From an optimization exercise on the open Yosys and OpenROAD flow, aimed at small area and a short achievable clock period; shortcuts taken in it are not production practice.
Where RTL was checked, it was by simulation tests only, not by an equivalence proof against the original.
Not every run is shown, and edits may drop behaviour that the tests do not exercise.
Function not checked in run 4: the RTL went through the layout flow alone.

===== flow/config.mk =====
export PLATFORM = sky130hd
export DESIGN_NAME = top
export DESIGN_NICKNAME = top
export VERILOG_FILES = /design/flow/design.v
export SDC_FILE = /design/flow/constraint.sdc
export NUM_CORES = 4
export LEC_CHECK = 0
export CAP_MARGIN = 20
export CORE_MARGIN = 2
export CORE_UTILIZATION = 40
export SLEW_MARGIN = 20

===== flow/constraint.sdc =====
create_clock -name core_clock -period 250.0 [get_ports {clk}]
set_input_delay 50.0000 -clock core_clock [delete_from_list [all_inputs] [get_ports {clk}]]
set_output_delay 50.0000 -clock core_clock [all_outputs]
set_load 0.01 [all_outputs]

===== flow/design.v =====
module instruction_decoder (
    input  logic [31:0] instr,
    output logic        set_h,
    output logic        set_w,
    output logic        is_bmi,
    output logic        is_bmr
);
    logic set_op;
    assign set_op = (instr[6:0] == 7'b0001011);
    assign set_h  = set_op & (instr[14:12] == 3'b000);
    assign set_w  = set_op & (instr[14:12] == 3'b001);
    assign is_bmi = (instr[6:0] == 7'b0001101);
    assign is_bmr = (instr[6:0] == 7'b0001110);
endmodule
module memory (
    input  logic        clk,
    input  logic        reset,
    input  logic        set_h,
    input  logic        set_w,
    input  logic [4:0]  wr_idx,
    input  logic [4:0]  rd_idx,
    input  logic [11:0] imm,
    output logic [11:0] h,
    output logic [11:0] w
);
    logic [31:0] valid;
    logic [32*12-1:0] hflat, wflat;
    logic [11:0] hd, wd;
    logic        set_any;
    assign set_any = set_h | set_w;
    assign hd = set_h ? imm : 12'd0;
    assign wd = set_w ? imm : 12'd0;
    always @(posedge clk or posedge reset) begin
        if (reset)
            valid <= 32'd0;
        else if (set_any)
            valid[wr_idx] <= 1'b1;
    end
    genvar i;
    generate
        for (i = 0; i < 32; i = i + 1) begin : rec
            logic [11:0] hq, wq;
            always @(posedge clk) begin
                if (set_any && wr_idx == i) begin
                    if (set_h || !valid[i]) hq <= hd;
                    if (set_w || !valid[i]) wq <= wd;
                end
            end
            assign hflat[i*12 +: 12] = hq;
            assign wflat[i*12 +: 12] = wq;
        end
    endgenerate
    assign h = valid[rd_idx] ? hflat[rd_idx*12 +: 12] : 12'd0;
    assign w = valid[rd_idx] ? wflat[rd_idx*12 +: 12] : 12'd0;
endmodule
module alu (
    input  logic        is_bmi,
    input  logic        is_bmr,
    input  logic [11:0] h,
    input  logic [11:0] w,
    input  logic [6:0]  funct7,
    output logic [31:0] y
);
    logic        neg;
    logic [16:0] t, t3;
    logic [31:0] p, w32, bmr, bmi, n;
    logic [10:0] ap;
    logic [22:0] x;
    logic [15:0] d;
    logic        dz;
    assign neg = h[11];
    assign w32 = {{20{w[11]}}, w};
    assign t   = {{5{h[11]}}, h} * 17'd25;
    assign t3  = t + (neg ? 17'd3 : 17'd0);
    assign p   = (neg ? 32'd42949672 : 32'd0) + {{17{t3[16]}}, t3[16:2]};
    assign bmr = w32 * 32'd10 + p - {26'd0, funct7[5:0]} * 32'd5
               + (funct7[6] ? 32'd5 : 32'hFFFFFF5F);
    assign ap  = h[10:0] ^ {11{neg}};
    assign dz  = (~neg & (h < 12'd10)) | (neg & (h > 12'hFF6));   
    logic sq_1;
    logic sq_2;
    assign sq_1 = (ap[0] & ap[9]) ^ (ap[1] & ap[8]);
    assign sq_2 = (ap[0] & ap[9]) & (ap[1] & ap[8]);
    logic sq_3;
    logic sq_4;
    assign sq_3 = (ap[0] & ap[10]) ^ (ap[1] & ap[9]);
    assign sq_4 = (ap[0] & ap[10]) & (ap[1] & ap[9]);
    logic sq_5;
    logic sq_6;
    assign sq_5 = (ap[1] & ap[10]) ^ (ap[2] & ap[9]);
    assign sq_6 = (ap[1] & ap[10]) & (ap[2] & ap[9]);
    logic sq_7;
    logic sq_8;
    assign sq_7 = (ap[0] & ap[5]) ^ (ap[1] & ap[4]);
    assign sq_8 = (ap[0] & ap[5]) & (ap[1] & ap[4]);
    logic sq_9;
    logic sq_10;
    assign sq_9 = (ap[0] & ap[6]) ^ (ap[1] & ap[5]);
    assign sq_10 = (ap[0] & ap[6]) & (ap[1] & ap[5]);
    logic sq_11;
    logic sq_12;
    assign sq_11 = (ap[0] & ap[7]) ^ (ap[1] & ap[6]) ^ (ap[2] & ap[5]);
    assign sq_12 = ((ap[0] & ap[7]) & (ap[1] & ap[6])) | ((ap[2] & ap[5]) & ((ap[0] & ap[7]) ^ (ap[1] & ap[6])));
    logic sq_13;
    logic sq_14;
    assign sq_13 = (ap[3] & ap[4]) ^ ap[4];
    assign sq_14 = (ap[3] & ap[4]) & ap[4];
    logic sq_15;
    logic sq_16;
    assign sq_15 = (ap[0] & ap[8]) ^ (ap[1] & ap[7]) ^ (ap[2] & ap[6]);
    assign sq_16 = ((ap[0] & ap[8]) & (ap[1] & ap[7])) | ((ap[2] & ap[6]) & ((ap[0] & ap[8]) ^ (ap[1] & ap[7])));
    logic sq_17;
    logic sq_18;
    assign sq_17 = (ap[3] & ap[5]) ^ (neg & ap[8]);
    assign sq_18 = (ap[3] & ap[5]) & (neg & ap[8]);
    logic sq_19;
    logic sq_20;
    assign sq_19 = (ap[2] & ap[7]) ^ (ap[3] & ap[6]) ^ (ap[4] & ap[5]);
    assign sq_20 = ((ap[2] & ap[7]) & (ap[3] & ap[6])) | ((ap[4] & ap[5]) & ((ap[2] & ap[7]) ^ (ap[3] & ap[6])));
    logic sq_21;
    logic sq_22;
    assign sq_21 = ap[5] ^ (neg & ap[9]) ^ sq_1;
    assign sq_22 = (ap[5] & (neg & ap[9])) | (sq_1 & (ap[5] ^ (neg & ap[9])));
    logic sq_23;
    logic sq_24;
    assign sq_23 = (ap[2] & ap[8]) ^ (ap[3] & ap[7]) ^ (ap[4] & ap[6]);
    assign sq_24 = ((ap[2] & ap[8]) & (ap[3] & ap[7])) | ((ap[4] & ap[6]) & ((ap[2] & ap[8]) ^ (ap[3] & ap[7])));
    logic sq_25;
    logic sq_26;
    assign sq_25 = (neg & ap[10]) ^ sq_2 ^ sq_3;
    assign sq_26 = ((neg & ap[10]) & sq_2) | (sq_3 & ((neg & ap[10]) ^ sq_2));
    logic sq_27;
    logic sq_28;
    assign sq_27 = (ap[3] & ap[8]) ^ (ap[4] & ap[7]) ^ (ap[5] & ap[6]);
    assign sq_28 = ((ap[3] & ap[8]) & (ap[4] & ap[7])) | ((ap[5] & ap[6]) & ((ap[3] & ap[8]) ^ (ap[4] & ap[7])));
    logic sq_29;
    logic sq_30;
    assign sq_29 = ap[6] ^ sq_4 ^ sq_5;
    assign sq_30 = (ap[6] & sq_4) | (sq_5 & (ap[6] ^ sq_4));
    logic sq_31;
    logic sq_32;
    assign sq_31 = (ap[2] & ap[10]) ^ (ap[3] & ap[9]) ^ (ap[4] & ap[8]);
    assign sq_32 = ((ap[2] & ap[10]) & (ap[3] & ap[9])) | ((ap[4] & ap[8]) & ((ap[2] & ap[10]) ^ (ap[3] & ap[9])));
    logic sq_33;
    logic sq_34;
    assign sq_33 = (ap[5] & ap[7]) ^ sq_6;
    assign sq_34 = (ap[5] & ap[7]) & sq_6;
    logic sq_35;
    logic sq_36;
    assign sq_35 = (ap[3] & ap[10]) ^ (ap[4] & ap[9]) ^ (ap[5] & ap[8]);
    assign sq_36 = ((ap[3] & ap[10]) & (ap[4] & ap[9])) | ((ap[5] & ap[8]) & ((ap[3] & ap[10]) ^ (ap[4] & ap[9])));
    logic sq_37;
    logic sq_38;
    assign sq_37 = (ap[6] & ap[7]) ^ ap[7];
    assign sq_38 = (ap[6] & ap[7]) & ap[7];
    logic sq_39;
    logic sq_40;
    assign sq_39 = (ap[4] & ap[10]) ^ (ap[5] & ap[9]);
    assign sq_40 = (ap[4] & ap[10]) & (ap[5] & ap[9]);
    logic sq_41;
    logic sq_42;
    assign sq_41 = (ap[5] & ap[10]) ^ (ap[6] & ap[9]);
    assign sq_42 = (ap[5] & ap[10]) & (ap[6] & ap[9]);
    logic sq_43;
    logic sq_44;
    assign sq_43 = (ap[0] & ap[3]) ^ (ap[1] & ap[2]);
    assign sq_44 = (ap[0] & ap[3]) & (ap[1] & ap[2]);
    logic sq_45;
    logic sq_46;
    assign sq_45 = (ap[0] & ap[4]) ^ (ap[1] & ap[3]);
    assign sq_46 = (ap[0] & ap[4]) & (ap[1] & ap[3]);
    logic sq_47;
    logic sq_48;
    assign sq_47 = (ap[2] & ap[3]) ^ ap[3] ^ (neg & ap[5]);
    assign sq_48 = ((ap[2] & ap[3]) & ap[3]) | ((neg & ap[5]) & ((ap[2] & ap[3]) ^ ap[3]));
    logic sq_49;
    logic sq_50;
    assign sq_49 = (ap[2] & ap[4]) ^ (neg & ap[6]) ^ sq_8;
    assign sq_50 = ((ap[2] & ap[4]) & (neg & ap[6])) | (sq_8 & ((ap[2] & ap[4]) ^ (neg & ap[6])));
    logic sq_51;
    logic sq_52;
    assign sq_51 = (neg & ap[7]) ^ sq_10 ^ sq_11;
    assign sq_52 = ((neg & ap[7]) & sq_10) | (sq_11 & ((neg & ap[7]) ^ sq_10));
    logic sq_53;
    logic sq_54;
    assign sq_53 = sq_12 ^ sq_14 ^ sq_15;
    assign sq_54 = (sq_12 & sq_14) | (sq_15 & (sq_12 ^ sq_14));
    logic sq_55;
    logic sq_56;
    assign sq_55 = sq_16 ^ sq_18 ^ sq_19;
    assign sq_56 = (sq_16 & sq_18) | (sq_19 & (sq_16 ^ sq_18));
    logic sq_57;
    logic sq_58;
    assign sq_57 = sq_20 ^ sq_22 ^ sq_23;
    assign sq_58 = (sq_20 & sq_22) | (sq_23 & (sq_20 ^ sq_22));
    logic sq_59;
    logic sq_60;
    assign sq_59 = sq_24 ^ sq_26 ^ sq_27;
    assign sq_60 = (sq_24 & sq_26) | (sq_27 & (sq_24 ^ sq_26));
    logic sq_61;
    logic sq_62;
    assign sq_61 = sq_28 ^ sq_30 ^ sq_31;
    assign sq_62 = (sq_28 & sq_30) | (sq_31 & (sq_28 ^ sq_30));
    logic sq_63;
    logic sq_64;
    assign sq_63 = sq_32 ^ sq_34 ^ sq_35;
    assign sq_64 = (sq_32 & sq_34) | (sq_35 & (sq_32 ^ sq_34));
    logic sq_65;
    logic sq_66;
    assign sq_65 = (ap[6] & ap[8]) ^ sq_36 ^ sq_38;
    assign sq_66 = ((ap[6] & ap[8]) & sq_36) | (sq_38 & ((ap[6] & ap[8]) ^ sq_36));
    logic sq_67;
    logic sq_68;
    assign sq_67 = (ap[7] & ap[8]) ^ ap[8] ^ sq_40;
    assign sq_68 = ((ap[7] & ap[8]) & ap[8]) | (sq_40 & ((ap[7] & ap[8]) ^ ap[8]));
    logic sq_69;
    logic sq_70;
    assign sq_69 = (ap[6] & ap[10]) ^ (ap[7] & ap[9]);
    assign sq_70 = (ap[6] & ap[10]) & (ap[7] & ap[9]);
    logic sq_71;
    logic sq_72;
    assign sq_71 = (ap[7] & ap[10]) ^ (ap[8] & ap[9]);
    assign sq_72 = (ap[7] & ap[10]) & (ap[8] & ap[9]);
    logic sq_73;
    logic sq_74;
    assign sq_73 = (ap[0] & ap[1]) ^ ap[1];
    assign sq_74 = (ap[0] & ap[1]) & ap[1];
    logic sq_75;
    logic sq_76;
    assign sq_75 = (ap[0] & ap[2]) ^ (neg & ap[2]);
    assign sq_76 = (ap[0] & ap[2]) & (neg & ap[2]);
    logic sq_77;
    logic sq_78;
    assign sq_77 = ap[2] ^ (neg & ap[3]) ^ sq_43;
    assign sq_78 = (ap[2] & (neg & ap[3])) | (sq_43 & (ap[2] ^ (neg & ap[3])));
    logic sq_79;
    logic sq_80;
    assign sq_79 = (neg & ap[4]) ^ sq_44 ^ sq_45;
    assign sq_80 = ((neg & ap[4]) & sq_44) | (sq_45 & ((neg & ap[4]) ^ sq_44));
    logic sq_81;
    logic sq_82;
    assign sq_81 = sq_7 ^ sq_46 ^ sq_47;
    assign sq_82 = (sq_7 & sq_46) | (sq_47 & (sq_7 ^ sq_46));
    logic sq_83;
    logic sq_84;
    assign sq_83 = sq_9 ^ sq_48 ^ sq_49;
    assign sq_84 = (sq_9 & sq_48) | (sq_49 & (sq_9 ^ sq_48));
    logic sq_85;
    logic sq_86;
    assign sq_85 = sq_13 ^ sq_50 ^ sq_51;
    assign sq_86 = (sq_13 & sq_50) | (sq_51 & (sq_13 ^ sq_50));
    logic sq_87;
    logic sq_88;
    assign sq_87 = sq_17 ^ sq_52 ^ sq_53;
    assign sq_88 = (sq_17 & sq_52) | (sq_53 & (sq_17 ^ sq_52));
    logic sq_89;
    logic sq_90;
    assign sq_89 = sq_21 ^ sq_54 ^ sq_55;
    assign sq_90 = (sq_21 & sq_54) | (sq_55 & (sq_21 ^ sq_54));
    logic sq_91;
    logic sq_92;
    assign sq_91 = sq_25 ^ sq_56 ^ sq_57;
    assign sq_92 = (sq_25 & sq_56) | (sq_57 & (sq_25 ^ sq_56));
    logic sq_93;
    logic sq_94;
    assign sq_93 = sq_29 ^ sq_58 ^ sq_59;
    assign sq_94 = (sq_29 & sq_58) | (sq_59 & (sq_29 ^ sq_58));
    logic sq_95;
    logic sq_96;
    assign sq_95 = sq_33 ^ sq_60 ^ sq_61;
    assign sq_96 = (sq_33 & sq_60) | (sq_61 & (sq_33 ^ sq_60));
    logic sq_97;
    logic sq_98;
    assign sq_97 = sq_37 ^ sq_62 ^ sq_63;
    assign sq_98 = (sq_37 & sq_62) | (sq_63 & (sq_37 ^ sq_62));
    logic sq_99;
    logic sq_100;
    assign sq_99 = sq_39 ^ sq_64 ^ sq_65;
    assign sq_100 = (sq_39 & sq_64) | (sq_65 & (sq_39 ^ sq_64));
    logic sq_101;
    logic sq_102;
    assign sq_101 = sq_41 ^ sq_66 ^ sq_67;
    assign sq_102 = (sq_41 & sq_66) | (sq_67 & (sq_41 ^ sq_66));
    logic sq_103;
    logic sq_104;
    assign sq_103 = sq_42 ^ sq_68 ^ sq_69;
    assign sq_104 = (sq_42 & sq_68) | (sq_69 & (sq_42 ^ sq_68));
    logic sq_105;
    logic sq_106;
    assign sq_105 = ap[9] ^ sq_70 ^ sq_71;
    assign sq_106 = (ap[9] & sq_70) | (sq_71 & (ap[9] ^ sq_70));
    logic sq_107;
    logic sq_108;
    assign sq_107 = (ap[8] & ap[10]) ^ sq_72;
    assign sq_108 = (ap[8] & ap[10]) & sq_72;
    logic sq_109;
    logic sq_110;
    assign sq_109 = (ap[9] & ap[10]) ^ ap[10];
    assign sq_110 = (ap[9] & ap[10]) & ap[10];
    logic [22:0] sq_ra, sq_rb, sq_sum;
    assign sq_ra = {1'b0, sq_110, sq_108, sq_106, sq_104, sq_102, sq_100, sq_98, sq_96, sq_94, sq_92, sq_90, sq_88, sq_86, sq_84, sq_82, sq_80, sq_78, sq_76, sq_74, (neg & ap[1]), (neg & ap[0]), ap[0]};
    assign sq_rb = {1'b0, 1'b0, sq_109, sq_107, sq_105, sq_103, sq_101, sq_99, sq_97, sq_95, sq_93, sq_91, sq_89, sq_87, sq_85, sq_83, sq_81, sq_79, sq_77, sq_75, sq_73, 1'b0, neg};
    assign sq_sum = sq_ra + sq_rb;
    assign x = sq_sum[22:0];
    logic dv_1;
    logic dv_2;
    assign dv_1 = (~x[15]) ^ (~x[12]);
    assign dv_2 = (~x[15]) & (~x[12]);
    logic dv_3;
    logic dv_4;
    assign dv_3 = (~x[16]) ^ (~x[13]);
    assign dv_4 = (~x[16]) & (~x[13]);
    logic dv_5;
    logic dv_6;
    assign dv_5 = (~x[17]) ^ (~x[14]) ^ (~x[12]);
    assign dv_6 = ((~x[17]) & (~x[14])) | ((~x[12]) & ((~x[17]) ^ (~x[14])));
    logic dv_7;
    logic dv_8;
    assign dv_7 = (~x[18]) ^ (~x[15]);
    assign dv_8 = (~x[18]) & (~x[15]);
    logic dv_9;
    logic dv_10;
    assign dv_9 = (~x[19]) ^ (~x[16]);
    assign dv_10 = (~x[19]) & (~x[16]);
    logic dv_11;
    logic dv_12;
    assign dv_11 = (~x[20]) ^ (~x[17]);
    assign dv_12 = (~x[20]) & (~x[17]);
    logic dv_13;
    logic dv_14;
    assign dv_13 = (~x[21]) ^ (~x[18]);
    assign dv_14 = (~x[21]) & (~x[18]);
    logic dv_15;
    logic dv_16;
    assign dv_15 = (~x[22]) ^ (~x[19]);
    assign dv_16 = (~x[22]) & (~x[19]);
    logic dv_17;
    logic dv_18;
    assign dv_17 = (~x[20]) ^ (~x[18]);
    assign dv_18 = (~x[20]) & (~x[18]);
    logic dv_19;
    logic dv_20;
    assign dv_19 = (~x[21]) ^ (~x[19]);
    assign dv_20 = (~x[21]) & (~x[19]);
    logic dv_21;
    logic dv_22;
    assign dv_21 = (~x[22]) ^ (~x[20]);
    assign dv_22 = (~x[22]) & (~x[20]);
    logic dv_23;
    logic dv_24;
    assign dv_23 = (~x[10]) ^ (~x[7]);
    assign dv_24 = (~x[10]) & (~x[7]);
    logic dv_25;
    logic dv_26;
    assign dv_25 = (~x[11]) ^ (~x[8]) ^ (~x[6]);
    assign dv_26 = ((~x[11]) & (~x[8])) | ((~x[6]) & ((~x[11]) ^ (~x[8])));
    logic dv_27;
    logic dv_28;
    assign dv_27 = (~x[12]) ^ (~x[9]);
    assign dv_28 = (~x[12]) & (~x[9]);
    logic dv_29;
    logic dv_30;
    assign dv_29 = (~x[13]) ^ (~x[10]) ^ (~x[8]);
    assign dv_30 = ((~x[13]) & (~x[10])) | ((~x[8]) & ((~x[13]) ^ (~x[10])));
    logic dv_31;
    logic dv_32;
    assign dv_31 = (~x[14]) ^ (~x[11]) ^ (~x[9]);
    assign dv_32 = ((~x[14]) & (~x[11])) | ((~x[9]) & ((~x[14]) ^ (~x[11])));
    logic dv_33;
    logic dv_34;
    assign dv_33 = (~x[10]) ^ x[5] ^ x[2];
    assign dv_34 = ((~x[10]) & x[5]) | (x[2] & ((~x[10]) ^ x[5]));
    logic dv_35;
    logic dv_36;
    assign dv_35 = x[0] ^ 1'b1;
    assign dv_36 = x[0] & 1'b1;
    logic dv_37;
    logic dv_38;
    assign dv_37 = (~x[11]) ^ x[6] ^ x[3];
    assign dv_38 = ((~x[11]) & x[6]) | (x[3] & ((~x[11]) ^ x[6]));
    logic dv_39;
    logic dv_40;
    assign dv_39 = x[1] ^ dv_2 ^ dv_3;
    assign dv_40 = (x[1] & dv_2) | (dv_3 & (x[1] ^ dv_2));
    logic dv_41;
    logic dv_42;
    assign dv_41 = x[7] ^ x[4] ^ x[2];
    assign dv_42 = (x[7] & x[4]) | (x[2] & (x[7] ^ x[4]));
    logic dv_43;
    logic dv_44;
    assign dv_43 = 1'b1 ^ dv_4 ^ dv_5;
    assign dv_44 = (1'b1 & dv_4) | (dv_5 & (1'b1 ^ dv_4));
    logic dv_45;
    logic dv_46;
    assign dv_45 = (~x[13]) ^ x[8] ^ x[5];
    assign dv_46 = ((~x[13]) & x[8]) | (x[5] & ((~x[13]) ^ x[8]));
    logic dv_47;
    logic dv_48;
    assign dv_47 = x[3] ^ dv_6 ^ dv_7;
    assign dv_48 = (x[3] & dv_6) | (dv_7 & (x[3] ^ dv_6));
    logic dv_49;
    logic dv_50;
    assign dv_49 = (~x[14]) ^ x[9] ^ x[6];
    assign dv_50 = ((~x[14]) & x[9]) | (x[6] & ((~x[14]) ^ x[9]));
    logic dv_51;
    logic dv_52;
    assign dv_51 = x[4] ^ dv_8 ^ dv_9;
    assign dv_52 = (x[4] & dv_8) | (dv_9 & (x[4] ^ dv_8));
    logic dv_53;
    logic dv_54;
    assign dv_53 = (~x[15]) ^ x[10] ^ x[7];
    assign dv_54 = ((~x[15]) & x[10]) | (x[7] & ((~x[15]) ^ x[10]));
    logic dv_55;
    logic dv_56;
    assign dv_55 = x[5] ^ dv_10 ^ dv_11;
    assign dv_56 = (x[5] & dv_10) | (dv_11 & (x[5] ^ dv_10));
    logic dv_57;
    logic dv_58;
    assign dv_57 = (~x[16]) ^ x[11] ^ x[8];
    assign dv_58 = ((~x[16]) & x[11]) | (x[8] & ((~x[16]) ^ x[11]));
    logic dv_59;
    logic dv_60;
    assign dv_59 = x[6] ^ dv_12 ^ dv_13;
    assign dv_60 = (x[6] & dv_12) | (dv_13 & (x[6] ^ dv_12));
    logic dv_61;
    logic dv_62;
    assign dv_61 = (~x[17]) ^ x[12] ^ x[9];
    assign dv_62 = ((~x[17]) & x[12]) | (x[9] & ((~x[17]) ^ x[12]));
    logic dv_63;
    logic dv_64;
    assign dv_63 = x[7] ^ dv_14 ^ dv_15;
    assign dv_64 = (x[7] & dv_14) | (dv_15 & (x[7] ^ dv_14));
    logic dv_65;
    logic dv_66;
    assign dv_65 = x[13] ^ x[10] ^ x[8];
    assign dv_66 = (x[13] & x[10]) | (x[8] & (x[13] ^ x[10]));
    logic dv_67;
    logic dv_68;
    assign dv_67 = 1'b1 ^ dv_16 ^ dv_17;
    assign dv_68 = (1'b1 & dv_16) | (dv_17 & (1'b1 ^ dv_16));
    logic dv_69;
    logic dv_70;
    assign dv_69 = x[14] ^ x[11] ^ x[9];
    assign dv_70 = (x[14] & x[11]) | (x[9] & (x[14] ^ x[11]));
    logic dv_71;
    logic dv_72;
    assign dv_71 = 1'b1 ^ dv_18 ^ dv_19;
    assign dv_72 = (1'b1 & dv_18) | (dv_19 & (1'b1 ^ dv_18));
    logic dv_73;
    logic dv_74;
    assign dv_73 = x[15] ^ x[12] ^ x[10];
    assign dv_74 = (x[15] & x[12]) | (x[10] & (x[15] ^ x[12]));
    logic dv_75;
    logic dv_76;
    assign dv_75 = 1'b1 ^ dv_20 ^ dv_21;
    assign dv_76 = (1'b1 & dv_20) | (dv_21 & (1'b1 ^ dv_20));
    logic dv_77;
    logic dv_78;
    assign dv_77 = (~x[21]) ^ x[16] ^ x[13];
    assign dv_78 = ((~x[21]) & x[16]) | (x[13] & ((~x[21]) ^ x[16]));
    logic dv_79;
    logic dv_80;
    assign dv_79 = x[11] ^ dv_22;
    assign dv_80 = x[11] & dv_22;
    logic dv_81;
    logic dv_82;
    assign dv_81 = (~x[22]) ^ x[17] ^ x[14];
    assign dv_82 = ((~x[22]) & x[17]) | (x[14] & ((~x[22]) ^ x[17]));
    logic dv_83;
    logic dv_84;
    assign dv_83 = x[12] ^ 1'b1;
    assign dv_84 = x[12] & 1'b1;
    logic dv_85;
    logic dv_86;
    assign dv_85 = x[18] ^ x[15];
    assign dv_86 = x[18] & x[15];
    logic dv_87;
    logic dv_88;
    assign dv_87 = x[19] ^ x[16];
    assign dv_88 = x[19] & x[16];
    logic dv_89;
    logic dv_90;
    assign dv_89 = x[20] ^ x[17];
    assign dv_90 = x[20] & x[17];
    logic dv_91;
    logic dv_92;
    assign dv_91 = x[21] ^ x[18];
    assign dv_92 = x[21] & x[18];
    logic dv_93;
    logic dv_94;
    assign dv_93 = x[22] ^ x[19];
    assign dv_94 = x[22] & x[19];
    logic dv_95;
    logic dv_96;
    assign dv_95 = (~x[7]) ^ (~x[4]);
    assign dv_96 = (~x[7]) & (~x[4]);
    logic dv_97;
    logic dv_98;
    assign dv_97 = (~x[8]) ^ (~x[5]);
    assign dv_98 = (~x[8]) & (~x[5]);
    logic dv_99;
    logic dv_100;
    assign dv_99 = (~x[9]) ^ (~x[6]);
    assign dv_100 = (~x[9]) & (~x[6]);
    logic dv_101;
    logic dv_102;
    assign dv_101 = (~x[5]) ^ x[0] ^ 1'b1;
    assign dv_102 = ((~x[5]) & x[0]) | (1'b1 & ((~x[5]) ^ x[0]));
    logic dv_103;
    logic dv_104;
    assign dv_103 = x[1] ^ 1'b1 ^ dv_24;
    assign dv_104 = (x[1] & 1'b1) | (dv_24 & (x[1] ^ 1'b1));
    logic dv_105;
    logic dv_106;
    assign dv_105 = (~x[7]) ^ x[2] ^ dv_26;
    assign dv_106 = ((~x[7]) & x[2]) | (dv_26 & ((~x[7]) ^ x[2]));
    logic dv_107;
    logic dv_108;
    assign dv_107 = x[3] ^ x[0] ^ dv_28;
    assign dv_108 = (x[3] & x[0]) | (dv_28 & (x[3] ^ x[0]));
    logic dv_109;
    logic dv_110;
    assign dv_109 = x[4] ^ x[1] ^ dv_30;
    assign dv_110 = (x[4] & x[1]) | (dv_30 & (x[4] ^ x[1]));
    logic dv_111;
    logic dv_112;
    assign dv_111 = dv_1 ^ dv_32 ^ dv_33;
    assign dv_112 = (dv_1 & dv_32) | (dv_33 & (dv_1 ^ dv_32));
    logic dv_113;
    logic dv_114;
    assign dv_113 = dv_34 ^ dv_36 ^ dv_37;
    assign dv_114 = (dv_34 & dv_36) | (dv_37 & (dv_34 ^ dv_36));
    logic dv_115;
    logic dv_116;
    assign dv_115 = dv_38 ^ dv_40 ^ dv_41;
    assign dv_116 = (dv_38 & dv_40) | (dv_41 & (dv_38 ^ dv_40));
    logic dv_117;
    logic dv_118;
    assign dv_117 = dv_42 ^ dv_44 ^ dv_45;
    assign dv_118 = (dv_42 & dv_44) | (dv_45 & (dv_42 ^ dv_44));
    logic dv_119;
    logic dv_120;
    assign dv_119 = dv_46 ^ dv_48 ^ dv_49;
    assign dv_120 = (dv_46 & dv_48) | (dv_49 & (dv_46 ^ dv_48));
    logic dv_121;
    logic dv_122;
    assign dv_121 = dv_50 ^ dv_52 ^ dv_53;
    assign dv_122 = (dv_50 & dv_52) | (dv_53 & (dv_50 ^ dv_52));
    logic dv_123;
    logic dv_124;
    assign dv_123 = dv_54 ^ dv_56 ^ dv_57;
    assign dv_124 = (dv_54 & dv_56) | (dv_57 & (dv_54 ^ dv_56));
    logic dv_125;
    logic dv_126;
    assign dv_125 = dv_58 ^ dv_60 ^ dv_61;
    assign dv_126 = (dv_58 & dv_60) | (dv_61 & (dv_58 ^ dv_60));
    logic dv_127;
    logic dv_128;
    assign dv_127 = dv_62 ^ dv_64 ^ dv_65;
    assign dv_128 = (dv_62 & dv_64) | (dv_65 & (dv_62 ^ dv_64));
    logic dv_129;
    logic dv_130;
    assign dv_129 = dv_66 ^ dv_68 ^ dv_69;
    assign dv_130 = (dv_66 & dv_68) | (dv_69 & (dv_66 ^ dv_68));
    logic dv_131;
    logic dv_132;
    assign dv_131 = dv_70 ^ dv_72 ^ dv_73;
    assign dv_132 = (dv_70 & dv_72) | (dv_73 & (dv_70 ^ dv_72));
    logic dv_133;
    logic dv_134;
    assign dv_133 = dv_74 ^ dv_76 ^ dv_77;
    assign dv_134 = (dv_74 & dv_76) | (dv_77 & (dv_74 ^ dv_76));
    logic dv_135;
    logic dv_136;
    assign dv_135 = dv_78 ^ dv_80 ^ dv_81;
    assign dv_136 = (dv_78 & dv_80) | (dv_81 & (dv_78 ^ dv_80));
    logic dv_137;
    logic dv_138;
    assign dv_137 = x[13] ^ dv_82 ^ dv_84;
    assign dv_138 = (x[13] & dv_82) | (dv_84 & (x[13] ^ dv_82));
    logic dv_139;
    logic dv_140;
    assign dv_139 = x[14] ^ 1'b1 ^ dv_86;
    assign dv_140 = (x[14] & 1'b1) | (dv_86 & (x[14] ^ 1'b1));
    logic dv_141;
    logic dv_142;
    assign dv_141 = x[15] ^ 1'b1 ^ dv_88;
    assign dv_142 = (x[15] & 1'b1) | (dv_88 & (x[15] ^ 1'b1));
    logic dv_143;
    logic dv_144;
    assign dv_143 = x[16] ^ 1'b1 ^ dv_90;
    assign dv_144 = (x[16] & 1'b1) | (dv_90 & (x[16] ^ 1'b1));
    logic dv_145;
    logic dv_146;
    assign dv_145 = x[17] ^ 1'b1 ^ dv_92;
    assign dv_146 = (x[17] & 1'b1) | (dv_92 & (x[17] ^ 1'b1));
    logic dv_147;
    logic dv_148;
    assign dv_147 = x[20] ^ x[18] ^ 1'b1;
    assign dv_148 = (x[20] & x[18]) | (1'b1 & (x[20] ^ x[18]));
    logic dv_149;
    logic dv_150;
    assign dv_149 = x[21] ^ x[19];
    assign dv_150 = x[21] & x[19];
    logic dv_151;
    logic dv_152;
    assign dv_151 = x[22] ^ x[20];
    assign dv_152 = x[22] & x[20];
    logic dv_153;
    logic dv_154;
    assign dv_153 = (~x[5]) ^ (~x[2]);
    assign dv_154 = (~x[5]) & (~x[2]);
    logic dv_155;
    logic dv_156;
    assign dv_155 = (~x[6]) ^ (~x[3]) ^ (~x[1]);
    assign dv_156 = ((~x[6]) & (~x[3])) | ((~x[1]) & ((~x[6]) ^ (~x[3])));
    logic dv_157;
    logic dv_158;
    assign dv_157 = (~x[2]) ^ 1'b1 ^ dv_95;
    assign dv_158 = ((~x[2]) & 1'b1) | (dv_95 & ((~x[2]) ^ 1'b1));
    logic dv_159;
    logic dv_160;
    assign dv_159 = (~x[3]) ^ dv_96 ^ dv_97;
    assign dv_160 = ((~x[3]) & dv_96) | (dv_97 & ((~x[3]) ^ dv_96));
    logic dv_161;
    logic dv_162;
    assign dv_161 = (~x[4]) ^ dv_98 ^ dv_99;
    assign dv_162 = ((~x[4]) & dv_98) | (dv_99 & ((~x[4]) ^ dv_98));
    logic dv_163;
    logic dv_164;
    assign dv_163 = dv_23 ^ dv_100 ^ dv_101;
    assign dv_164 = (dv_23 & dv_100) | (dv_101 & (dv_23 ^ dv_100));
    logic dv_165;
    logic dv_166;
    assign dv_165 = dv_25 ^ dv_102 ^ dv_103;
    assign dv_166 = (dv_25 & dv_102) | (dv_103 & (dv_25 ^ dv_102));
    logic dv_167;
    logic dv_168;
    assign dv_167 = dv_27 ^ dv_104 ^ dv_105;
    assign dv_168 = (dv_27 & dv_104) | (dv_105 & (dv_27 ^ dv_104));
    logic dv_169;
    logic dv_170;
    assign dv_169 = dv_29 ^ dv_106 ^ dv_107;
    assign dv_170 = (dv_29 & dv_106) | (dv_107 & (dv_29 ^ dv_106));
    logic dv_171;
    logic dv_172;
    assign dv_171 = dv_31 ^ dv_108 ^ dv_109;
    assign dv_172 = (dv_31 & dv_108) | (dv_109 & (dv_31 ^ dv_108));
    logic dv_173;
    logic dv_174;
    assign dv_173 = dv_35 ^ dv_110 ^ dv_111;
    assign dv_174 = (dv_35 & dv_110) | (dv_111 & (dv_35 ^ dv_110));
    logic dv_175;
    logic dv_176;
    assign dv_175 = dv_39 ^ dv_112 ^ dv_113;
    assign dv_176 = (dv_39 & dv_112) | (dv_113 & (dv_39 ^ dv_112));
    logic dv_177;
    logic dv_178;
    assign dv_177 = dv_43 ^ dv_114 ^ dv_115;
    assign dv_178 = (dv_43 & dv_114) | (dv_115 & (dv_43 ^ dv_114));
    logic dv_179;
    logic dv_180;
    assign dv_179 = dv_47 ^ dv_116 ^ dv_117;
    assign dv_180 = (dv_47 & dv_116) | (dv_117 & (dv_47 ^ dv_116));
    logic dv_181;
    logic dv_182;
    assign dv_181 = dv_51 ^ dv_118 ^ dv_119;
    assign dv_182 = (dv_51 & dv_118) | (dv_119 & (dv_51 ^ dv_118));
    logic dv_183;
    logic dv_184;
    assign dv_183 = dv_55 ^ dv_120 ^ dv_121;
    assign dv_184 = (dv_55 & dv_120) | (dv_121 & (dv_55 ^ dv_120));
    logic dv_185;
    logic dv_186;
    assign dv_185 = dv_59 ^ dv_122 ^ dv_123;
    assign dv_186 = (dv_59 & dv_122) | (dv_123 & (dv_59 ^ dv_122));
    logic dv_187;
    logic dv_188;
    assign dv_187 = dv_63 ^ dv_124 ^ dv_125;
    assign dv_188 = (dv_63 & dv_124) | (dv_125 & (dv_63 ^ dv_124));
    logic dv_189;
    logic dv_190;
    assign dv_189 = dv_67 ^ dv_126 ^ dv_127;
    assign dv_190 = (dv_67 & dv_126) | (dv_127 & (dv_67 ^ dv_126));
    logic dv_191;
    logic dv_192;
    assign dv_191 = dv_71 ^ dv_128 ^ dv_129;
    assign dv_192 = (dv_71 & dv_128) | (dv_129 & (dv_71 ^ dv_128));
    logic dv_193;
    logic dv_194;
    assign dv_193 = dv_75 ^ dv_130 ^ dv_131;
    assign dv_194 = (dv_75 & dv_130) | (dv_131 & (dv_75 ^ dv_130));
    logic dv_195;
    logic dv_196;
    assign dv_195 = dv_79 ^ dv_132 ^ dv_133;
    assign dv_196 = (dv_79 & dv_132) | (dv_133 & (dv_79 ^ dv_132));
    logic dv_197;
    logic dv_198;
    assign dv_197 = dv_83 ^ dv_134 ^ dv_135;
    assign dv_198 = (dv_83 & dv_134) | (dv_135 & (dv_83 ^ dv_134));
    logic dv_199;
    logic dv_200;
    assign dv_199 = dv_85 ^ dv_136 ^ dv_137;
    assign dv_200 = (dv_85 & dv_136) | (dv_137 & (dv_85 ^ dv_136));
    logic dv_201;
    logic dv_202;
    assign dv_201 = dv_87 ^ dv_138 ^ dv_139;
    assign dv_202 = (dv_87 & dv_138) | (dv_139 & (dv_87 ^ dv_138));
    logic dv_203;
    logic dv_204;
    assign dv_203 = dv_89 ^ dv_140 ^ dv_141;
    assign dv_204 = (dv_89 & dv_140) | (dv_141 & (dv_89 ^ dv_140));
    logic dv_205;
    logic dv_206;
    assign dv_205 = dv_91 ^ dv_142 ^ dv_143;
    assign dv_206 = (dv_91 & dv_142) | (dv_143 & (dv_91 ^ dv_142));
    logic dv_207;
    logic dv_208;
    assign dv_207 = dv_93 ^ dv_144 ^ dv_145;
    assign dv_208 = (dv_93 & dv_144) | (dv_145 & (dv_93 ^ dv_144));
    logic dv_209;
    logic dv_210;
    assign dv_209 = dv_94 ^ dv_146 ^ dv_147;
    assign dv_210 = (dv_94 & dv_146) | (dv_147 & (dv_94 ^ dv_146));
    logic dv_211;
    logic dv_212;
    assign dv_211 = 1'b1 ^ dv_148 ^ dv_149;
    assign dv_212 = (1'b1 & dv_148) | (dv_149 & (1'b1 ^ dv_148));
    logic dv_213;
    logic dv_214;
    assign dv_213 = 1'b1 ^ dv_150 ^ dv_151;
    assign dv_214 = (1'b1 & dv_150) | (dv_151 & (1'b1 ^ dv_150));
    logic dv_215;
    logic dv_216;
    assign dv_215 = x[21] ^ 1'b1 ^ dv_152;
    assign dv_216 = (x[21] & 1'b1) | (dv_152 & (x[21] ^ 1'b1));
    logic dv_217;
    logic dv_218;
    assign dv_217 = x[22] ^ 1'b1;
    assign dv_218 = x[22] & 1'b1;
    logic [37:0] dv_ra, dv_rb, dv_sum;
    assign dv_ra = {dv_216, dv_214, dv_212, dv_210, dv_208, dv_206, dv_204, dv_202, dv_200, dv_198, dv_196, dv_194, dv_192, dv_190, dv_188, dv_186, dv_184, dv_182, dv_180, dv_178, dv_176, dv_174, dv_172, dv_170, dv_168, dv_166, dv_164, dv_162, dv_160, dv_158, dv_156, dv_154, (~x[0]), (~x[4]), (~x[3]), (~x[2]), (~x[1]), (~x[0])};
    assign dv_rb = {dv_217, dv_215, dv_213, dv_211, dv_209, dv_207, dv_205, dv_203, dv_201, dv_199, dv_197, dv_195, dv_193, dv_191, dv_189, dv_187, dv_185, dv_183, dv_181, dv_179, dv_177, dv_175, dv_173, dv_171, dv_169, dv_167, dv_165, dv_163, dv_161, dv_159, dv_157, dv_155, dv_153, (~x[1]), (~x[0]), 1'b0, 1'b0, 1'b1};
    assign dv_sum = dv_ra + dv_rb;
    assign d = dv_sum[37:22];
    logic nm_1;
    logic nm_2;
    assign nm_1 = (~w[11]) ^ (~w[7]);
    assign nm_2 = (~w[11]) & (~w[7]);
    logic nm_3;
    logic nm_4;
    assign nm_3 = (~w[8]) ^ w[5];
    assign nm_4 = (~w[8]) & w[5];
    logic nm_5;
    logic nm_6;
    assign nm_5 = (~w[9]) ^ w[6];
    assign nm_6 = (~w[9]) & w[6];
    logic nm_7;
    logic nm_8;
    assign nm_7 = (~w[10]) ^ w[7];
    assign nm_8 = (~w[10]) & w[7];
    logic nm_9;
    logic nm_10;
    assign nm_9 = w[9] ^ (~w[5]);
    assign nm_10 = w[9] & (~w[5]);
    logic nm_11;
    logic nm_12;
    assign nm_11 = w[10] ^ (~w[6]) ^ w[3];
    assign nm_12 = (w[10] & (~w[6])) | (w[3] & (w[10] ^ (~w[6])));
    logic nm_13;
    logic nm_14;
    assign nm_13 = w[4] ^ w[2] ^ 1'b1;
    assign nm_14 = (w[4] & w[2]) | (1'b1 & (w[4] ^ w[2]));
    logic nm_15;
    logic nm_16;
    assign nm_15 = w[3] ^ 1'b1 ^ nm_2;
    assign nm_16 = (w[3] & 1'b1) | (nm_2 & (w[3] ^ 1'b1));
    logic nm_17;
    logic nm_18;
    assign nm_17 = w[4] ^ 1'b1 ^ nm_4;
    assign nm_18 = (w[4] & 1'b1) | (nm_4 & (w[4] ^ 1'b1));
    logic nm_19;
    logic nm_20;
    assign nm_19 = w[5] ^ 1'b1 ^ nm_6;
    assign nm_20 = (w[5] & 1'b1) | (nm_6 & (w[5] ^ 1'b1));
    logic nm_21;
    logic nm_22;
    assign nm_21 = (~(~w[11])) ^ w[8] ^ w[6];
    assign nm_22 = ((~(~w[11])) & w[8]) | (w[6] & ((~(~w[11])) ^ w[8]));
    logic nm_23;
    logic nm_24;
    assign nm_23 = w[9] ^ w[7];
    assign nm_24 = w[9] & w[7];
    logic nm_25;
    logic nm_26;
    assign nm_25 = w[10] ^ w[8];
    assign nm_26 = w[10] & w[8];
    logic nm_27;
    logic nm_28;
    assign nm_27 = w[4] ^ (~w[0]);
    assign nm_28 = w[4] & (~w[0]);
    logic nm_29;
    logic nm_30;
    assign nm_29 = w[5] ^ (~w[1]);
    assign nm_30 = w[5] & (~w[1]);
    logic nm_31;
    logic nm_32;
    assign nm_31 = w[6] ^ (~w[2]);
    assign nm_32 = w[6] & (~w[2]);
    logic nm_33;
    logic nm_34;
    assign nm_33 = w[7] ^ (~w[3]) ^ w[0];
    assign nm_34 = (w[7] & (~w[3])) | (w[0] & (w[7] ^ (~w[3])));
    logic nm_35;
    logic nm_36;
    assign nm_35 = w[8] ^ (~w[4]) ^ w[1];
    assign nm_36 = (w[8] & (~w[4])) | (w[1] & (w[8] ^ (~w[4])));
    logic nm_37;
    logic nm_38;
    assign nm_37 = w[2] ^ w[0] ^ nm_9;
    assign nm_38 = (w[2] & w[0]) | (nm_9 & (w[2] ^ w[0]));
    logic nm_39;
    logic nm_40;
    assign nm_39 = w[1] ^ nm_10 ^ nm_11;
    assign nm_40 = (w[1] & nm_10) | (nm_11 & (w[1] ^ nm_10));
    logic nm_41;
    logic nm_42;
    assign nm_41 = nm_1 ^ nm_12 ^ nm_13;
    assign nm_42 = (nm_1 & nm_12) | (nm_13 & (nm_1 ^ nm_12));
    logic nm_43;
    logic nm_44;
    assign nm_43 = nm_3 ^ nm_14 ^ nm_15;
    assign nm_44 = (nm_3 & nm_14) | (nm_15 & (nm_3 ^ nm_14));
    logic nm_45;
    logic nm_46;
    assign nm_45 = nm_5 ^ nm_16 ^ nm_17;
    assign nm_46 = (nm_5 & nm_16) | (nm_17 & (nm_5 ^ nm_16));
    logic nm_47;
    logic nm_48;
    assign nm_47 = nm_7 ^ nm_18 ^ nm_19;
    assign nm_48 = (nm_7 & nm_18) | (nm_19 & (nm_7 ^ nm_18));
    logic nm_49;
    logic nm_50;
    assign nm_49 = nm_8 ^ nm_20 ^ nm_21;
    assign nm_50 = (nm_8 & nm_20) | (nm_21 & (nm_8 ^ nm_20));
    logic nm_51;
    logic nm_52;
    assign nm_51 = 1'b1 ^ nm_22 ^ nm_23;
    assign nm_52 = (1'b1 & nm_22) | (nm_23 & (1'b1 ^ nm_22));
    logic nm_53;
    logic nm_54;
    assign nm_53 = 1'b1 ^ nm_24 ^ nm_25;
    assign nm_54 = (1'b1 & nm_24) | (nm_25 & (1'b1 ^ nm_24));
    logic nm_55;
    logic nm_56;
    assign nm_55 = (~w[11]) ^ w[9] ^ nm_26;
    assign nm_56 = ((~w[11]) & w[9]) | (nm_26 & ((~w[11]) ^ w[9]));
    logic nm_57;
    logic nm_58;
    assign nm_57 = w[10] ^ 1'b1;
    assign nm_58 = w[10] & 1'b1;
    logic [31:0] nm_ra, nm_rb, nm_sum;
    assign nm_ra = {1'b1, 1'b1, 1'b1, 1'b1, 1'b1, 1'b1, 1'b1, (~w[11]), nm_56, nm_54, nm_52, nm_50, nm_48, nm_46, nm_44, nm_42, nm_40, nm_38, nm_36, nm_34, nm_32, nm_30, nm_28, 1'b1, w[3], w[2], w[1], w[0], 1'b0, 1'b0, 1'b0, 1'b0};
    assign nm_rb = {1'b0, 1'b0, 1'b0, 1'b0, 1'b0, 1'b0, 1'b0, nm_58, nm_57, nm_55, nm_53, nm_51, nm_49, nm_47, nm_45, nm_43, nm_41, nm_39, nm_37, nm_35, nm_33, nm_31, nm_29, nm_27, 1'b0, 1'b0, 1'b0, 1'b0, 1'b0, 1'b0, 1'b0, 1'b0};
    assign nm_sum = nm_ra + nm_rb;
    assign n = nm_sum[31:0];
    logic [31:0] q;
    logic [17:0] d3;
    assign d3 = {2'b0, d} + {1'b0, d, 1'b0};
    logic [31:0] r30;
    logic [18:0] a30, b30, c30;
    logic ge1_30, ge2_30, ge3_30;
    assign a30 = 19'(n[31:30]) - 19'(d);
    assign b30 = 19'(n[31:30]) - 19'({d, 1'b0});
    assign c30 = 19'(n[31:30]) - 19'(d3);
    assign ge1_30 = ~a30[18];
    assign ge2_30 = ~b30[18];
    assign ge3_30 = ~c30[18];
    assign q[31] = ge2_30;
    assign q[30] = ge3_30 | (ge1_30 & ~ge2_30);
    assign r30 = {(ge3_30 ? c30[1:0] : ge2_30 ? b30[1:0] : ge1_30 ? a30[1:0] : n[31:30]), n[29:0]};
    logic [31:0] r28;
    logic [18:0] a28, b28, c28;
    logic ge1_28, ge2_28, ge3_28;
    assign a28 = 19'(r30[31:28]) - 19'(d);
    assign b28 = 19'(r30[31:28]) - 19'({d, 1'b0});
    assign c28 = 19'(r30[31:28]) - 19'(d3);
    assign ge1_28 = ~a28[18];
    assign ge2_28 = ~b28[18];
    assign ge3_28 = ~c28[18];
    assign q[29] = ge2_28;
    assign q[28] = ge3_28 | (ge1_28 & ~ge2_28);
    assign r28 = {(ge3_28 ? c28[3:0] : ge2_28 ? b28[3:0] : ge1_28 ? a28[3:0] : r30[31:28]), r30[27:0]};
    logic [31:0] r26;
    logic [18:0] a26, b26, c26;
    logic ge1_26, ge2_26, ge3_26;
    assign a26 = 19'(r28[31:26]) - 19'(d);
    assign b26 = 19'(r28[31:26]) - 19'({d, 1'b0});
    assign c26 = 19'(r28[31:26]) - 19'(d3);
    assign ge1_26 = ~a26[18];
    assign ge2_26 = ~b26[18];
    assign ge3_26 = ~c26[18];
    assign q[27] = ge2_26;
    assign q[26] = ge3_26 | (ge1_26 & ~ge2_26);
    assign r26 = {(ge3_26 ? c26[5:0] : ge2_26 ? b26[5:0] : ge1_26 ? a26[5:0] : r28[31:26]), r28[25:0]};
    logic [31:0] r24;
    logic [18:0] a24, b24, c24;
    logic ge1_24, ge2_24, ge3_24;
    assign a24 = 19'(r26[31:24]) - 19'(d);
    assign b24 = 19'(r26[31:24]) - 19'({d, 1'b0});
    assign c24 = 19'(r26[31:24]) - 19'(d3);
    assign ge1_24 = ~a24[18];
    assign ge2_24 = ~b24[18];
    assign ge3_24 = ~c24[18];
    assign q[25] = ge2_24;
    assign q[24] = ge3_24 | (ge1_24 & ~ge2_24);
    assign r24 = {(ge3_24 ? c24[7:0] : ge2_24 ? b24[7:0] : ge1_24 ? a24[7:0] : r26[31:24]), r26[23:0]};
    logic [31:0] r22;
    logic [18:0] a22, b22, c22;
    logic ge1_22, ge2_22, ge3_22;
    assign a22 = 19'(r24[31:22]) - 19'(d);
    assign b22 = 19'(r24[31:22]) - 19'({d, 1'b0});
    assign c22 = 19'(r24[31:22]) - 19'(d3);
    assign ge1_22 = ~a22[18];
    assign ge2_22 = ~b22[18];
    assign ge3_22 = ~c22[18];
    assign q[23] = ge2_22;
    assign q[22] = ge3_22 | (ge1_22 & ~ge2_22);
    assign r22 = {(ge3_22 ? c22[9:0] : ge2_22 ? b22[9:0] : ge1_22 ? a22[9:0] : r24[31:22]), r24[21:0]};
    logic [31:0] r20;
    logic [18:0] a20, b20, c20;
    logic ge1_20, ge2_20, ge3_20;
    assign a20 = 19'(r22[31:20]) - 19'(d);
    assign b20 = 19'(r22[31:20]) - 19'({d, 1'b0});
    assign c20 = 19'(r22[31:20]) - 19'(d3);
    assign ge1_20 = ~a20[18];
    assign ge2_20 = ~b20[18];
    assign ge3_20 = ~c20[18];
    assign q[21] = ge2_20;
    assign q[20] = ge3_20 | (ge1_20 & ~ge2_20);
    assign r20 = {(ge3_20 ? c20[11:0] : ge2_20 ? b20[11:0] : ge1_20 ? a20[11:0] : r22[31:20]), r22[19:0]};
    logic [31:0] r18;
    logic [18:0] a18, b18, c18;
    logic ge1_18, ge2_18, ge3_18;
    assign a18 = 19'(r20[31:18]) - 19'(d);
    assign b18 = 19'(r20[31:18]) - 19'({d, 1'b0});
    assign c18 = 19'(r20[31:18]) - 19'(d3);
    assign ge1_18 = ~a18[18];
    assign ge2_18 = ~b18[18];
    assign ge3_18 = ~c18[18];
    assign q[19] = ge2_18;
    assign q[18] = ge3_18 | (ge1_18 & ~ge2_18);
    assign r18 = {(ge3_18 ? c18[13:0] : ge2_18 ? b18[13:0] : ge1_18 ? a18[13:0] : r20[31:18]), r20[17:0]};
    logic [31:0] r16;
    logic [18:0] a16, b16, c16;
    logic ge1_16, ge2_16, ge3_16;
    assign a16 = 19'(r18[31:16]) - 19'(d);
    assign b16 = 19'(r18[31:16]) - 19'({d, 1'b0});
    assign c16 = 19'(r18[31:16]) - 19'(d3);
    assign ge1_16 = ~a16[18];
    assign ge2_16 = ~b16[18];
    assign ge3_16 = ~c16[18];
    assign q[17] = ge2_16;
    assign q[16] = ge3_16 | (ge1_16 & ~ge2_16);
    assign r16 = {(ge3_16 ? c16[15:0] : ge2_16 ? b16[15:0] : ge1_16 ? a16[15:0] : r18[31:16]), r18[15:0]};
    logic [31:0] r14;
    logic [18:0] a14, b14, c14;
    logic ge1_14, ge2_14, ge3_14;
    assign a14 = 19'(r16[31:14]) - 19'(d);
    assign b14 = 19'(r16[31:14]) - 19'({d, 1'b0});
    assign c14 = 19'(r16[31:14]) - 19'(d3);
    assign ge1_14 = ~a14[18];
    assign ge2_14 = ~b14[18];
    assign ge3_14 = ~c14[18];
    assign q[15] = ge2_14;
    assign q[14] = ge3_14 | (ge1_14 & ~ge2_14);
    assign r14 = {(ge3_14 ? c14[17:0] : ge2_14 ? b14[17:0] : ge1_14 ? a14[17:0] : r16[31:14]), r16[13:0]};
    logic [31:0] r12;
    logic [18:0] a12, b12, c12;
    logic ge1_12, ge2_12, ge3_12;
    assign a12 = 19'(r14[29:12]) - 19'(d);
    assign b12 = 19'(r14[29:12]) - 19'({d, 1'b0});
    assign c12 = 19'(r14[29:12]) - 19'(d3);
    assign ge1_12 = ~a12[18];
    assign ge2_12 = ~b12[18];
    assign ge3_12 = ~c12[18];
    assign q[13] = ge2_12;
    assign q[12] = ge3_12 | (ge1_12 & ~ge2_12);
    assign r12 = {r14[31:30], (ge3_12 ? c12[17:0] : ge2_12 ? b12[17:0] : ge1_12 ? a12[17:0] : r14[29:12]), r14[11:0]};
    logic [31:0] r10;
    logic [18:0] a10, b10, c10;
    logic ge1_10, ge2_10, ge3_10;
    assign a10 = 19'(r12[27:10]) - 19'(d);
    assign b10 = 19'(r12[27:10]) - 19'({d, 1'b0});
    assign c10 = 19'(r12[27:10]) - 19'(d3);
    assign ge1_10 = ~a10[18];
    assign ge2_10 = ~b10[18];
    assign ge3_10 = ~c10[18];
    assign q[11] = ge2_10;
    assign q[10] = ge3_10 | (ge1_10 & ~ge2_10);
    assign r10 = {r12[31:28], (ge3_10 ? c10[17:0] : ge2_10 ? b10[17:0] : ge1_10 ? a10[17:0] : r12[27:10]), r12[9:0]};
    logic [31:0] r8;
    logic [18:0] a8, b8, c8;
    logic ge1_8, ge2_8, ge3_8;
    assign a8 = 19'(r10[25:8]) - 19'(d);
    assign b8 = 19'(r10[25:8]) - 19'({d, 1'b0});
    assign c8 = 19'(r10[25:8]) - 19'(d3);
    assign ge1_8 = ~a8[18];
    assign ge2_8 = ~b8[18];
    assign ge3_8 = ~c8[18];
    assign q[9] = ge2_8;
    assign q[8] = ge3_8 | (ge1_8 & ~ge2_8);
    assign r8 = {r10[31:26], (ge3_8 ? c8[17:0] : ge2_8 ? b8[17:0] : ge1_8 ? a8[17:0] : r10[25:8]), r10[7:0]};
    logic [31:0] r6;
    logic [18:0] a6, b6, c6;
    logic ge1_6, ge2_6, ge3_6;
    assign a6 = 19'(r8[23:6]) - 19'(d);
    assign b6 = 19'(r8[23:6]) - 19'({d, 1'b0});
    assign c6 = 19'(r8[23:6]) - 19'(d3);
    assign ge1_6 = ~a6[18];
    assign ge2_6 = ~b6[18];
    assign ge3_6 = ~c6[18];
    assign q[7] = ge2_6;
    assign q[6] = ge3_6 | (ge1_6 & ~ge2_6);
    assign r6 = {r8[31:24], (ge3_6 ? c6[17:0] : ge2_6 ? b6[17:0] : ge1_6 ? a6[17:0] : r8[23:6]), r8[5:0]};
    logic [31:0] r4;
    logic [18:0] a4, b4, c4;
    logic ge1_4, ge2_4, ge3_4;
    assign a4 = 19'(r6[21:4]) - 19'(d);
    assign b4 = 19'(r6[21:4]) - 19'({d, 1'b0});
    assign c4 = 19'(r6[21:4]) - 19'(d3);
    assign ge1_4 = ~a4[18];
    assign ge2_4 = ~b4[18];
    assign ge3_4 = ~c4[18];
    assign q[5] = ge2_4;
    assign q[4] = ge3_4 | (ge1_4 & ~ge2_4);
    assign r4 = {r6[31:22], (ge3_4 ? c4[17:0] : ge2_4 ? b4[17:0] : ge1_4 ? a4[17:0] : r6[21:4]), r6[3:0]};
    logic [31:0] r2;
    logic [18:0] a2, b2, c2;
    logic ge1_2, ge2_2, ge3_2;
    assign a2 = 19'(r4[19:2]) - 19'(d);
    assign b2 = 19'(r4[19:2]) - 19'({d, 1'b0});
    assign c2 = 19'(r4[19:2]) - 19'(d3);
    assign ge1_2 = ~a2[18];
    assign ge2_2 = ~b2[18];
    assign ge3_2 = ~c2[18];
    assign q[3] = ge2_2;
    assign q[2] = ge3_2 | (ge1_2 & ~ge2_2);
    assign r2 = {r4[31:20], (ge3_2 ? c2[17:0] : ge2_2 ? b2[17:0] : ge1_2 ? a2[17:0] : r4[19:2]), r4[1:0]};
    logic [31:0] r0;
    logic [18:0] a0, b0, c0;
    logic ge1_0, ge2_0, ge3_0;
    assign a0 = 19'(r2[17:0]) - 19'(d);
    assign b0 = 19'(r2[17:0]) - 19'({d, 1'b0});
    assign c0 = 19'(r2[17:0]) - 19'(d3);
    assign ge1_0 = ~a0[18];
    assign ge2_0 = ~b0[18];
    assign ge3_0 = ~c0[18];
    assign q[1] = ge2_0;
    assign q[0] = ge3_0 | (ge1_0 & ~ge2_0);
    assign r0 = {r2[31:18], (ge3_0 ? c0[17:0] : ge2_0 ? b0[17:0] : ge1_0 ? a0[17:0] : r2[17:0])};
    assign bmi = dz ? 32'd0 : q;
    assign y = is_bmi ? bmi : (is_bmr ? bmr : 32'd0);
endmodule
module top (
    input  logic        clk,
    input  logic        reset,
    input  logic [31:0] instr,
    output logic [31:0] result
);
    logic set_h, set_w, is_bmi, is_bmr;
    logic [11:0] h, w;
    logic [31:0] alu_y;
    instruction_decoder u_decoder (
        .instr(instr),
        .set_h(set_h),
        .set_w(set_w),
        .is_bmi(is_bmi),
        .is_bmr(is_bmr)
    );
    memory u_mem (
        .clk(clk),
        .reset(reset),
        .set_h(set_h),
        .set_w(set_w),
        .wr_idx(instr[11:7]),
        .rd_idx(instr[19:15]),
        .imm(instr[31:20]),
        .h(h),
        .w(w)
    );
    alu u_alu (
        .is_bmi(is_bmi),
        .is_bmr(is_bmr),
        .h(h),
        .w(w),
        .funct7(instr[31:25]),
        .y(alu_y)
    );
    always @(posedge clk or posedge reset) begin
        if (reset)
            result <= 32'd0;
        else
            result <= alu_y;
    end
endmodule

===== flow/run.sh =====
#!/bin/bash
# synth_recipe.tcl (not shown) runs the flow's synth.tcl, then flattens the netlist and writes it again
# the make line also repeats each setting of config.mk as NAME=value (left out here)
make -C /OpenROAD-flow-scripts/flow DESIGN_CONFIG=/design/flow/config.mk WORK_HOME=/design/flow/orfs CLKGATE_MAP_FILE= SYNTH_SCRIPT=/design/flow/synth_recipe.tcl finish

==> run_1/clocks.png <==
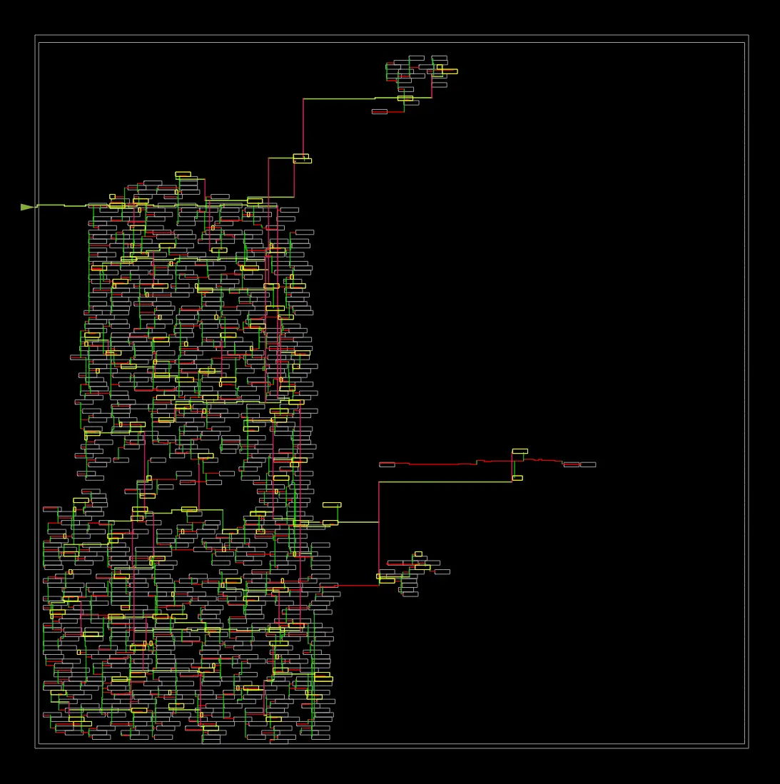
CTS sink cnt: 832

==> run_1/io_fan.png <==
(1.5 px per um)
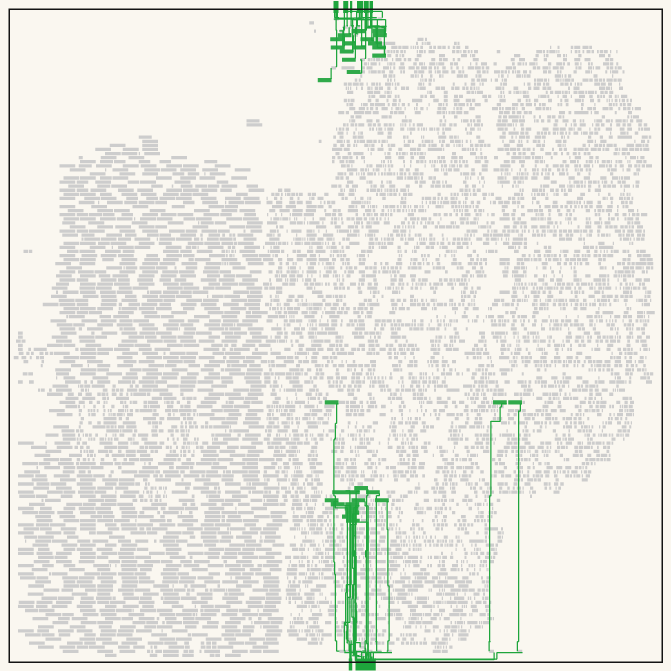
result -> green  # bits 32, direction output, edge 16 bottom, 16 top, end cells 32, wire 2760 um

==> run_1/layer_met1.png <==
(1 px per um) Supply wires on this layer in grey.
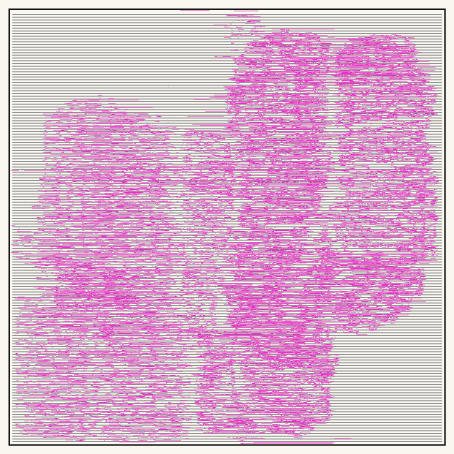
wire length on this layer = 93.6 mm
main direction = horizontal
nets with wire on the layer = 7891
longest straight run = 109 um
overall routed net length: 225 mm
vias post-DR: 55.4k

==> summary.txt, run 1 <==
Detailed routing
Wire segments on met2 add up to 109 mm in the final route. In the final routed layout, each cell accounts on average for 23.4 um. For this block, wires on met1 add up to 93.6 mm. The post-route antenna net violation count is 0. In the routed design, unresolved DRC markers number 0.

The detailed router used layers up to and including met5. The count of routing violations after the opening detailed-route iteration is 5063. After detailed routing, the number of vias per cell comes to 5.78.

Floorplanning
The well tap count is 2464. In this run the horizontal extent of the chip is 434 um. The die is 434 um tall.

Synth
The dominant combinational cell family by area after synthesis is adder cells. The async set-reset flop share out of synthesis is 7.69%. The area fraction of the dominant cell type after synthesis is 31.1%.

The post-synthesis share of cell area spent on full adders, half adders and majority gates is 20.6%. The number of synthesis warnings is 2. The post-synthesis instance area is 74100 sq um. The multiplexer share of the synthesized area is 8.58%. The number of flops mapped to enable cells by yosys is 768. Counting every net in the synthesized netlist gives 8080. After synthesis the netlist holds a flip-flop and latch count of 832. In this run the mean area of a mapped cell was 10.6 sq um.

After synthesis, the most frequently instantiated cells are ha_1 (884), edfxtp_1 (768), inv_1 (643). Counting every instance in the synthesized netlist gives 6957. The area fraction in compound gates after synthesis is 18.1%. Ranked by total cell area, the synthesized netlist is headed by edfxtp_1 (31%), ha_1 (15%), mux4_2 (7.0%).

Summing the areas of all and, or, nand and nor instances in the mapped netlist gives 8.94% of the synthesized area. The share of synthesized area occupied by flip-flops and latches is 33.3%. In the synthesized netlist the dominant register cell turns out to be edfxtp_1. The xor and xnor area share after synthesis is 5.96%. After synthesis, the netlist uses 133 different library cells.

Global route
Entering global routing, the biggest net connects 97 pins. The initial antenna violation count is 3. In the global route stage, met2 resource usage came out at 40.6%.

The first global-routing pass estimated 340 mm of wire. After global routing the overflow that remains totals 0. The busiest layer in global routing is met2. Global routing used 30.3% of the available met1 tracks.

Placed design
The count of input and output buffers is 65. The congestion estimate from routability-driven global placement came to 0.936. The sum of net half-perimeters after detailed placement is 167 mm.

Prior to clock tree synthesis, the placed netlist has a worst setup slack of 127.29 ns. In this run, placement finished with an instance count of 9435. The placed instance area is 78400 sq um.

Layout
The largest registers in the layout are u_mem.rec.hq: 384 flops, u_mem.rec.wq: 384 flops. After filler insertion, the fill cell instance count of the layout stands at 17.3k. Leaving out fill and tap cells, the most frequent cells in the layout are ha_1 (884), edfxtp_1 (768), inv_1 (641). The post-layout instance area is 81100 sq um.

Ranked by total area, the top cell class in this layout is multi-input combinational cells. The clock network takes up 3.33% of total cell area after layout. The share of cell area taken by flip-flops and latches is 30.4%. In the final design database the tool counted 8179 nets. The final non-filler cell total is 9588.

Counting the clock-network buffers in the layout gives 110. Counting the inverters off the clock network in the layout gives 652. Multi-input combinational cells in the finished layout were counted as 5273. The leading cell type in the layout, fill and taps excluded is ha_1. The proportion of cell area occupied by multi-input gates is 57.2%.

In the final layout, the multi-input gates occupy 46400 sq um. In the final layout, flip-flops and latches occupy 24700 sq um. Buffers outside the clock tree occupy 2.19% of the routed design's cell area.

In the final layout, the share of cells above drive strength 1 is 9.90%. The number of non-clock buffers is 214.

STA
The post-layout minimum cycle time is 123.32 ns. For the final database, setup skew stands at 0.0779 ns. Setup violations remaining at the end of the flow were counted as 0.

Setup slack closes at 126.68 ns. Setup repair after global routing left no endpoint under its margin. In this run the tightest slew margin relative to its limit is 21.0%. The slew at the pin closest to its max-slew limit is 1.17 ns. The worst hold slack is 0.512 ns. For the final routed database, the setup TNS stands at 0 ns.

Setup path
The endpoint of the worst-slack reg-to-reg timing path is result[0]. The maximum fanout along the worst path is 67. In this design, the stage delay of the slowest critical-path cell is 0.80 ns. The worst setup slack for register-to-register paths is 176.91 ns. The critical path runs through a total of 322 cells. The length in cells of the worst reg-to-reg path is 320. In this run the critical register-to-register path is launched from u_mem.valid[12].

The critical path class is input pin to flip-flop. The sum of buffers and inverters on the critical path is 13. The worst path required time is 250.60 ns.

The nature of the critical path startpoint is an input pin. The kind of end point of the critical path is a flip-flop. The launching instance or port of the critical path is instr[15]. The critical path ends at result[0].

On the critical path the largest part of the delay comes from compound AO/OA/AOI/OAI gates.

Clock tree
The number of setup buffers added after CTS is 0. In this run the number of H-tree levels came out at 3. After clock tree synthesis, the repair step resized 0 gates. The cell at the root of the clock tree is clkbuf_16.

The count of hold-fix buffers inserted at cts is 0. TritonCTS built the clock tree. The later-pin clock latency in the skew report is 0.71 ns. The clock passes through at most 3 buffers.

Worst hold path
The startpoint identified for the worst hold timing path is u_mem.valid[8]. The endpoint of the worst hold-timing path is u_mem.valid[8].

Run
The number of max-capacitance violations reported is 0.

Outcome
The run finished with no timing, DRC or antenna violations.
==> run 2, diff against run 1 <==
--- a/flow/config.mk
+++ b/flow/config.mk
@@ -8,4 +8,7 @@
 export CAP_MARGIN = 20
 export CORE_MARGIN = 2
-export CORE_UTILIZATION = 40
+export CORE_UTILIZATION = 60
+export CTS_BUF_LIST = sky130_fd_sc_hd__clkbuf_8
+export CTS_CLUSTER_SIZE = 30
+export PLACE_DENSITY = 0.7
 export SLEW_MARGIN = 20
==> run_2/clocks.png <==
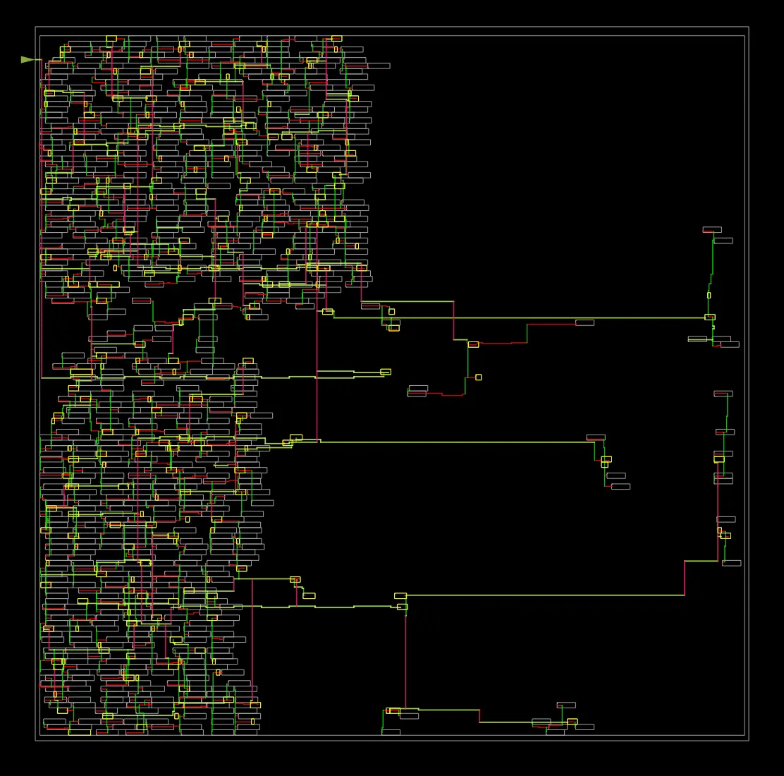
clkbuf count: 139
Num CTS Buffers: 136
Layout Skew: 0.0768 ns
later-pin clock latency in the skew report: 0.87 ns

==> run_2/io_fan.png <==
(1.5 px per um)
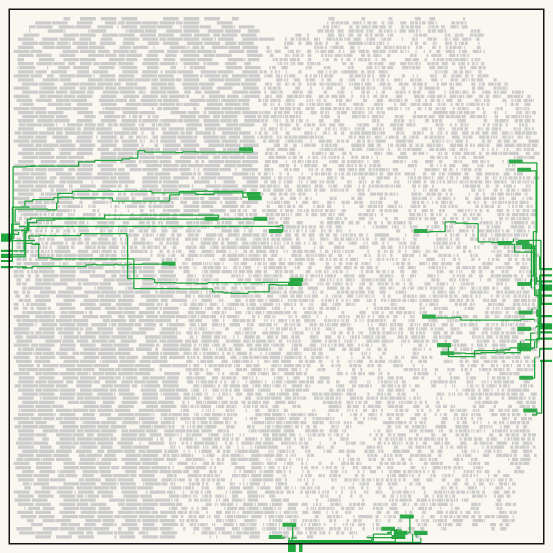
result -> green  # bits 32, direction output, edge 16 right, 9 left, 7 bottom, end cells 32, wire 3140 um
# IOs: 66
number of port buffers: 65

==> summary.txt, run 2 <==
Placed design
The minimum setup slack after placement is 127.51 ns (+0.225 ns). The placed instance area is 77300 sq um (-1.4%). The number of placed cells counting well taps is 8593 (-8.9%). The sum of net half-perimeters after detailed placement was 164 mm (-1.8%). The final weighted congestion in routability-driven placement is 0.994 (+6.3%).

Setup path
The depth of the critical timing path with buffers and inverters included is 325 (+0.93%). The maximum fanout along the worst path is 70 (+4.5%). The worst setup slack for register-to-register paths is 178.06 ns (+1.15 ns). In this run the worst setup path begins at instr[16]. The endpoint identified for the worst register-to-register timing path is result[0]. The kind of cell adding the most delay to the critical path is compound AO/OA/AOI/OAI gates. Following the worst setup path forward leads to its endpoint at result[0]. The length in cells of the worst reg-to-reg path is 322 (+0.63%). The nature of the critical path startpoint is an input pin. The setup path with the least slack is of type input pin to flip-flop. The kind of end point of the critical path is a flip-flop. The sum of buffers and inverters on the critical path came to 15 (+2). The worst path required time is 250.73 ns (+0.13 ns).

Detailed routing
The routed via count came to 56.8k (+2.4%). The remaining design rule violation count is 0 (unchanged). The wire length the detailed router placed on met1 is 89.5 mm (-4.3%). The detail-routed net length per standard cell was 25.2 um (+7.4%). The sum of met2 wire segment lengths after detailed routing came to 105 mm (-3.1%). The post-route antenna net violation count is 0 (unchanged). The top layer reached by signal wires is met4. The count of routing violations after the opening detailed-route iteration was 5429 (+7.2%).

Layout
The share of cell area taken by flip-flops and latches came to 30.9% (+0.47 points). The area used by sequential logic in the layout is 24700 sq um (unchanged). The number of nets in the layout is 8231 (+0.64%). In the final layout, the registers with the most flip-flops are u_mem.rec.hq: 384 flops, u_mem.rec.wq: 384 flops. The count of non-CTS inverters in the layout is 652 (unchanged).

The combined area of the multi-input logic cells was 46400 sq um (about the same). The proportion of layout cells with a drive suffix above 1 is 10.5% (+0.57 points). Among all cell classes, the greatest summed area belongs to multi-input combinational cells. The final-layout clock-cell area share came to 3.15% (-0.19 points). The post-layout instance area is 79900 sq um (-1.5%).

The number of non-clock buffers was 213 (-0.47%). The non-clock buffer contribution to total cell area was 2.24% (+0.059 points). The library cell used most frequently in the layout, excluding fill and tap cells, is ha_1. The final non-filler cell total is 8838 (-7.8%). The proportion of cell area occupied by multi-input gates is 58.1% (+0.87 points).

The number of multi-input combinational cells is 5273 (unchanged). The fraction of the core area covered by cells at the end of the flow is 65.4%.

STA
The worst path setup slack after routing is 127.20 ns (+0.521 ns). The slew at the pin closest to its max-slew limit is 1.19 ns (+0.0261 ns). The accumulated negative setup slack is 0 ns (unchanged). The worst hold slack is 0.517 ns (+0.00510 ns). The worst slew margin relative to its limit is 20.2% (-0.81 points). The post-layout minimum cycle time was 122.80 ns (-0.521 ns). Setup repair after global routing left no endpoint under its margin. The number of failing setup endpoints in the final timing report is 0 (unchanged).

Synth
After synthesis, the largest family of logic cells by area is adder cells. The number of synthesis warnings was 2 (unchanged). The async set-reset flop share out of synthesis is 7.69% (unchanged). The number of flops mapped to enable cells by yosys came to 768 (unchanged).

By area the synthesized netlist is led by edfxtp_1 (31%), ha_1 (15%), mux4_2 (7.0%). The post-synthesis register bit count is 832 (unchanged). The commonest cells after synthesis are ha_1 (884), edfxtp_1 (768), inv_1 (643). The multiplexer share of the synthesized area was 8.58% (unchanged). The area fraction of the dominant cell type after synthesis is 31.1% (unchanged). The xor and xnor area share after synthesis is 5.96% (unchanged).

The area fraction in compound gates after synthesis is 18.1% (unchanged). The flip-flop cell with the highest count after synthesis is edfxtp_1. The post-synthesis instance area came to 74100 sq um (unchanged).

The synthesized net count is 8080 (unchanged). The post-synthesis share of cell area spent on full adders, half adders and majority gates is 20.6% (unchanged). The count of cell types in the netlist came to 133 (unchanged). The share of synthesized area occupied by flip-flops and latches is 33.3% (unchanged).

The synthesized-area fraction occupied by and/or/nand/nor cells came to 8.94% (unchanged). The synthesized instance count is 6957 (unchanged).

Run
The number of max-capacitance violations reported is 0 (unchanged).

Global route
The busiest layer in global routing is met2. The initial antenna violation count came to 4 (+1). The met1 usage is 45.0% (+15 points). The global route total overflow is 0 (unchanged). The met2 track demand over resource is 58.4% (+18 points). The largest net degree at the start of global routing is 85 (-12%).

Clock tree
The worst-case clock buffer depth was 3 (unchanged). Clock tree synthesis selected as its root buffer the cell clkbuf_8. The number of H-tree branching levels is 4 (+1). The buffer count from post-CTS setup fixing came to 0 (unchanged). The count of hold-fix buffers inserted at cts is 0 (unchanged).

TritonCTS built the clock tree. The number of gates resized after cts is 0 (unchanged). The total number of clock tree sinks is 832 (unchanged).

Worst hold path
The origin of the worst min-delay path is u_mem.valid[17]. The endpoint of the worst hold-timing path is u_mem.valid[17].

Floorplanning
The well tap count is 1625 (-34%). The vertical die dimension is 355 um (-18%). The x dimension of the die is 355 um (-18%).

Outcome
The flow ran to the end and the layout has no timing, DRC or antenna violations.
==> run 3, diff against run 2 <==
--- a/flow/design.v
+++ b/flow/design.v
@@ -51,6 +51,14 @@
         end
     endgenerate
-    assign h = valid[rd_idx] ? hflat[rd_idx*12 +: 12] : 12'd0;
-    assign w = valid[rd_idx] ? wflat[rd_idx*12 +: 12] : 12'd0;
+    logic [31:0] sel;
+    always @(*) begin
+        h = 12'd0;
+        w = 12'd0;
+        for (int r = 0; r < 32; r++) begin
+            sel[r] = valid[r] & (rd_idx == r);
+            h = h | ({12{sel[r]}} & hflat[r*12 +: 12]);
+            w = w | ({12{sel[r]}} & wflat[r*12 +: 12]);
+        end
+    end
 endmodule
 module alu (
@@ -868,40 +876,157 @@
     logic [17:0] d3;
     assign d3 = {2'b0, d} + {1'b0, d, 1'b0};
-    logic [31:0] r30;
-    logic [18:0] a30, b30, c30;
-    logic ge1_30, ge2_30, ge3_30;
-    assign a30 = 19'(n[31:30]) - 19'(d);
-    assign b30 = 19'(n[31:30]) - 19'({d, 1'b0});
-    assign c30 = 19'(n[31:30]) - 19'(d3);
-    assign ge1_30 = ~a30[18];
-    assign ge2_30 = ~b30[18];
-    assign ge3_30 = ~c30[18];
-    assign q[31] = ge2_30;
-    assign q[30] = ge3_30 | (ge1_30 & ~ge2_30);
-    assign r30 = {(ge3_30 ? c30[1:0] : ge2_30 ? b30[1:0] : ge1_30 ? a30[1:0] : n[31:30]), n[29:0]};
-    logic [31:0] r28;
-    logic [18:0] a28, b28, c28;
-    logic ge1_28, ge2_28, ge3_28;
-    assign a28 = 19'(r30[31:28]) - 19'(d);
-    assign b28 = 19'(r30[31:28]) - 19'({d, 1'b0});
-    assign c28 = 19'(r30[31:28]) - 19'(d3);
-    assign ge1_28 = ~a28[18];
-    assign ge2_28 = ~b28[18];
-    assign ge3_28 = ~c28[18];
-    assign q[29] = ge2_28;
-    assign q[28] = ge3_28 | (ge1_28 & ~ge2_28);
-    assign r28 = {(ge3_28 ? c28[3:0] : ge2_28 ? b28[3:0] : ge1_28 ? a28[3:0] : r30[31:28]), r30[27:0]};
+    logic        hsmall;
+    logic [5:0]  tq, tr, qtop, rtop;
+    assign hsmall = neg ? (ap < 11'd79) : (ap < 11'd80);
+    always @(*) begin
+        case ({neg, ap[6:0]})
+            8'd10: begin tq = 6'd63; tr = 6'd0; end
+            8'd11: begin tq = 6'd63; tr = 6'd0; end
+            8'd12: begin tq = 6'd63; tr = 6'd0; end
+            8'd13: begin tq = 6'd63; tr = 6'd0; end
+            8'd14: begin tq = 6'd63; tr = 6'd0; end
+            8'd15: begin tq = 6'd31; tr = 6'd1; end
+            8'd16: begin tq = 6'd31; tr = 6'd1; end
+            8'd17: begin tq = 6'd31; tr = 6'd1; end
+            8'd18: begin tq = 6'd21; tr = 6'd0; end
+            8'd19: begin tq = 6'd21; tr = 6'd0; end
+            8'd20: begin tq = 6'd15; tr = 6'd3; end
+            8'd21: begin tq = 6'd15; tr = 6'd3; end
+            8'd22: begin tq = 6'd15; tr = 6'd3; end
+            8'd23: begin tq = 6'd12; tr = 6'd3; end
+            8'd24: begin tq = 6'd12; tr = 6'd3; end
+            8'd25: begin tq = 6'd10; tr = 6'd3; end
+            8'd26: begin tq = 6'd10; tr = 6'd3; end
+            8'd27: begin tq = 6'd9; tr = 6'd0; end
+            8'd28: begin tq = 6'd9; tr = 6'd0; end
+            8'd29: begin tq = 6'd7; tr = 6'd7; end
+            8'd30: begin tq = 6'd7; tr = 6'd0; end
+            8'd31: begin tq = 6'd7; tr = 6'd0; end
+            8'd32: begin tq = 6'd6; tr = 6'd3; end
+            8'd33: begin tq = 6'd6; tr = 6'd3; end
+            8'd34: begin tq = 6'd5; tr = 6'd8; end
+            8'd35: begin tq = 6'd5; tr = 6'd3; end
+            8'd36: begin tq = 6'd5; tr = 6'd3; end
+            8'd37: begin tq = 6'd4; tr = 6'd11; end
+            8'd38: begin tq = 6'd4; tr = 6'd7; end
+            8'd39: begin tq = 6'd4; tr = 6'd3; end
+            8'd40: begin tq = 6'd3; tr = 6'd15; end
+            8'd41: begin tq = 6'd3; tr = 6'd15; end
+            8'd42: begin tq = 6'd3; tr = 6'd12; end
+            8'd43: begin tq = 6'd3; tr = 6'd9; end
+            8'd44: begin tq = 6'd3; tr = 6'd6; end
+            8'd45: begin tq = 6'd3; tr = 6'd3; end
+            8'd46: begin tq = 6'd3; tr = 6'd0; end
+            8'd47: begin tq = 6'd2; tr = 6'd19; end
+            8'd48: begin tq = 6'd2; tr = 6'd17; end
+            8'd49: begin tq = 6'd2; tr = 6'd15; end
+            8'd50: begin tq = 6'd2; tr = 6'd13; end
+            8'd51: begin tq = 6'd2; tr = 6'd11; end
+            8'd52: begin tq = 6'd2; tr = 6'd9; end
+            8'd53: begin tq = 6'd2; tr = 6'd7; end
+            8'd54: begin tq = 6'd2; tr = 6'd5; end
+            8'd55: begin tq = 6'd2; tr = 6'd3; end
+            8'd56: begin tq = 6'd2; tr = 6'd1; end
+            8'd57: begin tq = 6'd1; tr = 6'd31; end
+            8'd58: begin tq = 6'd1; tr = 6'd30; end
+            8'd59: begin tq = 6'd1; tr = 6'd29; end
+            8'd60: begin tq = 6'd1; tr = 6'd27; end
+            8'd61: begin tq = 6'd1; tr = 6'd26; end
+            8'd62: begin tq = 6'd1; tr = 6'd25; end
+            8'd63: begin tq = 6'd1; tr = 6'd24; end
+            8'd64: begin tq = 6'd1; tr = 6'd23; end
+            8'd65: begin tq = 6'd1; tr = 6'd21; end
+            8'd66: begin tq = 6'd1; tr = 6'd20; end
+            8'd67: begin tq = 6'd1; tr = 6'd19; end
+            8'd68: begin tq = 6'd1; tr = 6'd17; end
+            8'd69: begin tq = 6'd1; tr = 6'd16; end
+            8'd70: begin tq = 6'd1; tr = 6'd14; end
+            8'd71: begin tq = 6'd1; tr = 6'd13; end
+            8'd72: begin tq = 6'd1; tr = 6'd12; end
+            8'd73: begin tq = 6'd1; tr = 6'd10; end
+            8'd74: begin tq = 6'd1; tr = 6'd9; end
+            8'd75: begin tq = 6'd1; tr = 6'd7; end
+            8'd76: begin tq = 6'd1; tr = 6'd6; end
+            8'd77: begin tq = 6'd1; tr = 6'd4; end
+            8'd78: begin tq = 6'd1; tr = 6'd3; end
+            8'd79: begin tq = 6'd1; tr = 6'd1; end
+            8'd137: begin tq = 6'd63; tr = 6'd0; end
+            8'd138: begin tq = 6'd63; tr = 6'd0; end
+            8'd139: begin tq = 6'd63; tr = 6'd0; end
+            8'd140: begin tq = 6'd63; tr = 6'd0; end
+            8'd141: begin tq = 6'd63; tr = 6'd0; end
+            8'd142: begin tq = 6'd31; tr = 6'd1; end
+            8'd143: begin tq = 6'd31; tr = 6'd1; end
+            8'd144: begin tq = 6'd31; tr = 6'd1; end
+            8'd145: begin tq = 6'd21; tr = 6'd0; end
+            8'd146: begin tq = 6'd21; tr = 6'd0; end
+            8'd147: begin tq = 6'd15; tr = 6'd3; end
+            8'd148: begin tq = 6'd15; tr = 6'd3; end
+            8'd149: begin tq = 6'd15; tr = 6'd3; end
+            8'd150: begin tq = 6'd12; tr = 6'd3; end
+            8'd151: begin tq = 6'd12; tr = 6'd3; end
+            8'd152: begin tq = 6'd10; tr = 6'd3; end
+            8'd153: begin tq = 6'd10; tr = 6'd3; end
+            8'd154: begin tq = 6'd9; tr = 6'd0; end
+            8'd155: begin tq = 6'd9; tr = 6'd0; end
+            8'd156: begin tq = 6'd7; tr = 6'd7; end
+            8'd157: begin tq = 6'd7; tr = 6'd0; end
+            8'd158: begin tq = 6'd7; tr = 6'd0; end
+            8'd159: begin tq = 6'd6; tr = 6'd3; end
+            8'd160: begin tq = 6'd6; tr = 6'd3; end
+            8'd161: begin tq = 6'd5; tr = 6'd8; end
+            8'd162: begin tq = 6'd5; tr = 6'd3; end
+            8'd163: begin tq = 6'd5; tr = 6'd3; end
+            8'd164: begin tq = 6'd4; tr = 6'd11; end
+            8'd165: begin tq = 6'd4; tr = 6'd7; end
+            8'd166: begin tq = 6'd4; tr = 6'd3; end
+            8'd167: begin tq = 6'd3; tr = 6'd15; end
+            8'd168: begin tq = 6'd3; tr = 6'd15; end
+            8'd169: begin tq = 6'd3; tr = 6'd12; end
+            8'd170: begin tq = 6'd3; tr = 6'd9; end
+            8'd171: begin tq = 6'd3; tr = 6'd6; end
+            8'd172: begin tq = 6'd3; tr = 6'd3; end
+            8'd173: begin tq = 6'd3; tr = 6'd0; end
+            8'd174: begin tq = 6'd2; tr = 6'd19; end
+            8'd175: begin tq = 6'd2; tr = 6'd17; end
+            8'd176: begin tq = 6'd2; tr = 6'd15; end
+            8'd177: begin tq = 6'd2; tr = 6'd13; end
+            8'd178: begin tq = 6'd2; tr = 6'd11; end
+            8'd179: begin tq = 6'd2; tr = 6'd9; end
+            8'd180: begin tq = 6'd2; tr = 6'd7; end
+            8'd181: begin tq = 6'd2; tr = 6'd5; end
+            8'd182: begin tq = 6'd2; tr = 6'd3; end
+            8'd183: begin tq = 6'd2; tr = 6'd1; end
+            8'd184: begin tq = 6'd1; tr = 6'd31; end
+            8'd185: begin tq = 6'd1; tr = 6'd30; end
+            8'd186: begin tq = 6'd1; tr = 6'd29; end
+            8'd187: begin tq = 6'd1; tr = 6'd27; end
+            8'd188: begin tq = 6'd1; tr = 6'd26; end
+            8'd189: begin tq = 6'd1; tr = 6'd25; end
+            8'd190: begin tq = 6'd1; tr = 6'd24; end
+            8'd191: begin tq = 6'd1; tr = 6'd23; end
+            8'd192: begin tq = 6'd1; tr = 6'd21; end
+            8'd193: begin tq = 6'd1; tr = 6'd20; end
+            8'd194: begin tq = 6'd1; tr = 6'd19; end
+            8'd195: begin tq = 6'd1; tr = 6'd17; end
+            8'd196: begin tq = 6'd1; tr = 6'd16; end
+            8'd197: begin tq = 6'd1; tr = 6'd14; end
+            8'd198: begin tq = 6'd1; tr = 6'd13; end
+            8'd199: begin tq = 6'd1; tr = 6'd12; end
+            8'd200: begin tq = 6'd1; tr = 6'd10; end
+            8'd201: begin tq = 6'd1; tr = 6'd9; end
+            8'd202: begin tq = 6'd1; tr = 6'd7; end
+            8'd203: begin tq = 6'd1; tr = 6'd6; end
+            8'd204: begin tq = 6'd1; tr = 6'd4; end
+            8'd205: begin tq = 6'd1; tr = 6'd3; end
+            8'd206: begin tq = 6'd1; tr = 6'd1; end
+            default: begin tq = 6'd0; tr = 6'd63; end
+        endcase
+    end
+    assign qtop = (w[11] & hsmall) ? tq : 6'd0;
+    assign rtop = w[11] ? (hsmall ? tr : 6'd63) : 6'd0;
+    assign q[31:26] = qtop;
     logic [31:0] r26;
-    logic [18:0] a26, b26, c26;
-    logic ge1_26, ge2_26, ge3_26;
-    assign a26 = 19'(r28[31:26]) - 19'(d);
-    assign b26 = 19'(r28[31:26]) - 19'({d, 1'b0});
-    assign c26 = 19'(r28[31:26]) - 19'(d3);
-    assign ge1_26 = ~a26[18];
-    assign ge2_26 = ~b26[18];
-    assign ge3_26 = ~c26[18];
-    assign q[27] = ge2_26;
-    assign q[26] = ge3_26 | (ge1_26 & ~ge2_26);
-    assign r26 = {(ge3_26 ? c26[5:0] : ge2_26 ? b26[5:0] : ge1_26 ? a26[5:0] : r28[31:26]), r28[25:0]};
+    assign r26 = {rtop, n[25:0]};
     logic [31:0] r24;
     logic [18:0] a24, b24, c24;
--- a/flow/config.mk
+++ b/flow/config.mk
@@ -8,7 +8,4 @@
 export CAP_MARGIN = 20
 export CORE_MARGIN = 2
-export CORE_UTILIZATION = 60
-export CTS_BUF_LIST = sky130_fd_sc_hd__clkbuf_8
-export CTS_CLUSTER_SIZE = 30
-export PLACE_DENSITY = 0.7
+export CORE_UTILIZATION = 40
 export SLEW_MARGIN = 20
==> run_3/wires.png <==
(1.5 px per um) Two of the layers only.
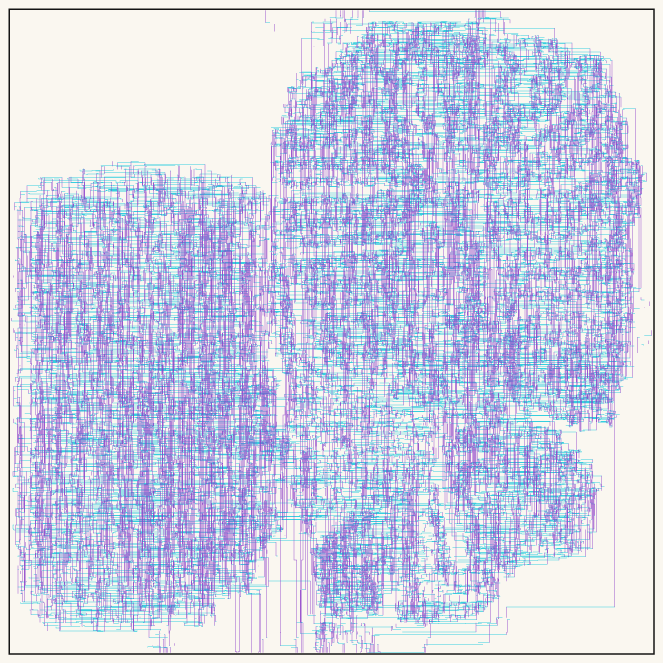
metal 1 -> cyan  # wire length 105 mm
metal 2 -> purple  # wire length 121 mm

==> run_3/clocks.png <==
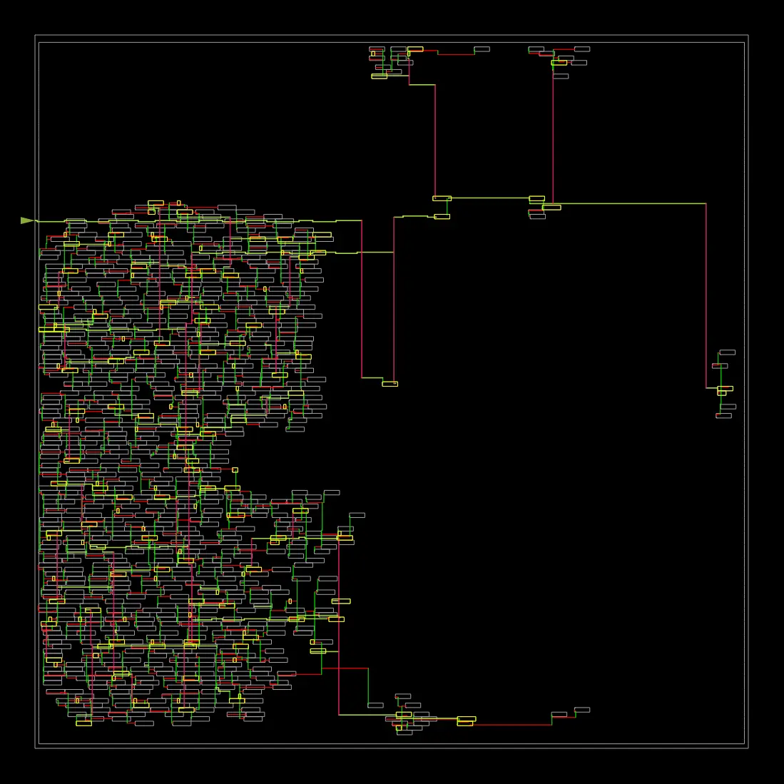
later-pin clock latency in the skew report: 0.75 ns
Seq Cell Count: 832
Num CTS Buffers: 89

==> summary.txt, run 3 <==
Outcome
The run finished with no timing, DRC or antenna violations.

Placed design
The minimum setup slack after placement is 134.38 ns (+6.87 ns). The sum of net half-perimeters after detailed placement is 184 mm (+12%). The placed instance area is 76600 sq um (-0.94%).

Clock tree
The number of gates resized after cts is 0 (unchanged). The total number of clock tree sinks came to 832 (unchanged). The worst-case clock buffer depth was 3 (unchanged).

The count of hold-fix buffers inserted at cts is 0 (unchanged). TritonCTS built the clock tree. The buffer count from post-CTS setup fixing is 0 (unchanged).

Layout
The proportion of cell area occupied by multi-input gates came to 55.9% (-2.2 points). The biggest slice of the area belongs to multi-input combinational cells. The number of nets in the layout was 8549 (+3.9%).

The number of non-clock buffers was 246 (+15%). The area used by sequential logic in the layout is 24700 sq um (unchanged). The count of non-CTS inverters in the layout is 699 (+7.2%). The final non-filler cell total came to 9873 (+12%).

The post-layout instance area came to 79400 sq um (-0.58%). The fraction of the core area covered by cells at the end of the flow was 44.4% (-21 points). The number of clock buffers in the layout is 118 (-15%).

Setup path
The depth of the critical timing path with buffers and inverters included is 307 (-5.5%). The maximum fanout along the worst path is 49 (-30%). The worst path required time came to 250.56 ns (-0.17 ns). STA classifies the critical path startpoint as an input pin.

The critical path class is input pin to flip-flop. The worst setup path is captured at a flip-flop.

Worst hold path
The origin of the worst min-delay path is u_mem.valid[9].

Synth
The async set-reset flop share out of synthesis is 7.69% (unchanged). The share of synthesized area occupied by flip-flops and latches is 34.2% (+0.88 points). Sorting the synthesized cells by area gives the leading types as edfxtp_1 (32%), ha_1 (15%), fa_1 (5.6%). The area fraction of the dominant cell type after synthesis came to 32.0% (+0.82 points). The count of cell types in the netlist is 124 (-6.8%). In the synthesized netlist, the cells that appear most often are ha_1 (874), edfxtp_1 (768), inv_1 (690). The area fraction in compound gates after synthesis was 22.2% (+4.1 points). The multiplexer share of the synthesized area is 1.08% (-7.5 points).

STA
The worst slew margin relative to its limit is 20.0% (-0.20 points). The slew at the pin closest to its max-slew limit came to 1.20 ns (+0.00563 ns).

Detailed routing
The detailed router used layers up to and including met5. The sum of met2 wire segment lengths after detailed routing came to 121 mm (+15%). The post-route antenna net violation count came to 0 (unchanged). The routed via count is 59.7k (+5.2%).

Floorplanning
The count of boundary I/O pins came to 66 (unchanged). The well tap count came to 2355 (+45%).

Run
The number of max-capacitance violations reported was 0 (unchanged).

Global route
The met2 track demand over resource was 45.6% (-13 points).
--- run 4 (changed files replaced; the others as in run 3) ---
==> flow/design.v <==
module instruction_decoder (
    input  logic [31:0] instr,
    output logic is_set_height,
    output logic is_set_weight,
    output logic is_calc_bmi,
    output logic is_calc_bmr,
    output logic [31:25] funct7,  
    output logic [31:20] imm,  
    output logic [24:20] rs2,    
    output logic [19:15] rs1,   
    output logic [11:7] rd  
);
    logic [6:0] opcode;
    assign opcode = instr[6:0];
    logic [14:12] w_h;
    assign w_h = instr[14:12];
    assign is_set_height = (opcode == 7'b0001011) & (w_h == 3'b000);
    assign is_set_weight = (opcode == 7'b0001011) & (w_h == 3'b001);
    assign is_calc_bmi   = (opcode == 7'b0001101);
    assign is_calc_bmr   = (opcode == 7'b0001110);
    assign imm = instr[31:20];
    assign rd = instr[11:7];
    assign rs2 = instr[24:20];
    assign rs1 = instr[19:15];
    assign funct7 = (is_calc_bmr)?instr[31:25]:7'b0;
endmodule
module memory (
    input  logic        clk,
    input  logic        reset,
    input  logic        we_height,
    input  logic        we_weight,
    input  logic [4:0]  user_index,
    input  logic [31:0] data_in,
    output logic [31:0] height_out,
    output logic [31:0] weight_out
);
    reg [31:0] mem_height [0:31];
    reg [31:0] mem_weight [0:31];
    always @(posedge clk or posedge reset) begin
         if (reset) begin
           for (int i = 0; i < 32; i++) begin
                mem_height[i] <= 32'd0;     
                mem_weight[i] <= 32'd0;      
            end
        end else begin
            if (we_height) mem_height[user_index] <= data_in;
            if (we_weight) mem_weight[user_index] <= data_in;
        end
    end
    assign height_out = mem_height[user_index];
    assign weight_out = mem_weight[user_index];
endmodule
module alu (
    input logic is_calc_bmi,
    input logic is_calc_bmr,
    input logic [31:0] height,   
    input logic [31:0] weight,   
    input logic [6:0] funct7,    
    output logic [31:0] result
);
    logic [31:0] bmi;
    logic [31:0] bmr;
    logic [31:0] height_mm;
    logic [31:0] height_m2;
    logic [31:0] weight_x10000;  
    logic [5:0] age;
    logic gender;  
    assign gender = funct7[6];
    assign age = funct7[5:0];
    always@(*)begin
        height_mm = height * 10;  
        height_m2 = (height_mm * height_mm) / 10000;  
        weight_x10000 = weight * 10000;
        bmi = 0;
        bmr = 0;
        if (is_calc_bmi) begin
            if (height_m2 != 0)
                bmi = weight_x10000 / height_m2;   
            else
                bmi = 0;
            result = bmi;
        end
        else if (is_calc_bmr) begin
            bmr = (10 * weight) + (625 * height / 100) - (5 * age);
            if (gender)
                bmr = bmr + 5;
            else
                bmr = bmr - 161;
            result = bmr;
        end
        else begin
            result = 0;   
        end
    end
endmodule
module top (
    input  logic        clk,
    input  logic        reset,
    input  logic [31:0] instr,
    output logic [31:0] result
);
    logic is_set_height;
    logic is_set_weight;
    logic is_calc_bmi;
    logic is_calc_bmr;
    logic [31:25] gender_age;
    logic [31:20] imm;  
    logic [24:20] rs2;    
    logic [19:15] rs1;   
    logic [11:7] rd;  
    logic [31:0] height_out;
    logic [31:0] weight_out;
    logic [31:0] alu_result;
    logic [4:0]  user_index;
    instruction_decoder u_decoder(.instr(instr),
        .is_set_height(is_set_height),
        .is_set_weight(is_set_weight),
        .is_calc_bmi(is_calc_bmi),
        .is_calc_bmr(is_calc_bmr),
        .funct7(gender_age),  
        .imm(imm),  
        .rs2(rs2),    
        .rs1(rs1),   
        .rd(rd)  
        );
    logic [31:0] imm_extended;
    assign imm_extended = {{20{imm[31]}}, imm};  
    assign user_index = (is_set_height | is_set_weight) ? rd : rs1;
    memory user_memory(.clk(clk),
        .reset(reset),
        .we_height(is_set_height),
        .we_weight(is_set_weight),
        .user_index(user_index),
        .data_in(imm_extended),
        .height_out(height_out),
        .weight_out(weight_out));
    alu health_alu (
        .is_calc_bmi(is_calc_bmi),
        .is_calc_bmr(is_calc_bmr),
        .height(height_out),
        .weight(weight_out),
        .funct7(gender_age),
        .result(alu_result)
    );
    always @(posedge clk or posedge reset) begin
        if (reset)
            result <= 32'd0;
        else
            result <= alu_result;
    end
endmodule
==> run_4/io_fan.png <==
(1 px per um)
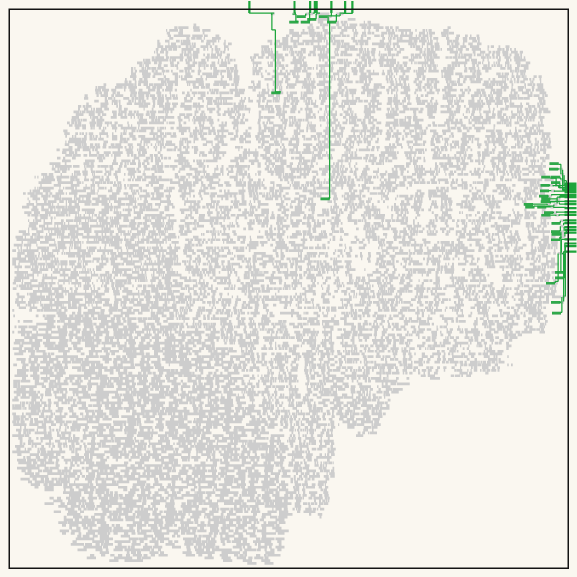
result -> green  # bits 32, direction output, edge 24 right, 8 top, end cells 32, wire 976 um

==> run_4/clocks.png <==
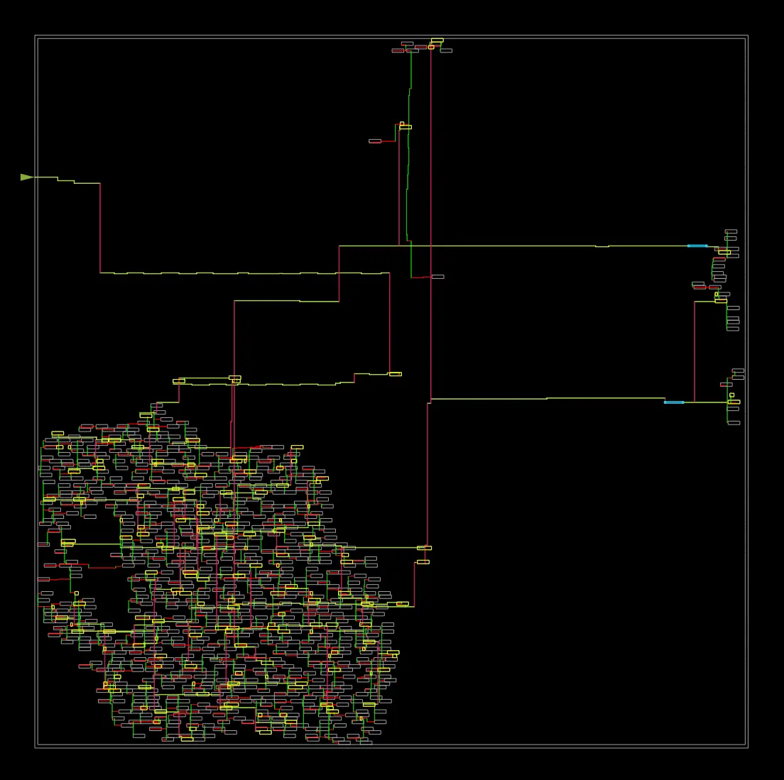
Layout Skew: 0.166 ns
later-pin clock latency in the skew report: 0.88 ns
Seq Cell Count: 800

==> summary.txt, run 4 <==
Synth
After Yosys synthesis, and, or, nand and nor cells account for 19.9% of the synthesized area. The area fraction of the dominant cell type after synthesis is 16.3% (-16 points). By area the synthesized netlist is led by dfrtp_1 (16%), ha_1 (8.0%), mux2_2 (7.8%). The async set-reset flop share out of synthesis was 100% (+92 points).

The count of cell types in the netlist came to 235 (+90%). The largest area contributor in the netlist is dfrtp_1. The share of synthesized area occupied by flip-flops and latches is 16.3% (-18 points). The multiplexer share of the synthesized area is 9.09% (+8.0 points). The area fraction in compound gates after synthesis is 24.2% (+2.0 points). The commonest cells after synthesis are nor2_1 (1262), a21oi_1 (1102), nand2_1 (931).

Setup path
The critical path class is input pin to flip-flop. The worst path required time was 250.75 ns (+0.19 ns). The depth of the critical timing path with buffers and inverters included is 668 (+120%). The kind of end point of the critical path is a flip-flop. The critical path's slowest cell is or3_2. In this design, the largest share of critical-path delay is due to compound AO/OA/AOI/OAI gates. The maximum fanout along the worst path was 60 (+22%).

STA
The slew at the pin closest to its max-slew limit is 1.22 ns (+0.0159 ns). The worst path setup slack after routing is 39.43 ns. Derived from the worst setup path, the maximum achievable clock frequency is 0.00475 GHz. The worst slew margin relative to its limit is 18.2% (-1.8 points).

Floorplanning
In this run the horizontal extent of the chip is 557 um. The count of boundary I/O pins was 66 (unchanged). The well tap count is 4100 (+74%).

Global route
The total global-route track usage is 26.9%. The met2 track demand over resource is 43.2% (-2.5 points).

Layout
The area used by sequential logic in the layout is 20000 sq um (-19%). The number of multi-input combinational cells is 12.0k. The post-layout instance area is 130000 sq um (+64%). The count of non-CTS inverters in the layout is 913 (+31%). The number of non-clock buffers was 317 (+29%).

The fraction of the core area covered by cells at the end of the flow is 42.5% (-1.9 points). The proportion of cell area occupied by multi-input gates was 73.4% (+18 points). The final non-filler cell total was 18.3k (+86%). In the final design, more cell area goes to multi-input combinational cells than to any other class.

The number of clock buffers in the layout is 132 (+12%). The number of nets in the layout is 15.4k (+80%).

Detailed routing
The remaining design rule violation count is 0. The sum of met2 wire segment lengths after detailed routing is 193 mm (+60%). The post-route antenna net violation count is 0 (unchanged). The routed via count is 112k (+88%). The top layer reached by signal wires is met5.

Clock tree
The number of buffers created by CTS is 95 (+6.7%). The TritonCTS clock tree is done. The total number of clock tree sinks came to 800 (-3.8%). The worst-case clock buffer depth is 4 (+1). The count of hold-fix buffers inserted at cts is 0 (unchanged). The number of gates resized after cts is 0 (unchanged).

Placed design
The placed instance area is 127000 sq um (+65%). The sum of net half-perimeters after detailed placement is 331 mm (+80%). The congestion estimate from routability-driven global placement came to 0.992.

Worst hold path
The worst hold path begins at user_memory.mem_weight[24][2]. For hold timing, the worst endpoint is user_memory.mem_weight[24][2].

Outcome
The run finished with no timing, DRC or antenna violations.

Run
The number of max-capacitance violations reported is 0 (unchanged).
==> run 5: too many edits to list; what changed since run 4 <==
flow/design.v: 151 -> 1715 lines; modules unchanged: 0
  instruction_decoder: edited, 26 -> 14 lines
  memory: edited, 26 -> 49 lines
  alu: edited, 43 -> 1610 lines
  top: edited, 56 -> 42 lines
==> module instruction_decoder as of run 5 <==
module instruction_decoder (
    input  logic [31:0] instr,
    output logic        set_h,
    output logic        set_w,
    output logic        is_bmi,
    output logic        is_bmr
);
    logic set_op;
    assign set_op = (instr[6:0] == 7'b0001011);
    assign set_h  = set_op & (instr[14:12] == 3'b000);
    assign set_w  = set_op & (instr[14:12] == 3'b001);
    assign is_bmi = (instr[6:0] == 7'b0001101);
    assign is_bmr = (instr[6:0] == 7'b0001110);
endmodule
==> module top as of run 5 <==
module top (
    input  logic        clk,
    input  logic        reset,
    input  logic [31:0] instr,
    output logic [31:0] result
);
    logic set_h, set_w, is_bmi, is_bmr;
    logic [11:0] h, w;
    logic [31:0] alu_y;
    instruction_decoder u_decoder (
        .instr(instr),
        .set_h(set_h),
        .set_w(set_w),
        .is_bmi(is_bmi),
        .is_bmr(is_bmr)
    );
    memory u_mem (
        .clk(clk),
        .reset(reset),
        .set_h(set_h),
        .set_w(set_w),
        .wr_idx(instr[11:7]),
        .rd_idx(instr[19:15]),
        .imm(instr[31:20]),
        .h(h),
        .w(w)
    );
    alu u_alu (
        .is_bmi(is_bmi),
        .is_bmr(is_bmr),
        .h(h),
        .w(w),
        .funct7(instr[31:25]),
        .y(alu_y)
    );
    always @(posedge clk or posedge reset) begin
        if (reset)
            result <= 32'd0;
        else
            result <= alu_y;
    end
endmodule
==> module memory as of run 5 <==
module memory (
    input  logic        clk,
    input  logic        reset,
    input  logic        set_h,
    input  logic        set_w,
    input  logic [4:0]  wr_idx,
    input  logic [4:0]  rd_idx,
    input  logic [11:0] imm,
    output logic [11:0] h,
    output logic [11:0] w
);
    logic [31:0] valid;
    logic [32*12-1:0] hflat, wflat;
    logic [11:0] hd, wd;
    logic        set_any;
    assign set_any = set_h | set_w;
    assign hd = set_h ? imm : 12'd0;
    assign wd = set_w ? imm : 12'd0;
    always @(posedge clk or posedge reset) begin
        if (reset)
            valid <= 32'd0;
        else if (set_any)
            valid[wr_idx] <= 1'b1;
    end
    genvar i;
    generate
        for (i = 0; i < 32; i = i + 1) begin : rec
            logic [11:0] hq, wq;
            always @(posedge clk) begin
                if (set_any && wr_idx == i) begin
                    if (set_h || !valid[i]) hq <= hd;
                    if (set_w || !valid[i]) wq <= wd;
                end
            end
            assign hflat[i*12 +: 12] = hq;
            assign wflat[i*12 +: 12] = wq;
        end
    endgenerate
    logic [31:0] sel;
    always @(*) begin
        h = 12'd0;
        w = 12'd0;
        for (int r = 0; r < 32; r++) begin
            sel[r] = valid[r] & (rd_idx == r);
            h = h | ({12{sel[r]}} & hflat[r*12 +: 12]);
            w = w | ({12{sel[r]}} & wflat[r*12 +: 12]);
        end
    end
endmodule
--- a/flow/config.mk
+++ b/flow/config.mk
@@ -6,6 +6,9 @@
 export NUM_CORES = 4
 export LEC_CHECK = 0
+export ABC_AREA = 1
 export CAP_MARGIN = 20
 export CORE_MARGIN = 2
-export CORE_UTILIZATION = 40
+export CORE_UTILIZATION = 60
+export CTS_BUF_LIST = sky130_fd_sc_hd__clkbuf_8
+export PLACE_DENSITY = 0.7
 export SLEW_MARGIN = 20
==> run_5/clocks.png <==
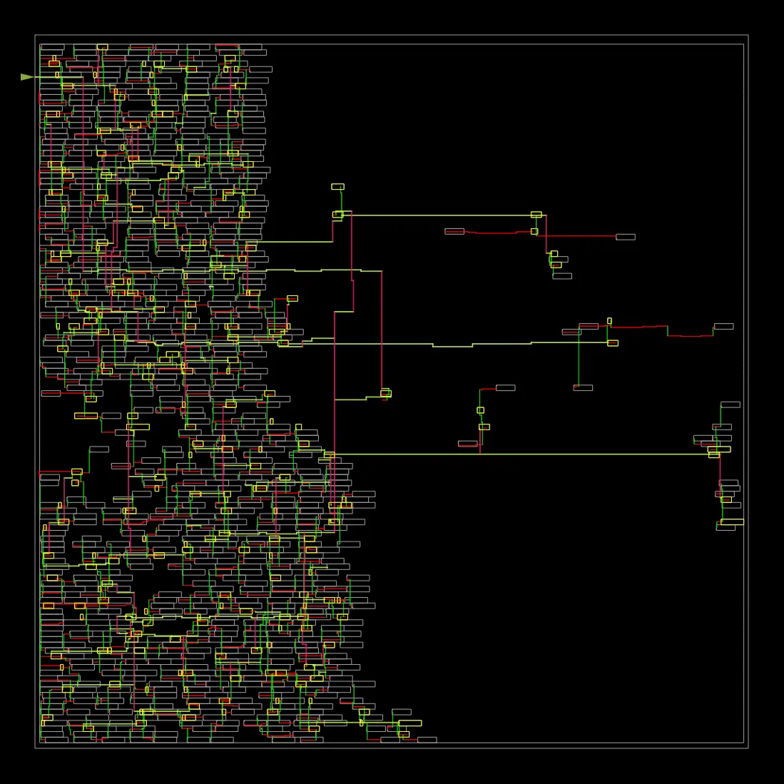
later-pin clock latency in the skew report: 0.87 ns
Layout Skew: 0.0736 ns
Seq Cell Count: 832
Num CTS Buffers: 137

==> run_5/io_fan.png <==
(1.5 px per um)
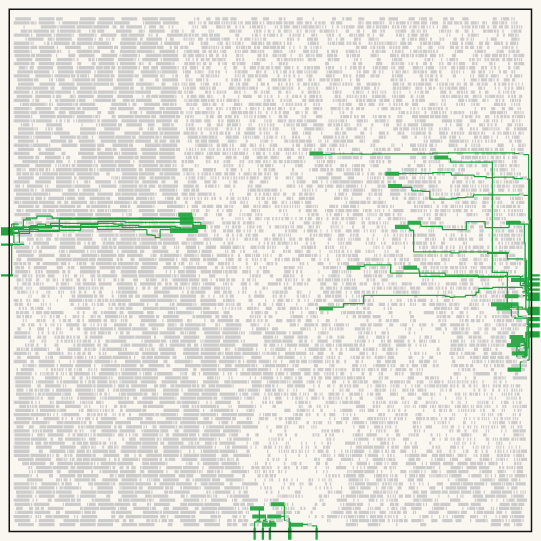
result -> green  # bits 32, direction output, edge 20 right, 6 left, 6 bottom, end cells 32, wire 2540 um

==> summary.txt, run 5 <==
Outcome
The run finished with no timing, DRC or antenna violations.

Setup path
The worst path required time is 250.76 ns (about the same). The depth of the critical timing path with buffers and inverters included is 319 (-52%). The largest individual stage delay along the critical path comes from the cell nor2_1. The maximum fanout along the worst path is 29 (-52%). The critical path is of the input pin to flip-flop type. The kind of cell adding the most delay to the critical path is compound AO/OA/AOI/OAI gates.

The worst setup slack for register-to-register paths is 194.14 ns.

Placed design
The final weighted congestion in routability-driven placement was 0.995 (+0.23%). The number of placed cells counting well taps is 9620. The sum of net half-perimeters after detailed placement is 177 mm (-47%).

The placed instance area was 73900 sq um (-42%).

Clock tree
The tree is rooted in a clkbuf_8. TritonCTS built the clock tree. The number of gates resized after cts came to 0 (unchanged). The total number of clock tree sinks came to 832 (+4.0%). The count of hold-fix buffers inserted at cts is 0 (unchanged).

Detailed routing
The remaining design rule violation count came to 0 (unchanged). In this run the top signal layer used is met5. The post-route antenna net violation count is 0 (unchanged). The sum of met2 wire segment lengths after detailed routing was 110 mm (-43%).

The first routing iteration left 7041 violations.

STA
Summed over all failing endpoints, the final setup total negative slack is 0 ns. The worst slew margin relative to its limit was 20.8% (+2.6 points). The worst path setup slack after routing is 144.42 ns (+104.99 ns).

The slew at the pin closest to its max-slew limit came to 1.19 ns (-0.0277 ns). The maximum clock frequency is 0.00947 GHz (+99%).

Floorplanning
The count of boundary I/O pins came to 66 (unchanged). The x dimension of the die is 347 um (-38%). The well tap count is 1524 (-63%).

Global route
The number of global-route vias before repair is 59.7k. The total global-route track usage is 40.5% (+14 points). The met2 track demand over resource is 64.6% (+21 points).

Synth
The area fraction of the dominant cell type after synthesis came to 32.6% (+16 points). The share of synthesized area occupied by flip-flops and latches was 34.9% (+19 points). The count of cell types in the netlist is 90 (-62%). The async set-reset flop share out of synthesis came to 7.69% (-92 points). The commonest cells after synthesis are nand2_1 (1267), inv_1 (1138), edfxtp_1 (768). The synthesized-area fraction occupied by and/or/nand/nor cells came to 17.6% (-2.3 points). Summed over all instances, the cell type with the most area after synthesis is edfxtp_1. The area fraction in compound gates after synthesis was 15.7% (-8.4 points). By area the synthesized netlist is led by edfxtp_1 (33%), ha_1 (13%), nand2_1 (6.7%).

Layout
The number of clock buffers in the layout is 139 (+5.3%). The final non-filler cell total is 9871 (-46%). The area used by sequential logic in the layout is 24700 sq um (+23%).

The final-layout clock-cell area share is 3.46%. The number of multi-input combinational cells was 5821 (-52%). The number of nets in the layout is 9227 (-40%). The fraction of the core area covered by cells at the end of the flow is 65.8% (+23 points).

The proportion of cell area occupied by multi-input gates is 53.3% (-20 points). The number of non-clock buffers is 243 (-23%).

Worst hold path
The worst hold path begins at u_mem.valid[15]. The worst hold path terminates at u_mem.valid[15].
--- run 6: outline of the changes from run 5 ---
flow/design.v: 1715 -> 7552 lines; modules unchanged: 3
  alu: edited, 1610 -> 7447 lines
==> run_6/layer_met1.png <==
(1.5 px per um) Supply wires on this layer in grey.
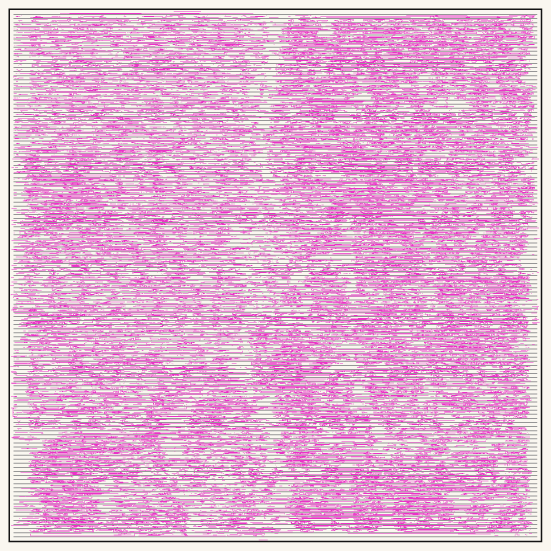
longest straight run = 95.7 um
main direction = horizontal
overall routed net length: 296 mm
met1 Use GR: 55.4%
vias post-DR: 76.7k

==> run_6/placement_by_type.png <==
(1 px per um)
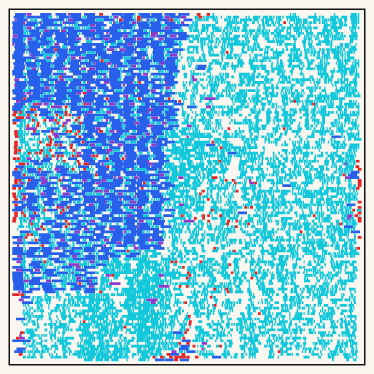
combinational and other logic -> cyan  # cells 9099, share of their area 62%
clock drivers and dummy loads -> purple  # cells 236, share of their area 3.5%
sequential cells -> blue  # cells 832, share of their area 32%
remaining buffers and delay cells -> red  # cells 256, share of their area 2.7%
# rows: 128
post-route cell area: 78400 sq um
flip-flop and latch share of the layout cell area: 31.4%
fin util: 64.5%
CORE AREA: 122000 sq um

==> summary.txt, run 6 <==
Clock tree
The number of buffers created by CTS is 136 (-0.73%). In this run the number of H-tree levels came out at 4. The TritonCTS clock tree is done. The count of hold-fix buffers inserted at cts was 0 (unchanged). The number of gates resized after cts came to 0 (unchanged). The tree is rooted in a clkbuf_8. Clock-pin slew was measured on the worst setup and hold paths at 0.06 ns. The later-pin clock latency in the skew report is 0.94 ns (+0.07 ns). The total number of clock tree sinks is 832 (unchanged).

Setup path
The critical path is of the input pin to flip-flop type. The arrival time at the worst endpoint is 91.18 ns. Among all stages on the critical path, the largest delay is contributed by xor2_1. The depth of the critical timing path with buffers and inverters included is 185 (-42%). The kind of cell adding the most delay to the critical path is simple AND/OR/NAND/NOR gates. The worst path required time is 250.81 ns (+0.05 ns). The cell repeated most along the worst path is nand2_1. The sum of buffers and inverters on the critical path is 21. The worst setup slack for register-to-register paths came to 209.25 ns (+15.11 ns).

The maximum fanout along the worst path was 35 (+21%).

STA
The maximum clock frequency came to 0.0111 GHz (+17%). The portion of the clock cycle consumed by the worst path in the final layout is 36.1%. The accumulated negative setup slack came to 0 ns (unchanged). Setup repair after global routing left no endpoint under its margin. The worst slew margin relative to its limit is 18.2% (-2.6 points).

The worst path setup slack after routing is 159.63 ns (+15.21 ns). The setup skew after layout is 0.0960 ns (+0.0225 ns). The slew at the pin closest to its max-slew limit is 1.23 ns (+0.0386 ns).

Synth
The count of cell types in the netlist came to 72 (-20%). The commonest cells after synthesis are nand2_1 (3267), nand3_1 (1312), inv_1 (1158). The synthesized netlist devotes 8.11% of its cell area to adder and majority cells. The area fraction in compound gates after synthesis is 7.96% (-7.8 points). The async set-reset flop share out of synthesis is 7.69% (unchanged). The largest total area in the synthesized netlist belongs to edfxtp_1.

By area the synthesized netlist is led by edfxtp_1 (31%), nand2_1 (17%), nand3_1 (8.9%). The share of synthesized area occupied by flip-flops and latches is 33.6% (-1.3 points). The post-synthesis register bit count is 832. The synthesized-area fraction occupied by and/or/nand/nor cells is 37.7% (+20 points).

The multiplexer share of the synthesized area is 0%. The area fraction of the dominant cell type after synthesis came to 31.4% (-1.2 points).

Floorplanning
The x dimension of the die is 354 um (+1.9%). The area of the die is 125000 sq um. The count of boundary I/O pins is 66 (unchanged).

The well tap count is 1625 (+6.6%).

Detailed routing
The post-route antenna net violation count is 0 (unchanged). The detailed router put a total of 102 mm of wire on met1. The sum of met2 wire segment lengths after detailed routing is 128 mm (+16%). The remaining design rule violation count is 0 (unchanged).

The count of routing violations after the opening detailed-route iteration is 11.2k (+59%). After detailed routing, no signal wire sits above met5.

Placed design
The number of placed cells counting well taps is 11.8k (+23%). The placed instance area is 75700 sq um (+2.4%). The final weighted congestion in routability-driven placement is 1.04 (+4.9%).

The sum of net half-perimeters after detailed placement came to 210 mm (+19%). The count of input and output buffers is 65.

Global route
The total global-route track usage is 46.2% (+5.7 points). The number of global-route vias before repair came to 72.3k (+21%). Summed over all layers, the global routing overflow is 0. The met2 track demand over resource came to 71.7% (+7.1 points).

Layout
The top cell types in the final layout, fill and taps aside, are nand2_1 (3257), nand3_1 (1312), inv_1 (1193). The number of clock buffers in the layout was 137 (-1.4%). In the final layout, the registers with the most flip-flops are u_mem.rec.hq: 384 flops, u_mem.rec.wq: 384 flops. The final-layout clock-cell area share came to 3.36% (-0.10 points). The number of antenna diodes is 9. The number of non-clock buffers came to 256 (+5.3%).

The proportion of cell area occupied by multi-input gates was 53.7% (+0.40 points). The proportion of layout cells with a drive suffix above 1 is 8.53%. The final non-filler cell total was 12.1k (+22%). The number of multi-input combinational cells was 7813 (+34%). The flip-flop and latch count is 832 (unchanged). The number of nets in the layout is 10.7k (+16%).

The area used by sequential logic in the layout is 24700 sq um (unchanged). The cell type taking the most area is multi-input combinational cells.

Outcome
The flow ran to the end and the layout has no timing, DRC or antenna violations.

Worst hold path
For hold timing, the worst endpoint is u_mem.valid[10]. The startpoint identified for the worst hold timing path is u_mem.valid[10].
==> run 7, diff against run 6 <==
--- a/flow/config.mk
+++ b/flow/config.mk
@@ -11,4 +11,6 @@
 export CORE_UTILIZATION = 60
 export CTS_BUF_LIST = sky130_fd_sc_hd__clkbuf_8
+export CTS_CLUSTER_DIAMETER = 50
+export CTS_CLUSTER_SIZE = 12
 export PLACE_DENSITY = 0.7
 export SLEW_MARGIN = 20
==> run_7/wires.png <==
(2 px per um) Two of the layers only.
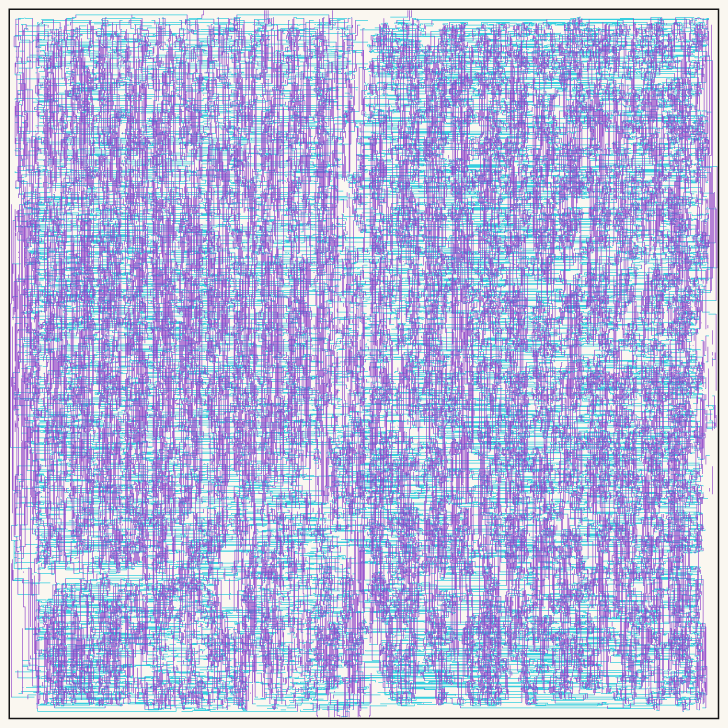
metal 1 -> cyan  # wire length 102 mm
metal 2 -> purple  # wire length 127 mm

==> run_7/layer_met1.png <==
(1.5 px per um) Supply wires on this layer in grey.
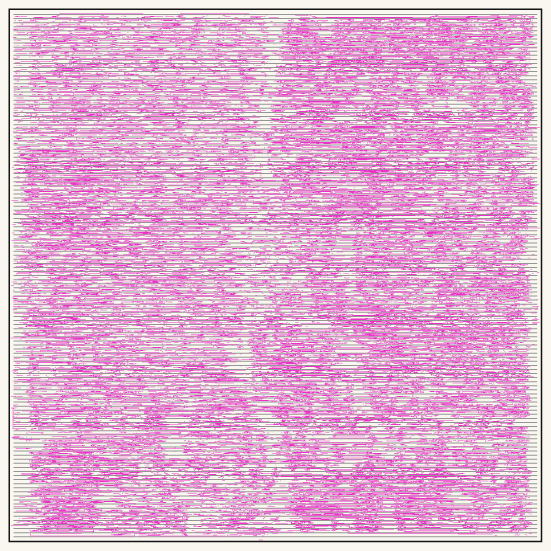
longest straight run = 90.2 um
wire length on this layer = 102 mm

==> summary.txt, run 7 <==
Outcome
The flow ran to the end and the layout has no timing, DRC or antenna violations.

Floorplanning
The area of the die is 125000 sq um (unchanged). The x dimension of the die is 354 um (unchanged). The well tap count was 1625 (unchanged). The count of boundary I/O pins is 66 (unchanged). The number of core rows is 128 (unchanged).

Layout
The fraction of the core area covered by cells at the end of the flow is 63.8% (-0.73 points). The share of cell area taken by flip-flops and latches was 31.8% (+0.36 points). The number of antenna diodes was 6 (-3). Leaving out fill and tap cells, the most frequent cells in the layout are nand2_1 (3257), nand3_1 (1312), inv_1 (1172). The largest registers in the layout are u_mem.rec.hq: 384 flops, u_mem.rec.wq: 384 flops. The proportion of layout cells with a drive suffix above 1 is 8.14% (-0.39 points). The final-layout clock-cell area share came to 2.27% (-1.1 points). The number of multi-input combinational cells is 7813 (unchanged). The number of nets in the layout is 10.7k (-0.41%).

Setup path
The critical path's slowest cell is xor2_1. The maximum fanout along the worst path is 35 (unchanged). The arrival time at the worst endpoint is 91.26 ns (+0.08 ns). The worst path required time is 250.74 ns (-0.07 ns).

Synth
The count of cell types in the netlist is 72 (unchanged). The largest area contributor in the netlist is edfxtp_1. The async set-reset flop share out of synthesis is 7.69% (unchanged). The synthesized-area fraction occupied by and/or/nand/nor cells was 37.7% (unchanged). The area fraction of the dominant cell type after synthesis is 31.4% (unchanged). The share of synthesized area occupied by flip-flops and latches is 33.6% (unchanged).

Global route
The number of global-route vias before repair came to 71.7k (-0.78%). The global route total overflow was 0 (unchanged). The total global-route track usage was 45.9% (-0.33 points).

Detailed routing
The aggregate routed wire length was 295 mm (-0.52%). The post-route antenna net violation count came to 0 (unchanged). The sum of met2 wire segment lengths after detailed routing was 127 mm (-0.69%). The routed via count is 76.1k (-0.82%).

Clock tree
The total number of clock tree sinks was 832 (unchanged). The post-CTS clock slew at the launch and capture registers of the worst setup and hold paths is 0.08 ns (+0.02 ns). TritonCTS built the clock tree.

Worst hold path
The endpoint of the worst hold-timing path is u_mem.valid[10].

STA
The accumulated negative setup slack is 0 ns (unchanged). The setup skew after layout is 0.0808 ns (-0.0152 ns). The maximum clock frequency is 0.0110 GHz (-0.17%). The worst slew margin relative to its limit is 23.5% (+5.2 points). The slew at the pin closest to its max-slew limit came to 1.15 ns (-0.0785 ns).

Placed design
The sum of net half-perimeters after detailed placement is 210 mm (unchanged). The number of placed cells counting well taps is 11.8k (unchanged).
==> run 8, diff against run 7 <==
--- a/flow/config.mk
+++ b/flow/config.mk
@@ -13,4 +13,4 @@
 export CTS_CLUSTER_DIAMETER = 50
 export CTS_CLUSTER_SIZE = 12
-export PLACE_DENSITY = 0.7
+export PLACE_DENSITY = 0.85
 export SLEW_MARGIN = 20
==> run_8/io_fan.png <==
(1.5 px per um)
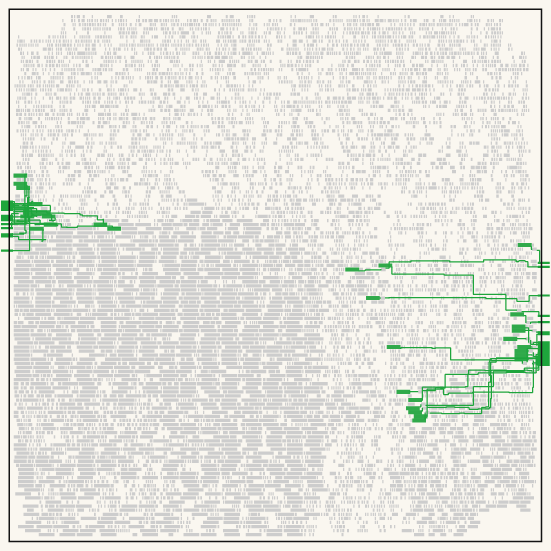
result -> green  # bits 32, direction output, edge 19 right, 13 left, end cells 32, wire 1870 um

==> run_8/placement_by_type.png <==
(1 px per um)
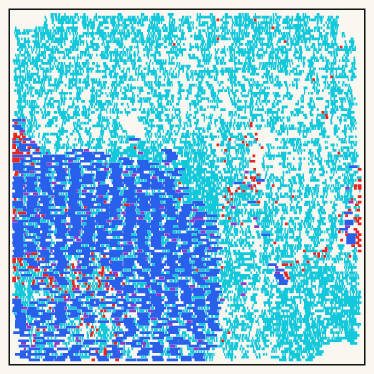
clock drivers and dummy loads -> purple  # cells 139, share of their area 2.0%
sequential cells -> blue  # cells 832, share of their area 33%
combinational and other logic -> cyan  # cells 9099, share of their area 62%
remaining buffers and delay cells -> red  # cells 251, share of their area 2.7%

==> summary.txt, run 8 <==
Setup path
The maximum fanout along the worst path is 35 (unchanged). The delay contributed by the slowest stage of the critical path is 0.88 ns. The worst path required time was 250.69 ns (-0.05 ns).

On the critical path, the stage with the largest delay is an instance of nor3_1. The arrival time at the worst endpoint is 91.20 ns (-0.06 ns). The endpoint of the worst-slack reg-to-reg timing path is result[0].

Counting buffers and inverters, the worst setup path is 183 cells deep.

Synth
The number of nets handed over by synthesis was 10.7k. The area fraction of the dominant cell type after synthesis is 31.4% (unchanged). The share of synthesized area occupied by flip-flops and latches is 33.6% (unchanged). In this run the cell area of the synthesized design comes to 73400 sq um. The number of flops mapped to enable cells by yosys is 768. Of all cell types, the one taking the most synthesized area is edfxtp_1. The async set-reset flop share out of synthesis was 7.69% (unchanged). The synthesized-area fraction occupied by and/or/nand/nor cells is 37.7% (unchanged).

The count of cell types in the netlist is 72 (unchanged). The post-synthesis share of cell area spent on full adders, half adders and majority gates is 8.11%.

Layout
Leaving out the clock tree, the finished layout contains a buffer count of 251. In the layout the commonest cells are nand2_1 (3259), nand3_1 (1312), inv_1 (1191). Compared with the post-synthesis result, the final layout area differs by 5.16%. The final-layout clock-cell area share is 1.97% (-0.29 points). The fraction of the core area covered by cells at the end of the flow is 63.5% (-0.26 points).

In the final layout, the registers with the most flip-flops are u_mem.rec.hq: 384 flops, u_mem.rec.wq: 384 flops. The number of multi-input combinational cells is 7813 (unchanged). The number of antenna diodes is 10 (+4). Among all cell classes, the greatest summed area belongs to multi-input combinational cells. Summing all non-filler instances in the final layout gives an area of 77200 sq um. The proportion of layout cells with a drive suffix above 1 was 7.74% (-0.40 points). The number of nets in the layout is 10.7k (-0.11%). The share of cell area taken by flip-flops and latches is 31.9% (+0.13 points).

STA
The accumulated negative setup slack is 0 ns (unchanged). The setup skew after layout is 0.0490 ns (-0.0318 ns). The maximum clock frequency is 0.0110 GHz (about the same).

The slew at the pin closest to its max-slew limit is 1.16 ns (+0.0133 ns). The number of failing setup endpoints in the final timing report is 0. The worst slew margin relative to its limit is 22.5% (-0.97 points).

Clock tree
The total number of clock tree sinks is 832 (unchanged). TritonCTS built the clock tree. The later-pin clock latency in the skew report is 0.80 ns. The post-CTS clock slew at the launch and capture registers of the worst setup and hold paths was 0.09 ns (about the same).

Floorplanning
The well tap count is 1625 (unchanged). The x dimension of the die is 354 um (unchanged). The count of boundary I/O pins is 66 (unchanged).

The number of core rows is 128 (unchanged). The area of the die is 125000 sq um (unchanged).

Detailed routing
After detailed routing, the number of remaining DRC violations is 0. The detailed route wirelength on metal3 is 48.7 mm. The sum of met2 wire segment lengths after detailed routing is 124 mm (-2.1%). The aggregate routed wire length came to 298 mm (+1.0%). The post-route antenna net violation count is 0 (unchanged). The routed via count is 76.8k (+0.90%).

Global route
The total global-route track usage is 46.2% (+0.31 points). The met2 track demand over resource is 68.6%. The global route total overflow was 0 (unchanged).

The first-pass GRT wire length is 437 mm. The number of global-route vias before repair is 71.5k (-0.27%).

Placed design
The number of placed cells counting well taps was 11.8k (-0.042%). The sum of net half-perimeters after detailed placement is 211 mm (+0.51%).

Outcome
The flow ran to the end and the layout has no timing, DRC or antenna violations.

Worst hold path
The worst hold path was traced through 2 stages. For hold timing, the worst endpoint is u_mem.valid[3].

[separate check: timing with driven ports]
No port has a modelled driver above. Below, the same layouts with a new extraction and two added sets of constraints.
Step 1 (the two cells are an assumption about what drives the block):
set clk [get_ports {clk}]
set_driving_cell -lib_cell sky130_fd_sc_hd__clkbuf_16 $clk
set_driving_cell -lib_cell sky130_fd_sc_hd__buf_2 [delete_from_list [all_inputs] $clk]
Step 2 moves the port delays by t, midway between the first and last clock arrival at a register: inputs arrive t later, outputs are due t later. That takes back most of the time a late clock gives input paths.
Slacks: no drivers / after step 1 / after step 2; pairs: no drivers / after step 1.
| run | shift t [ns] | slack for setup (ns) | worst setup path at the end | worst slew at a driven data input, ns | pins driven straight from the clock port |
|---|---|---|---|---|---|
| run 1 | 0.742 | 126.679 / 126.703 / 125.961 | input to register | 0.12 | 1 |
| run 2 | 0.905 | 127.200 / 127.243 / 126.338 | input to register | 0.05 | 1 |
| run 3 | 0.785 | 133.719 / 133.753 / 132.967 | input to register | 0.22 | 1 |
| run 4 | 0.893 | 39.434 / 39.290 / 38.397 | input to register | 0.24 | 1 |
| run 5 | 0.920 | 144.423 / 144.453 / 143.533 | input to register | 0.08 | 1 |
| run 6 | 0.976 | 159.634 / 159.696 / 158.720 | input to register | 0.04 | 1 |
| run 7 | 0.906 | 159.483 / 159.539 / 158.633 | input to register | 0.04 | 1 |
| run 8 | 0.859 | 159.489 / 159.555 / 158.696 | input to register | 0.08 | 1 |
After both steps every run listed still meets setup and hold. The setup slack of run 4, which loses most, moves by -0.144 ns with the drivers and by -1.037 ns with both steps.
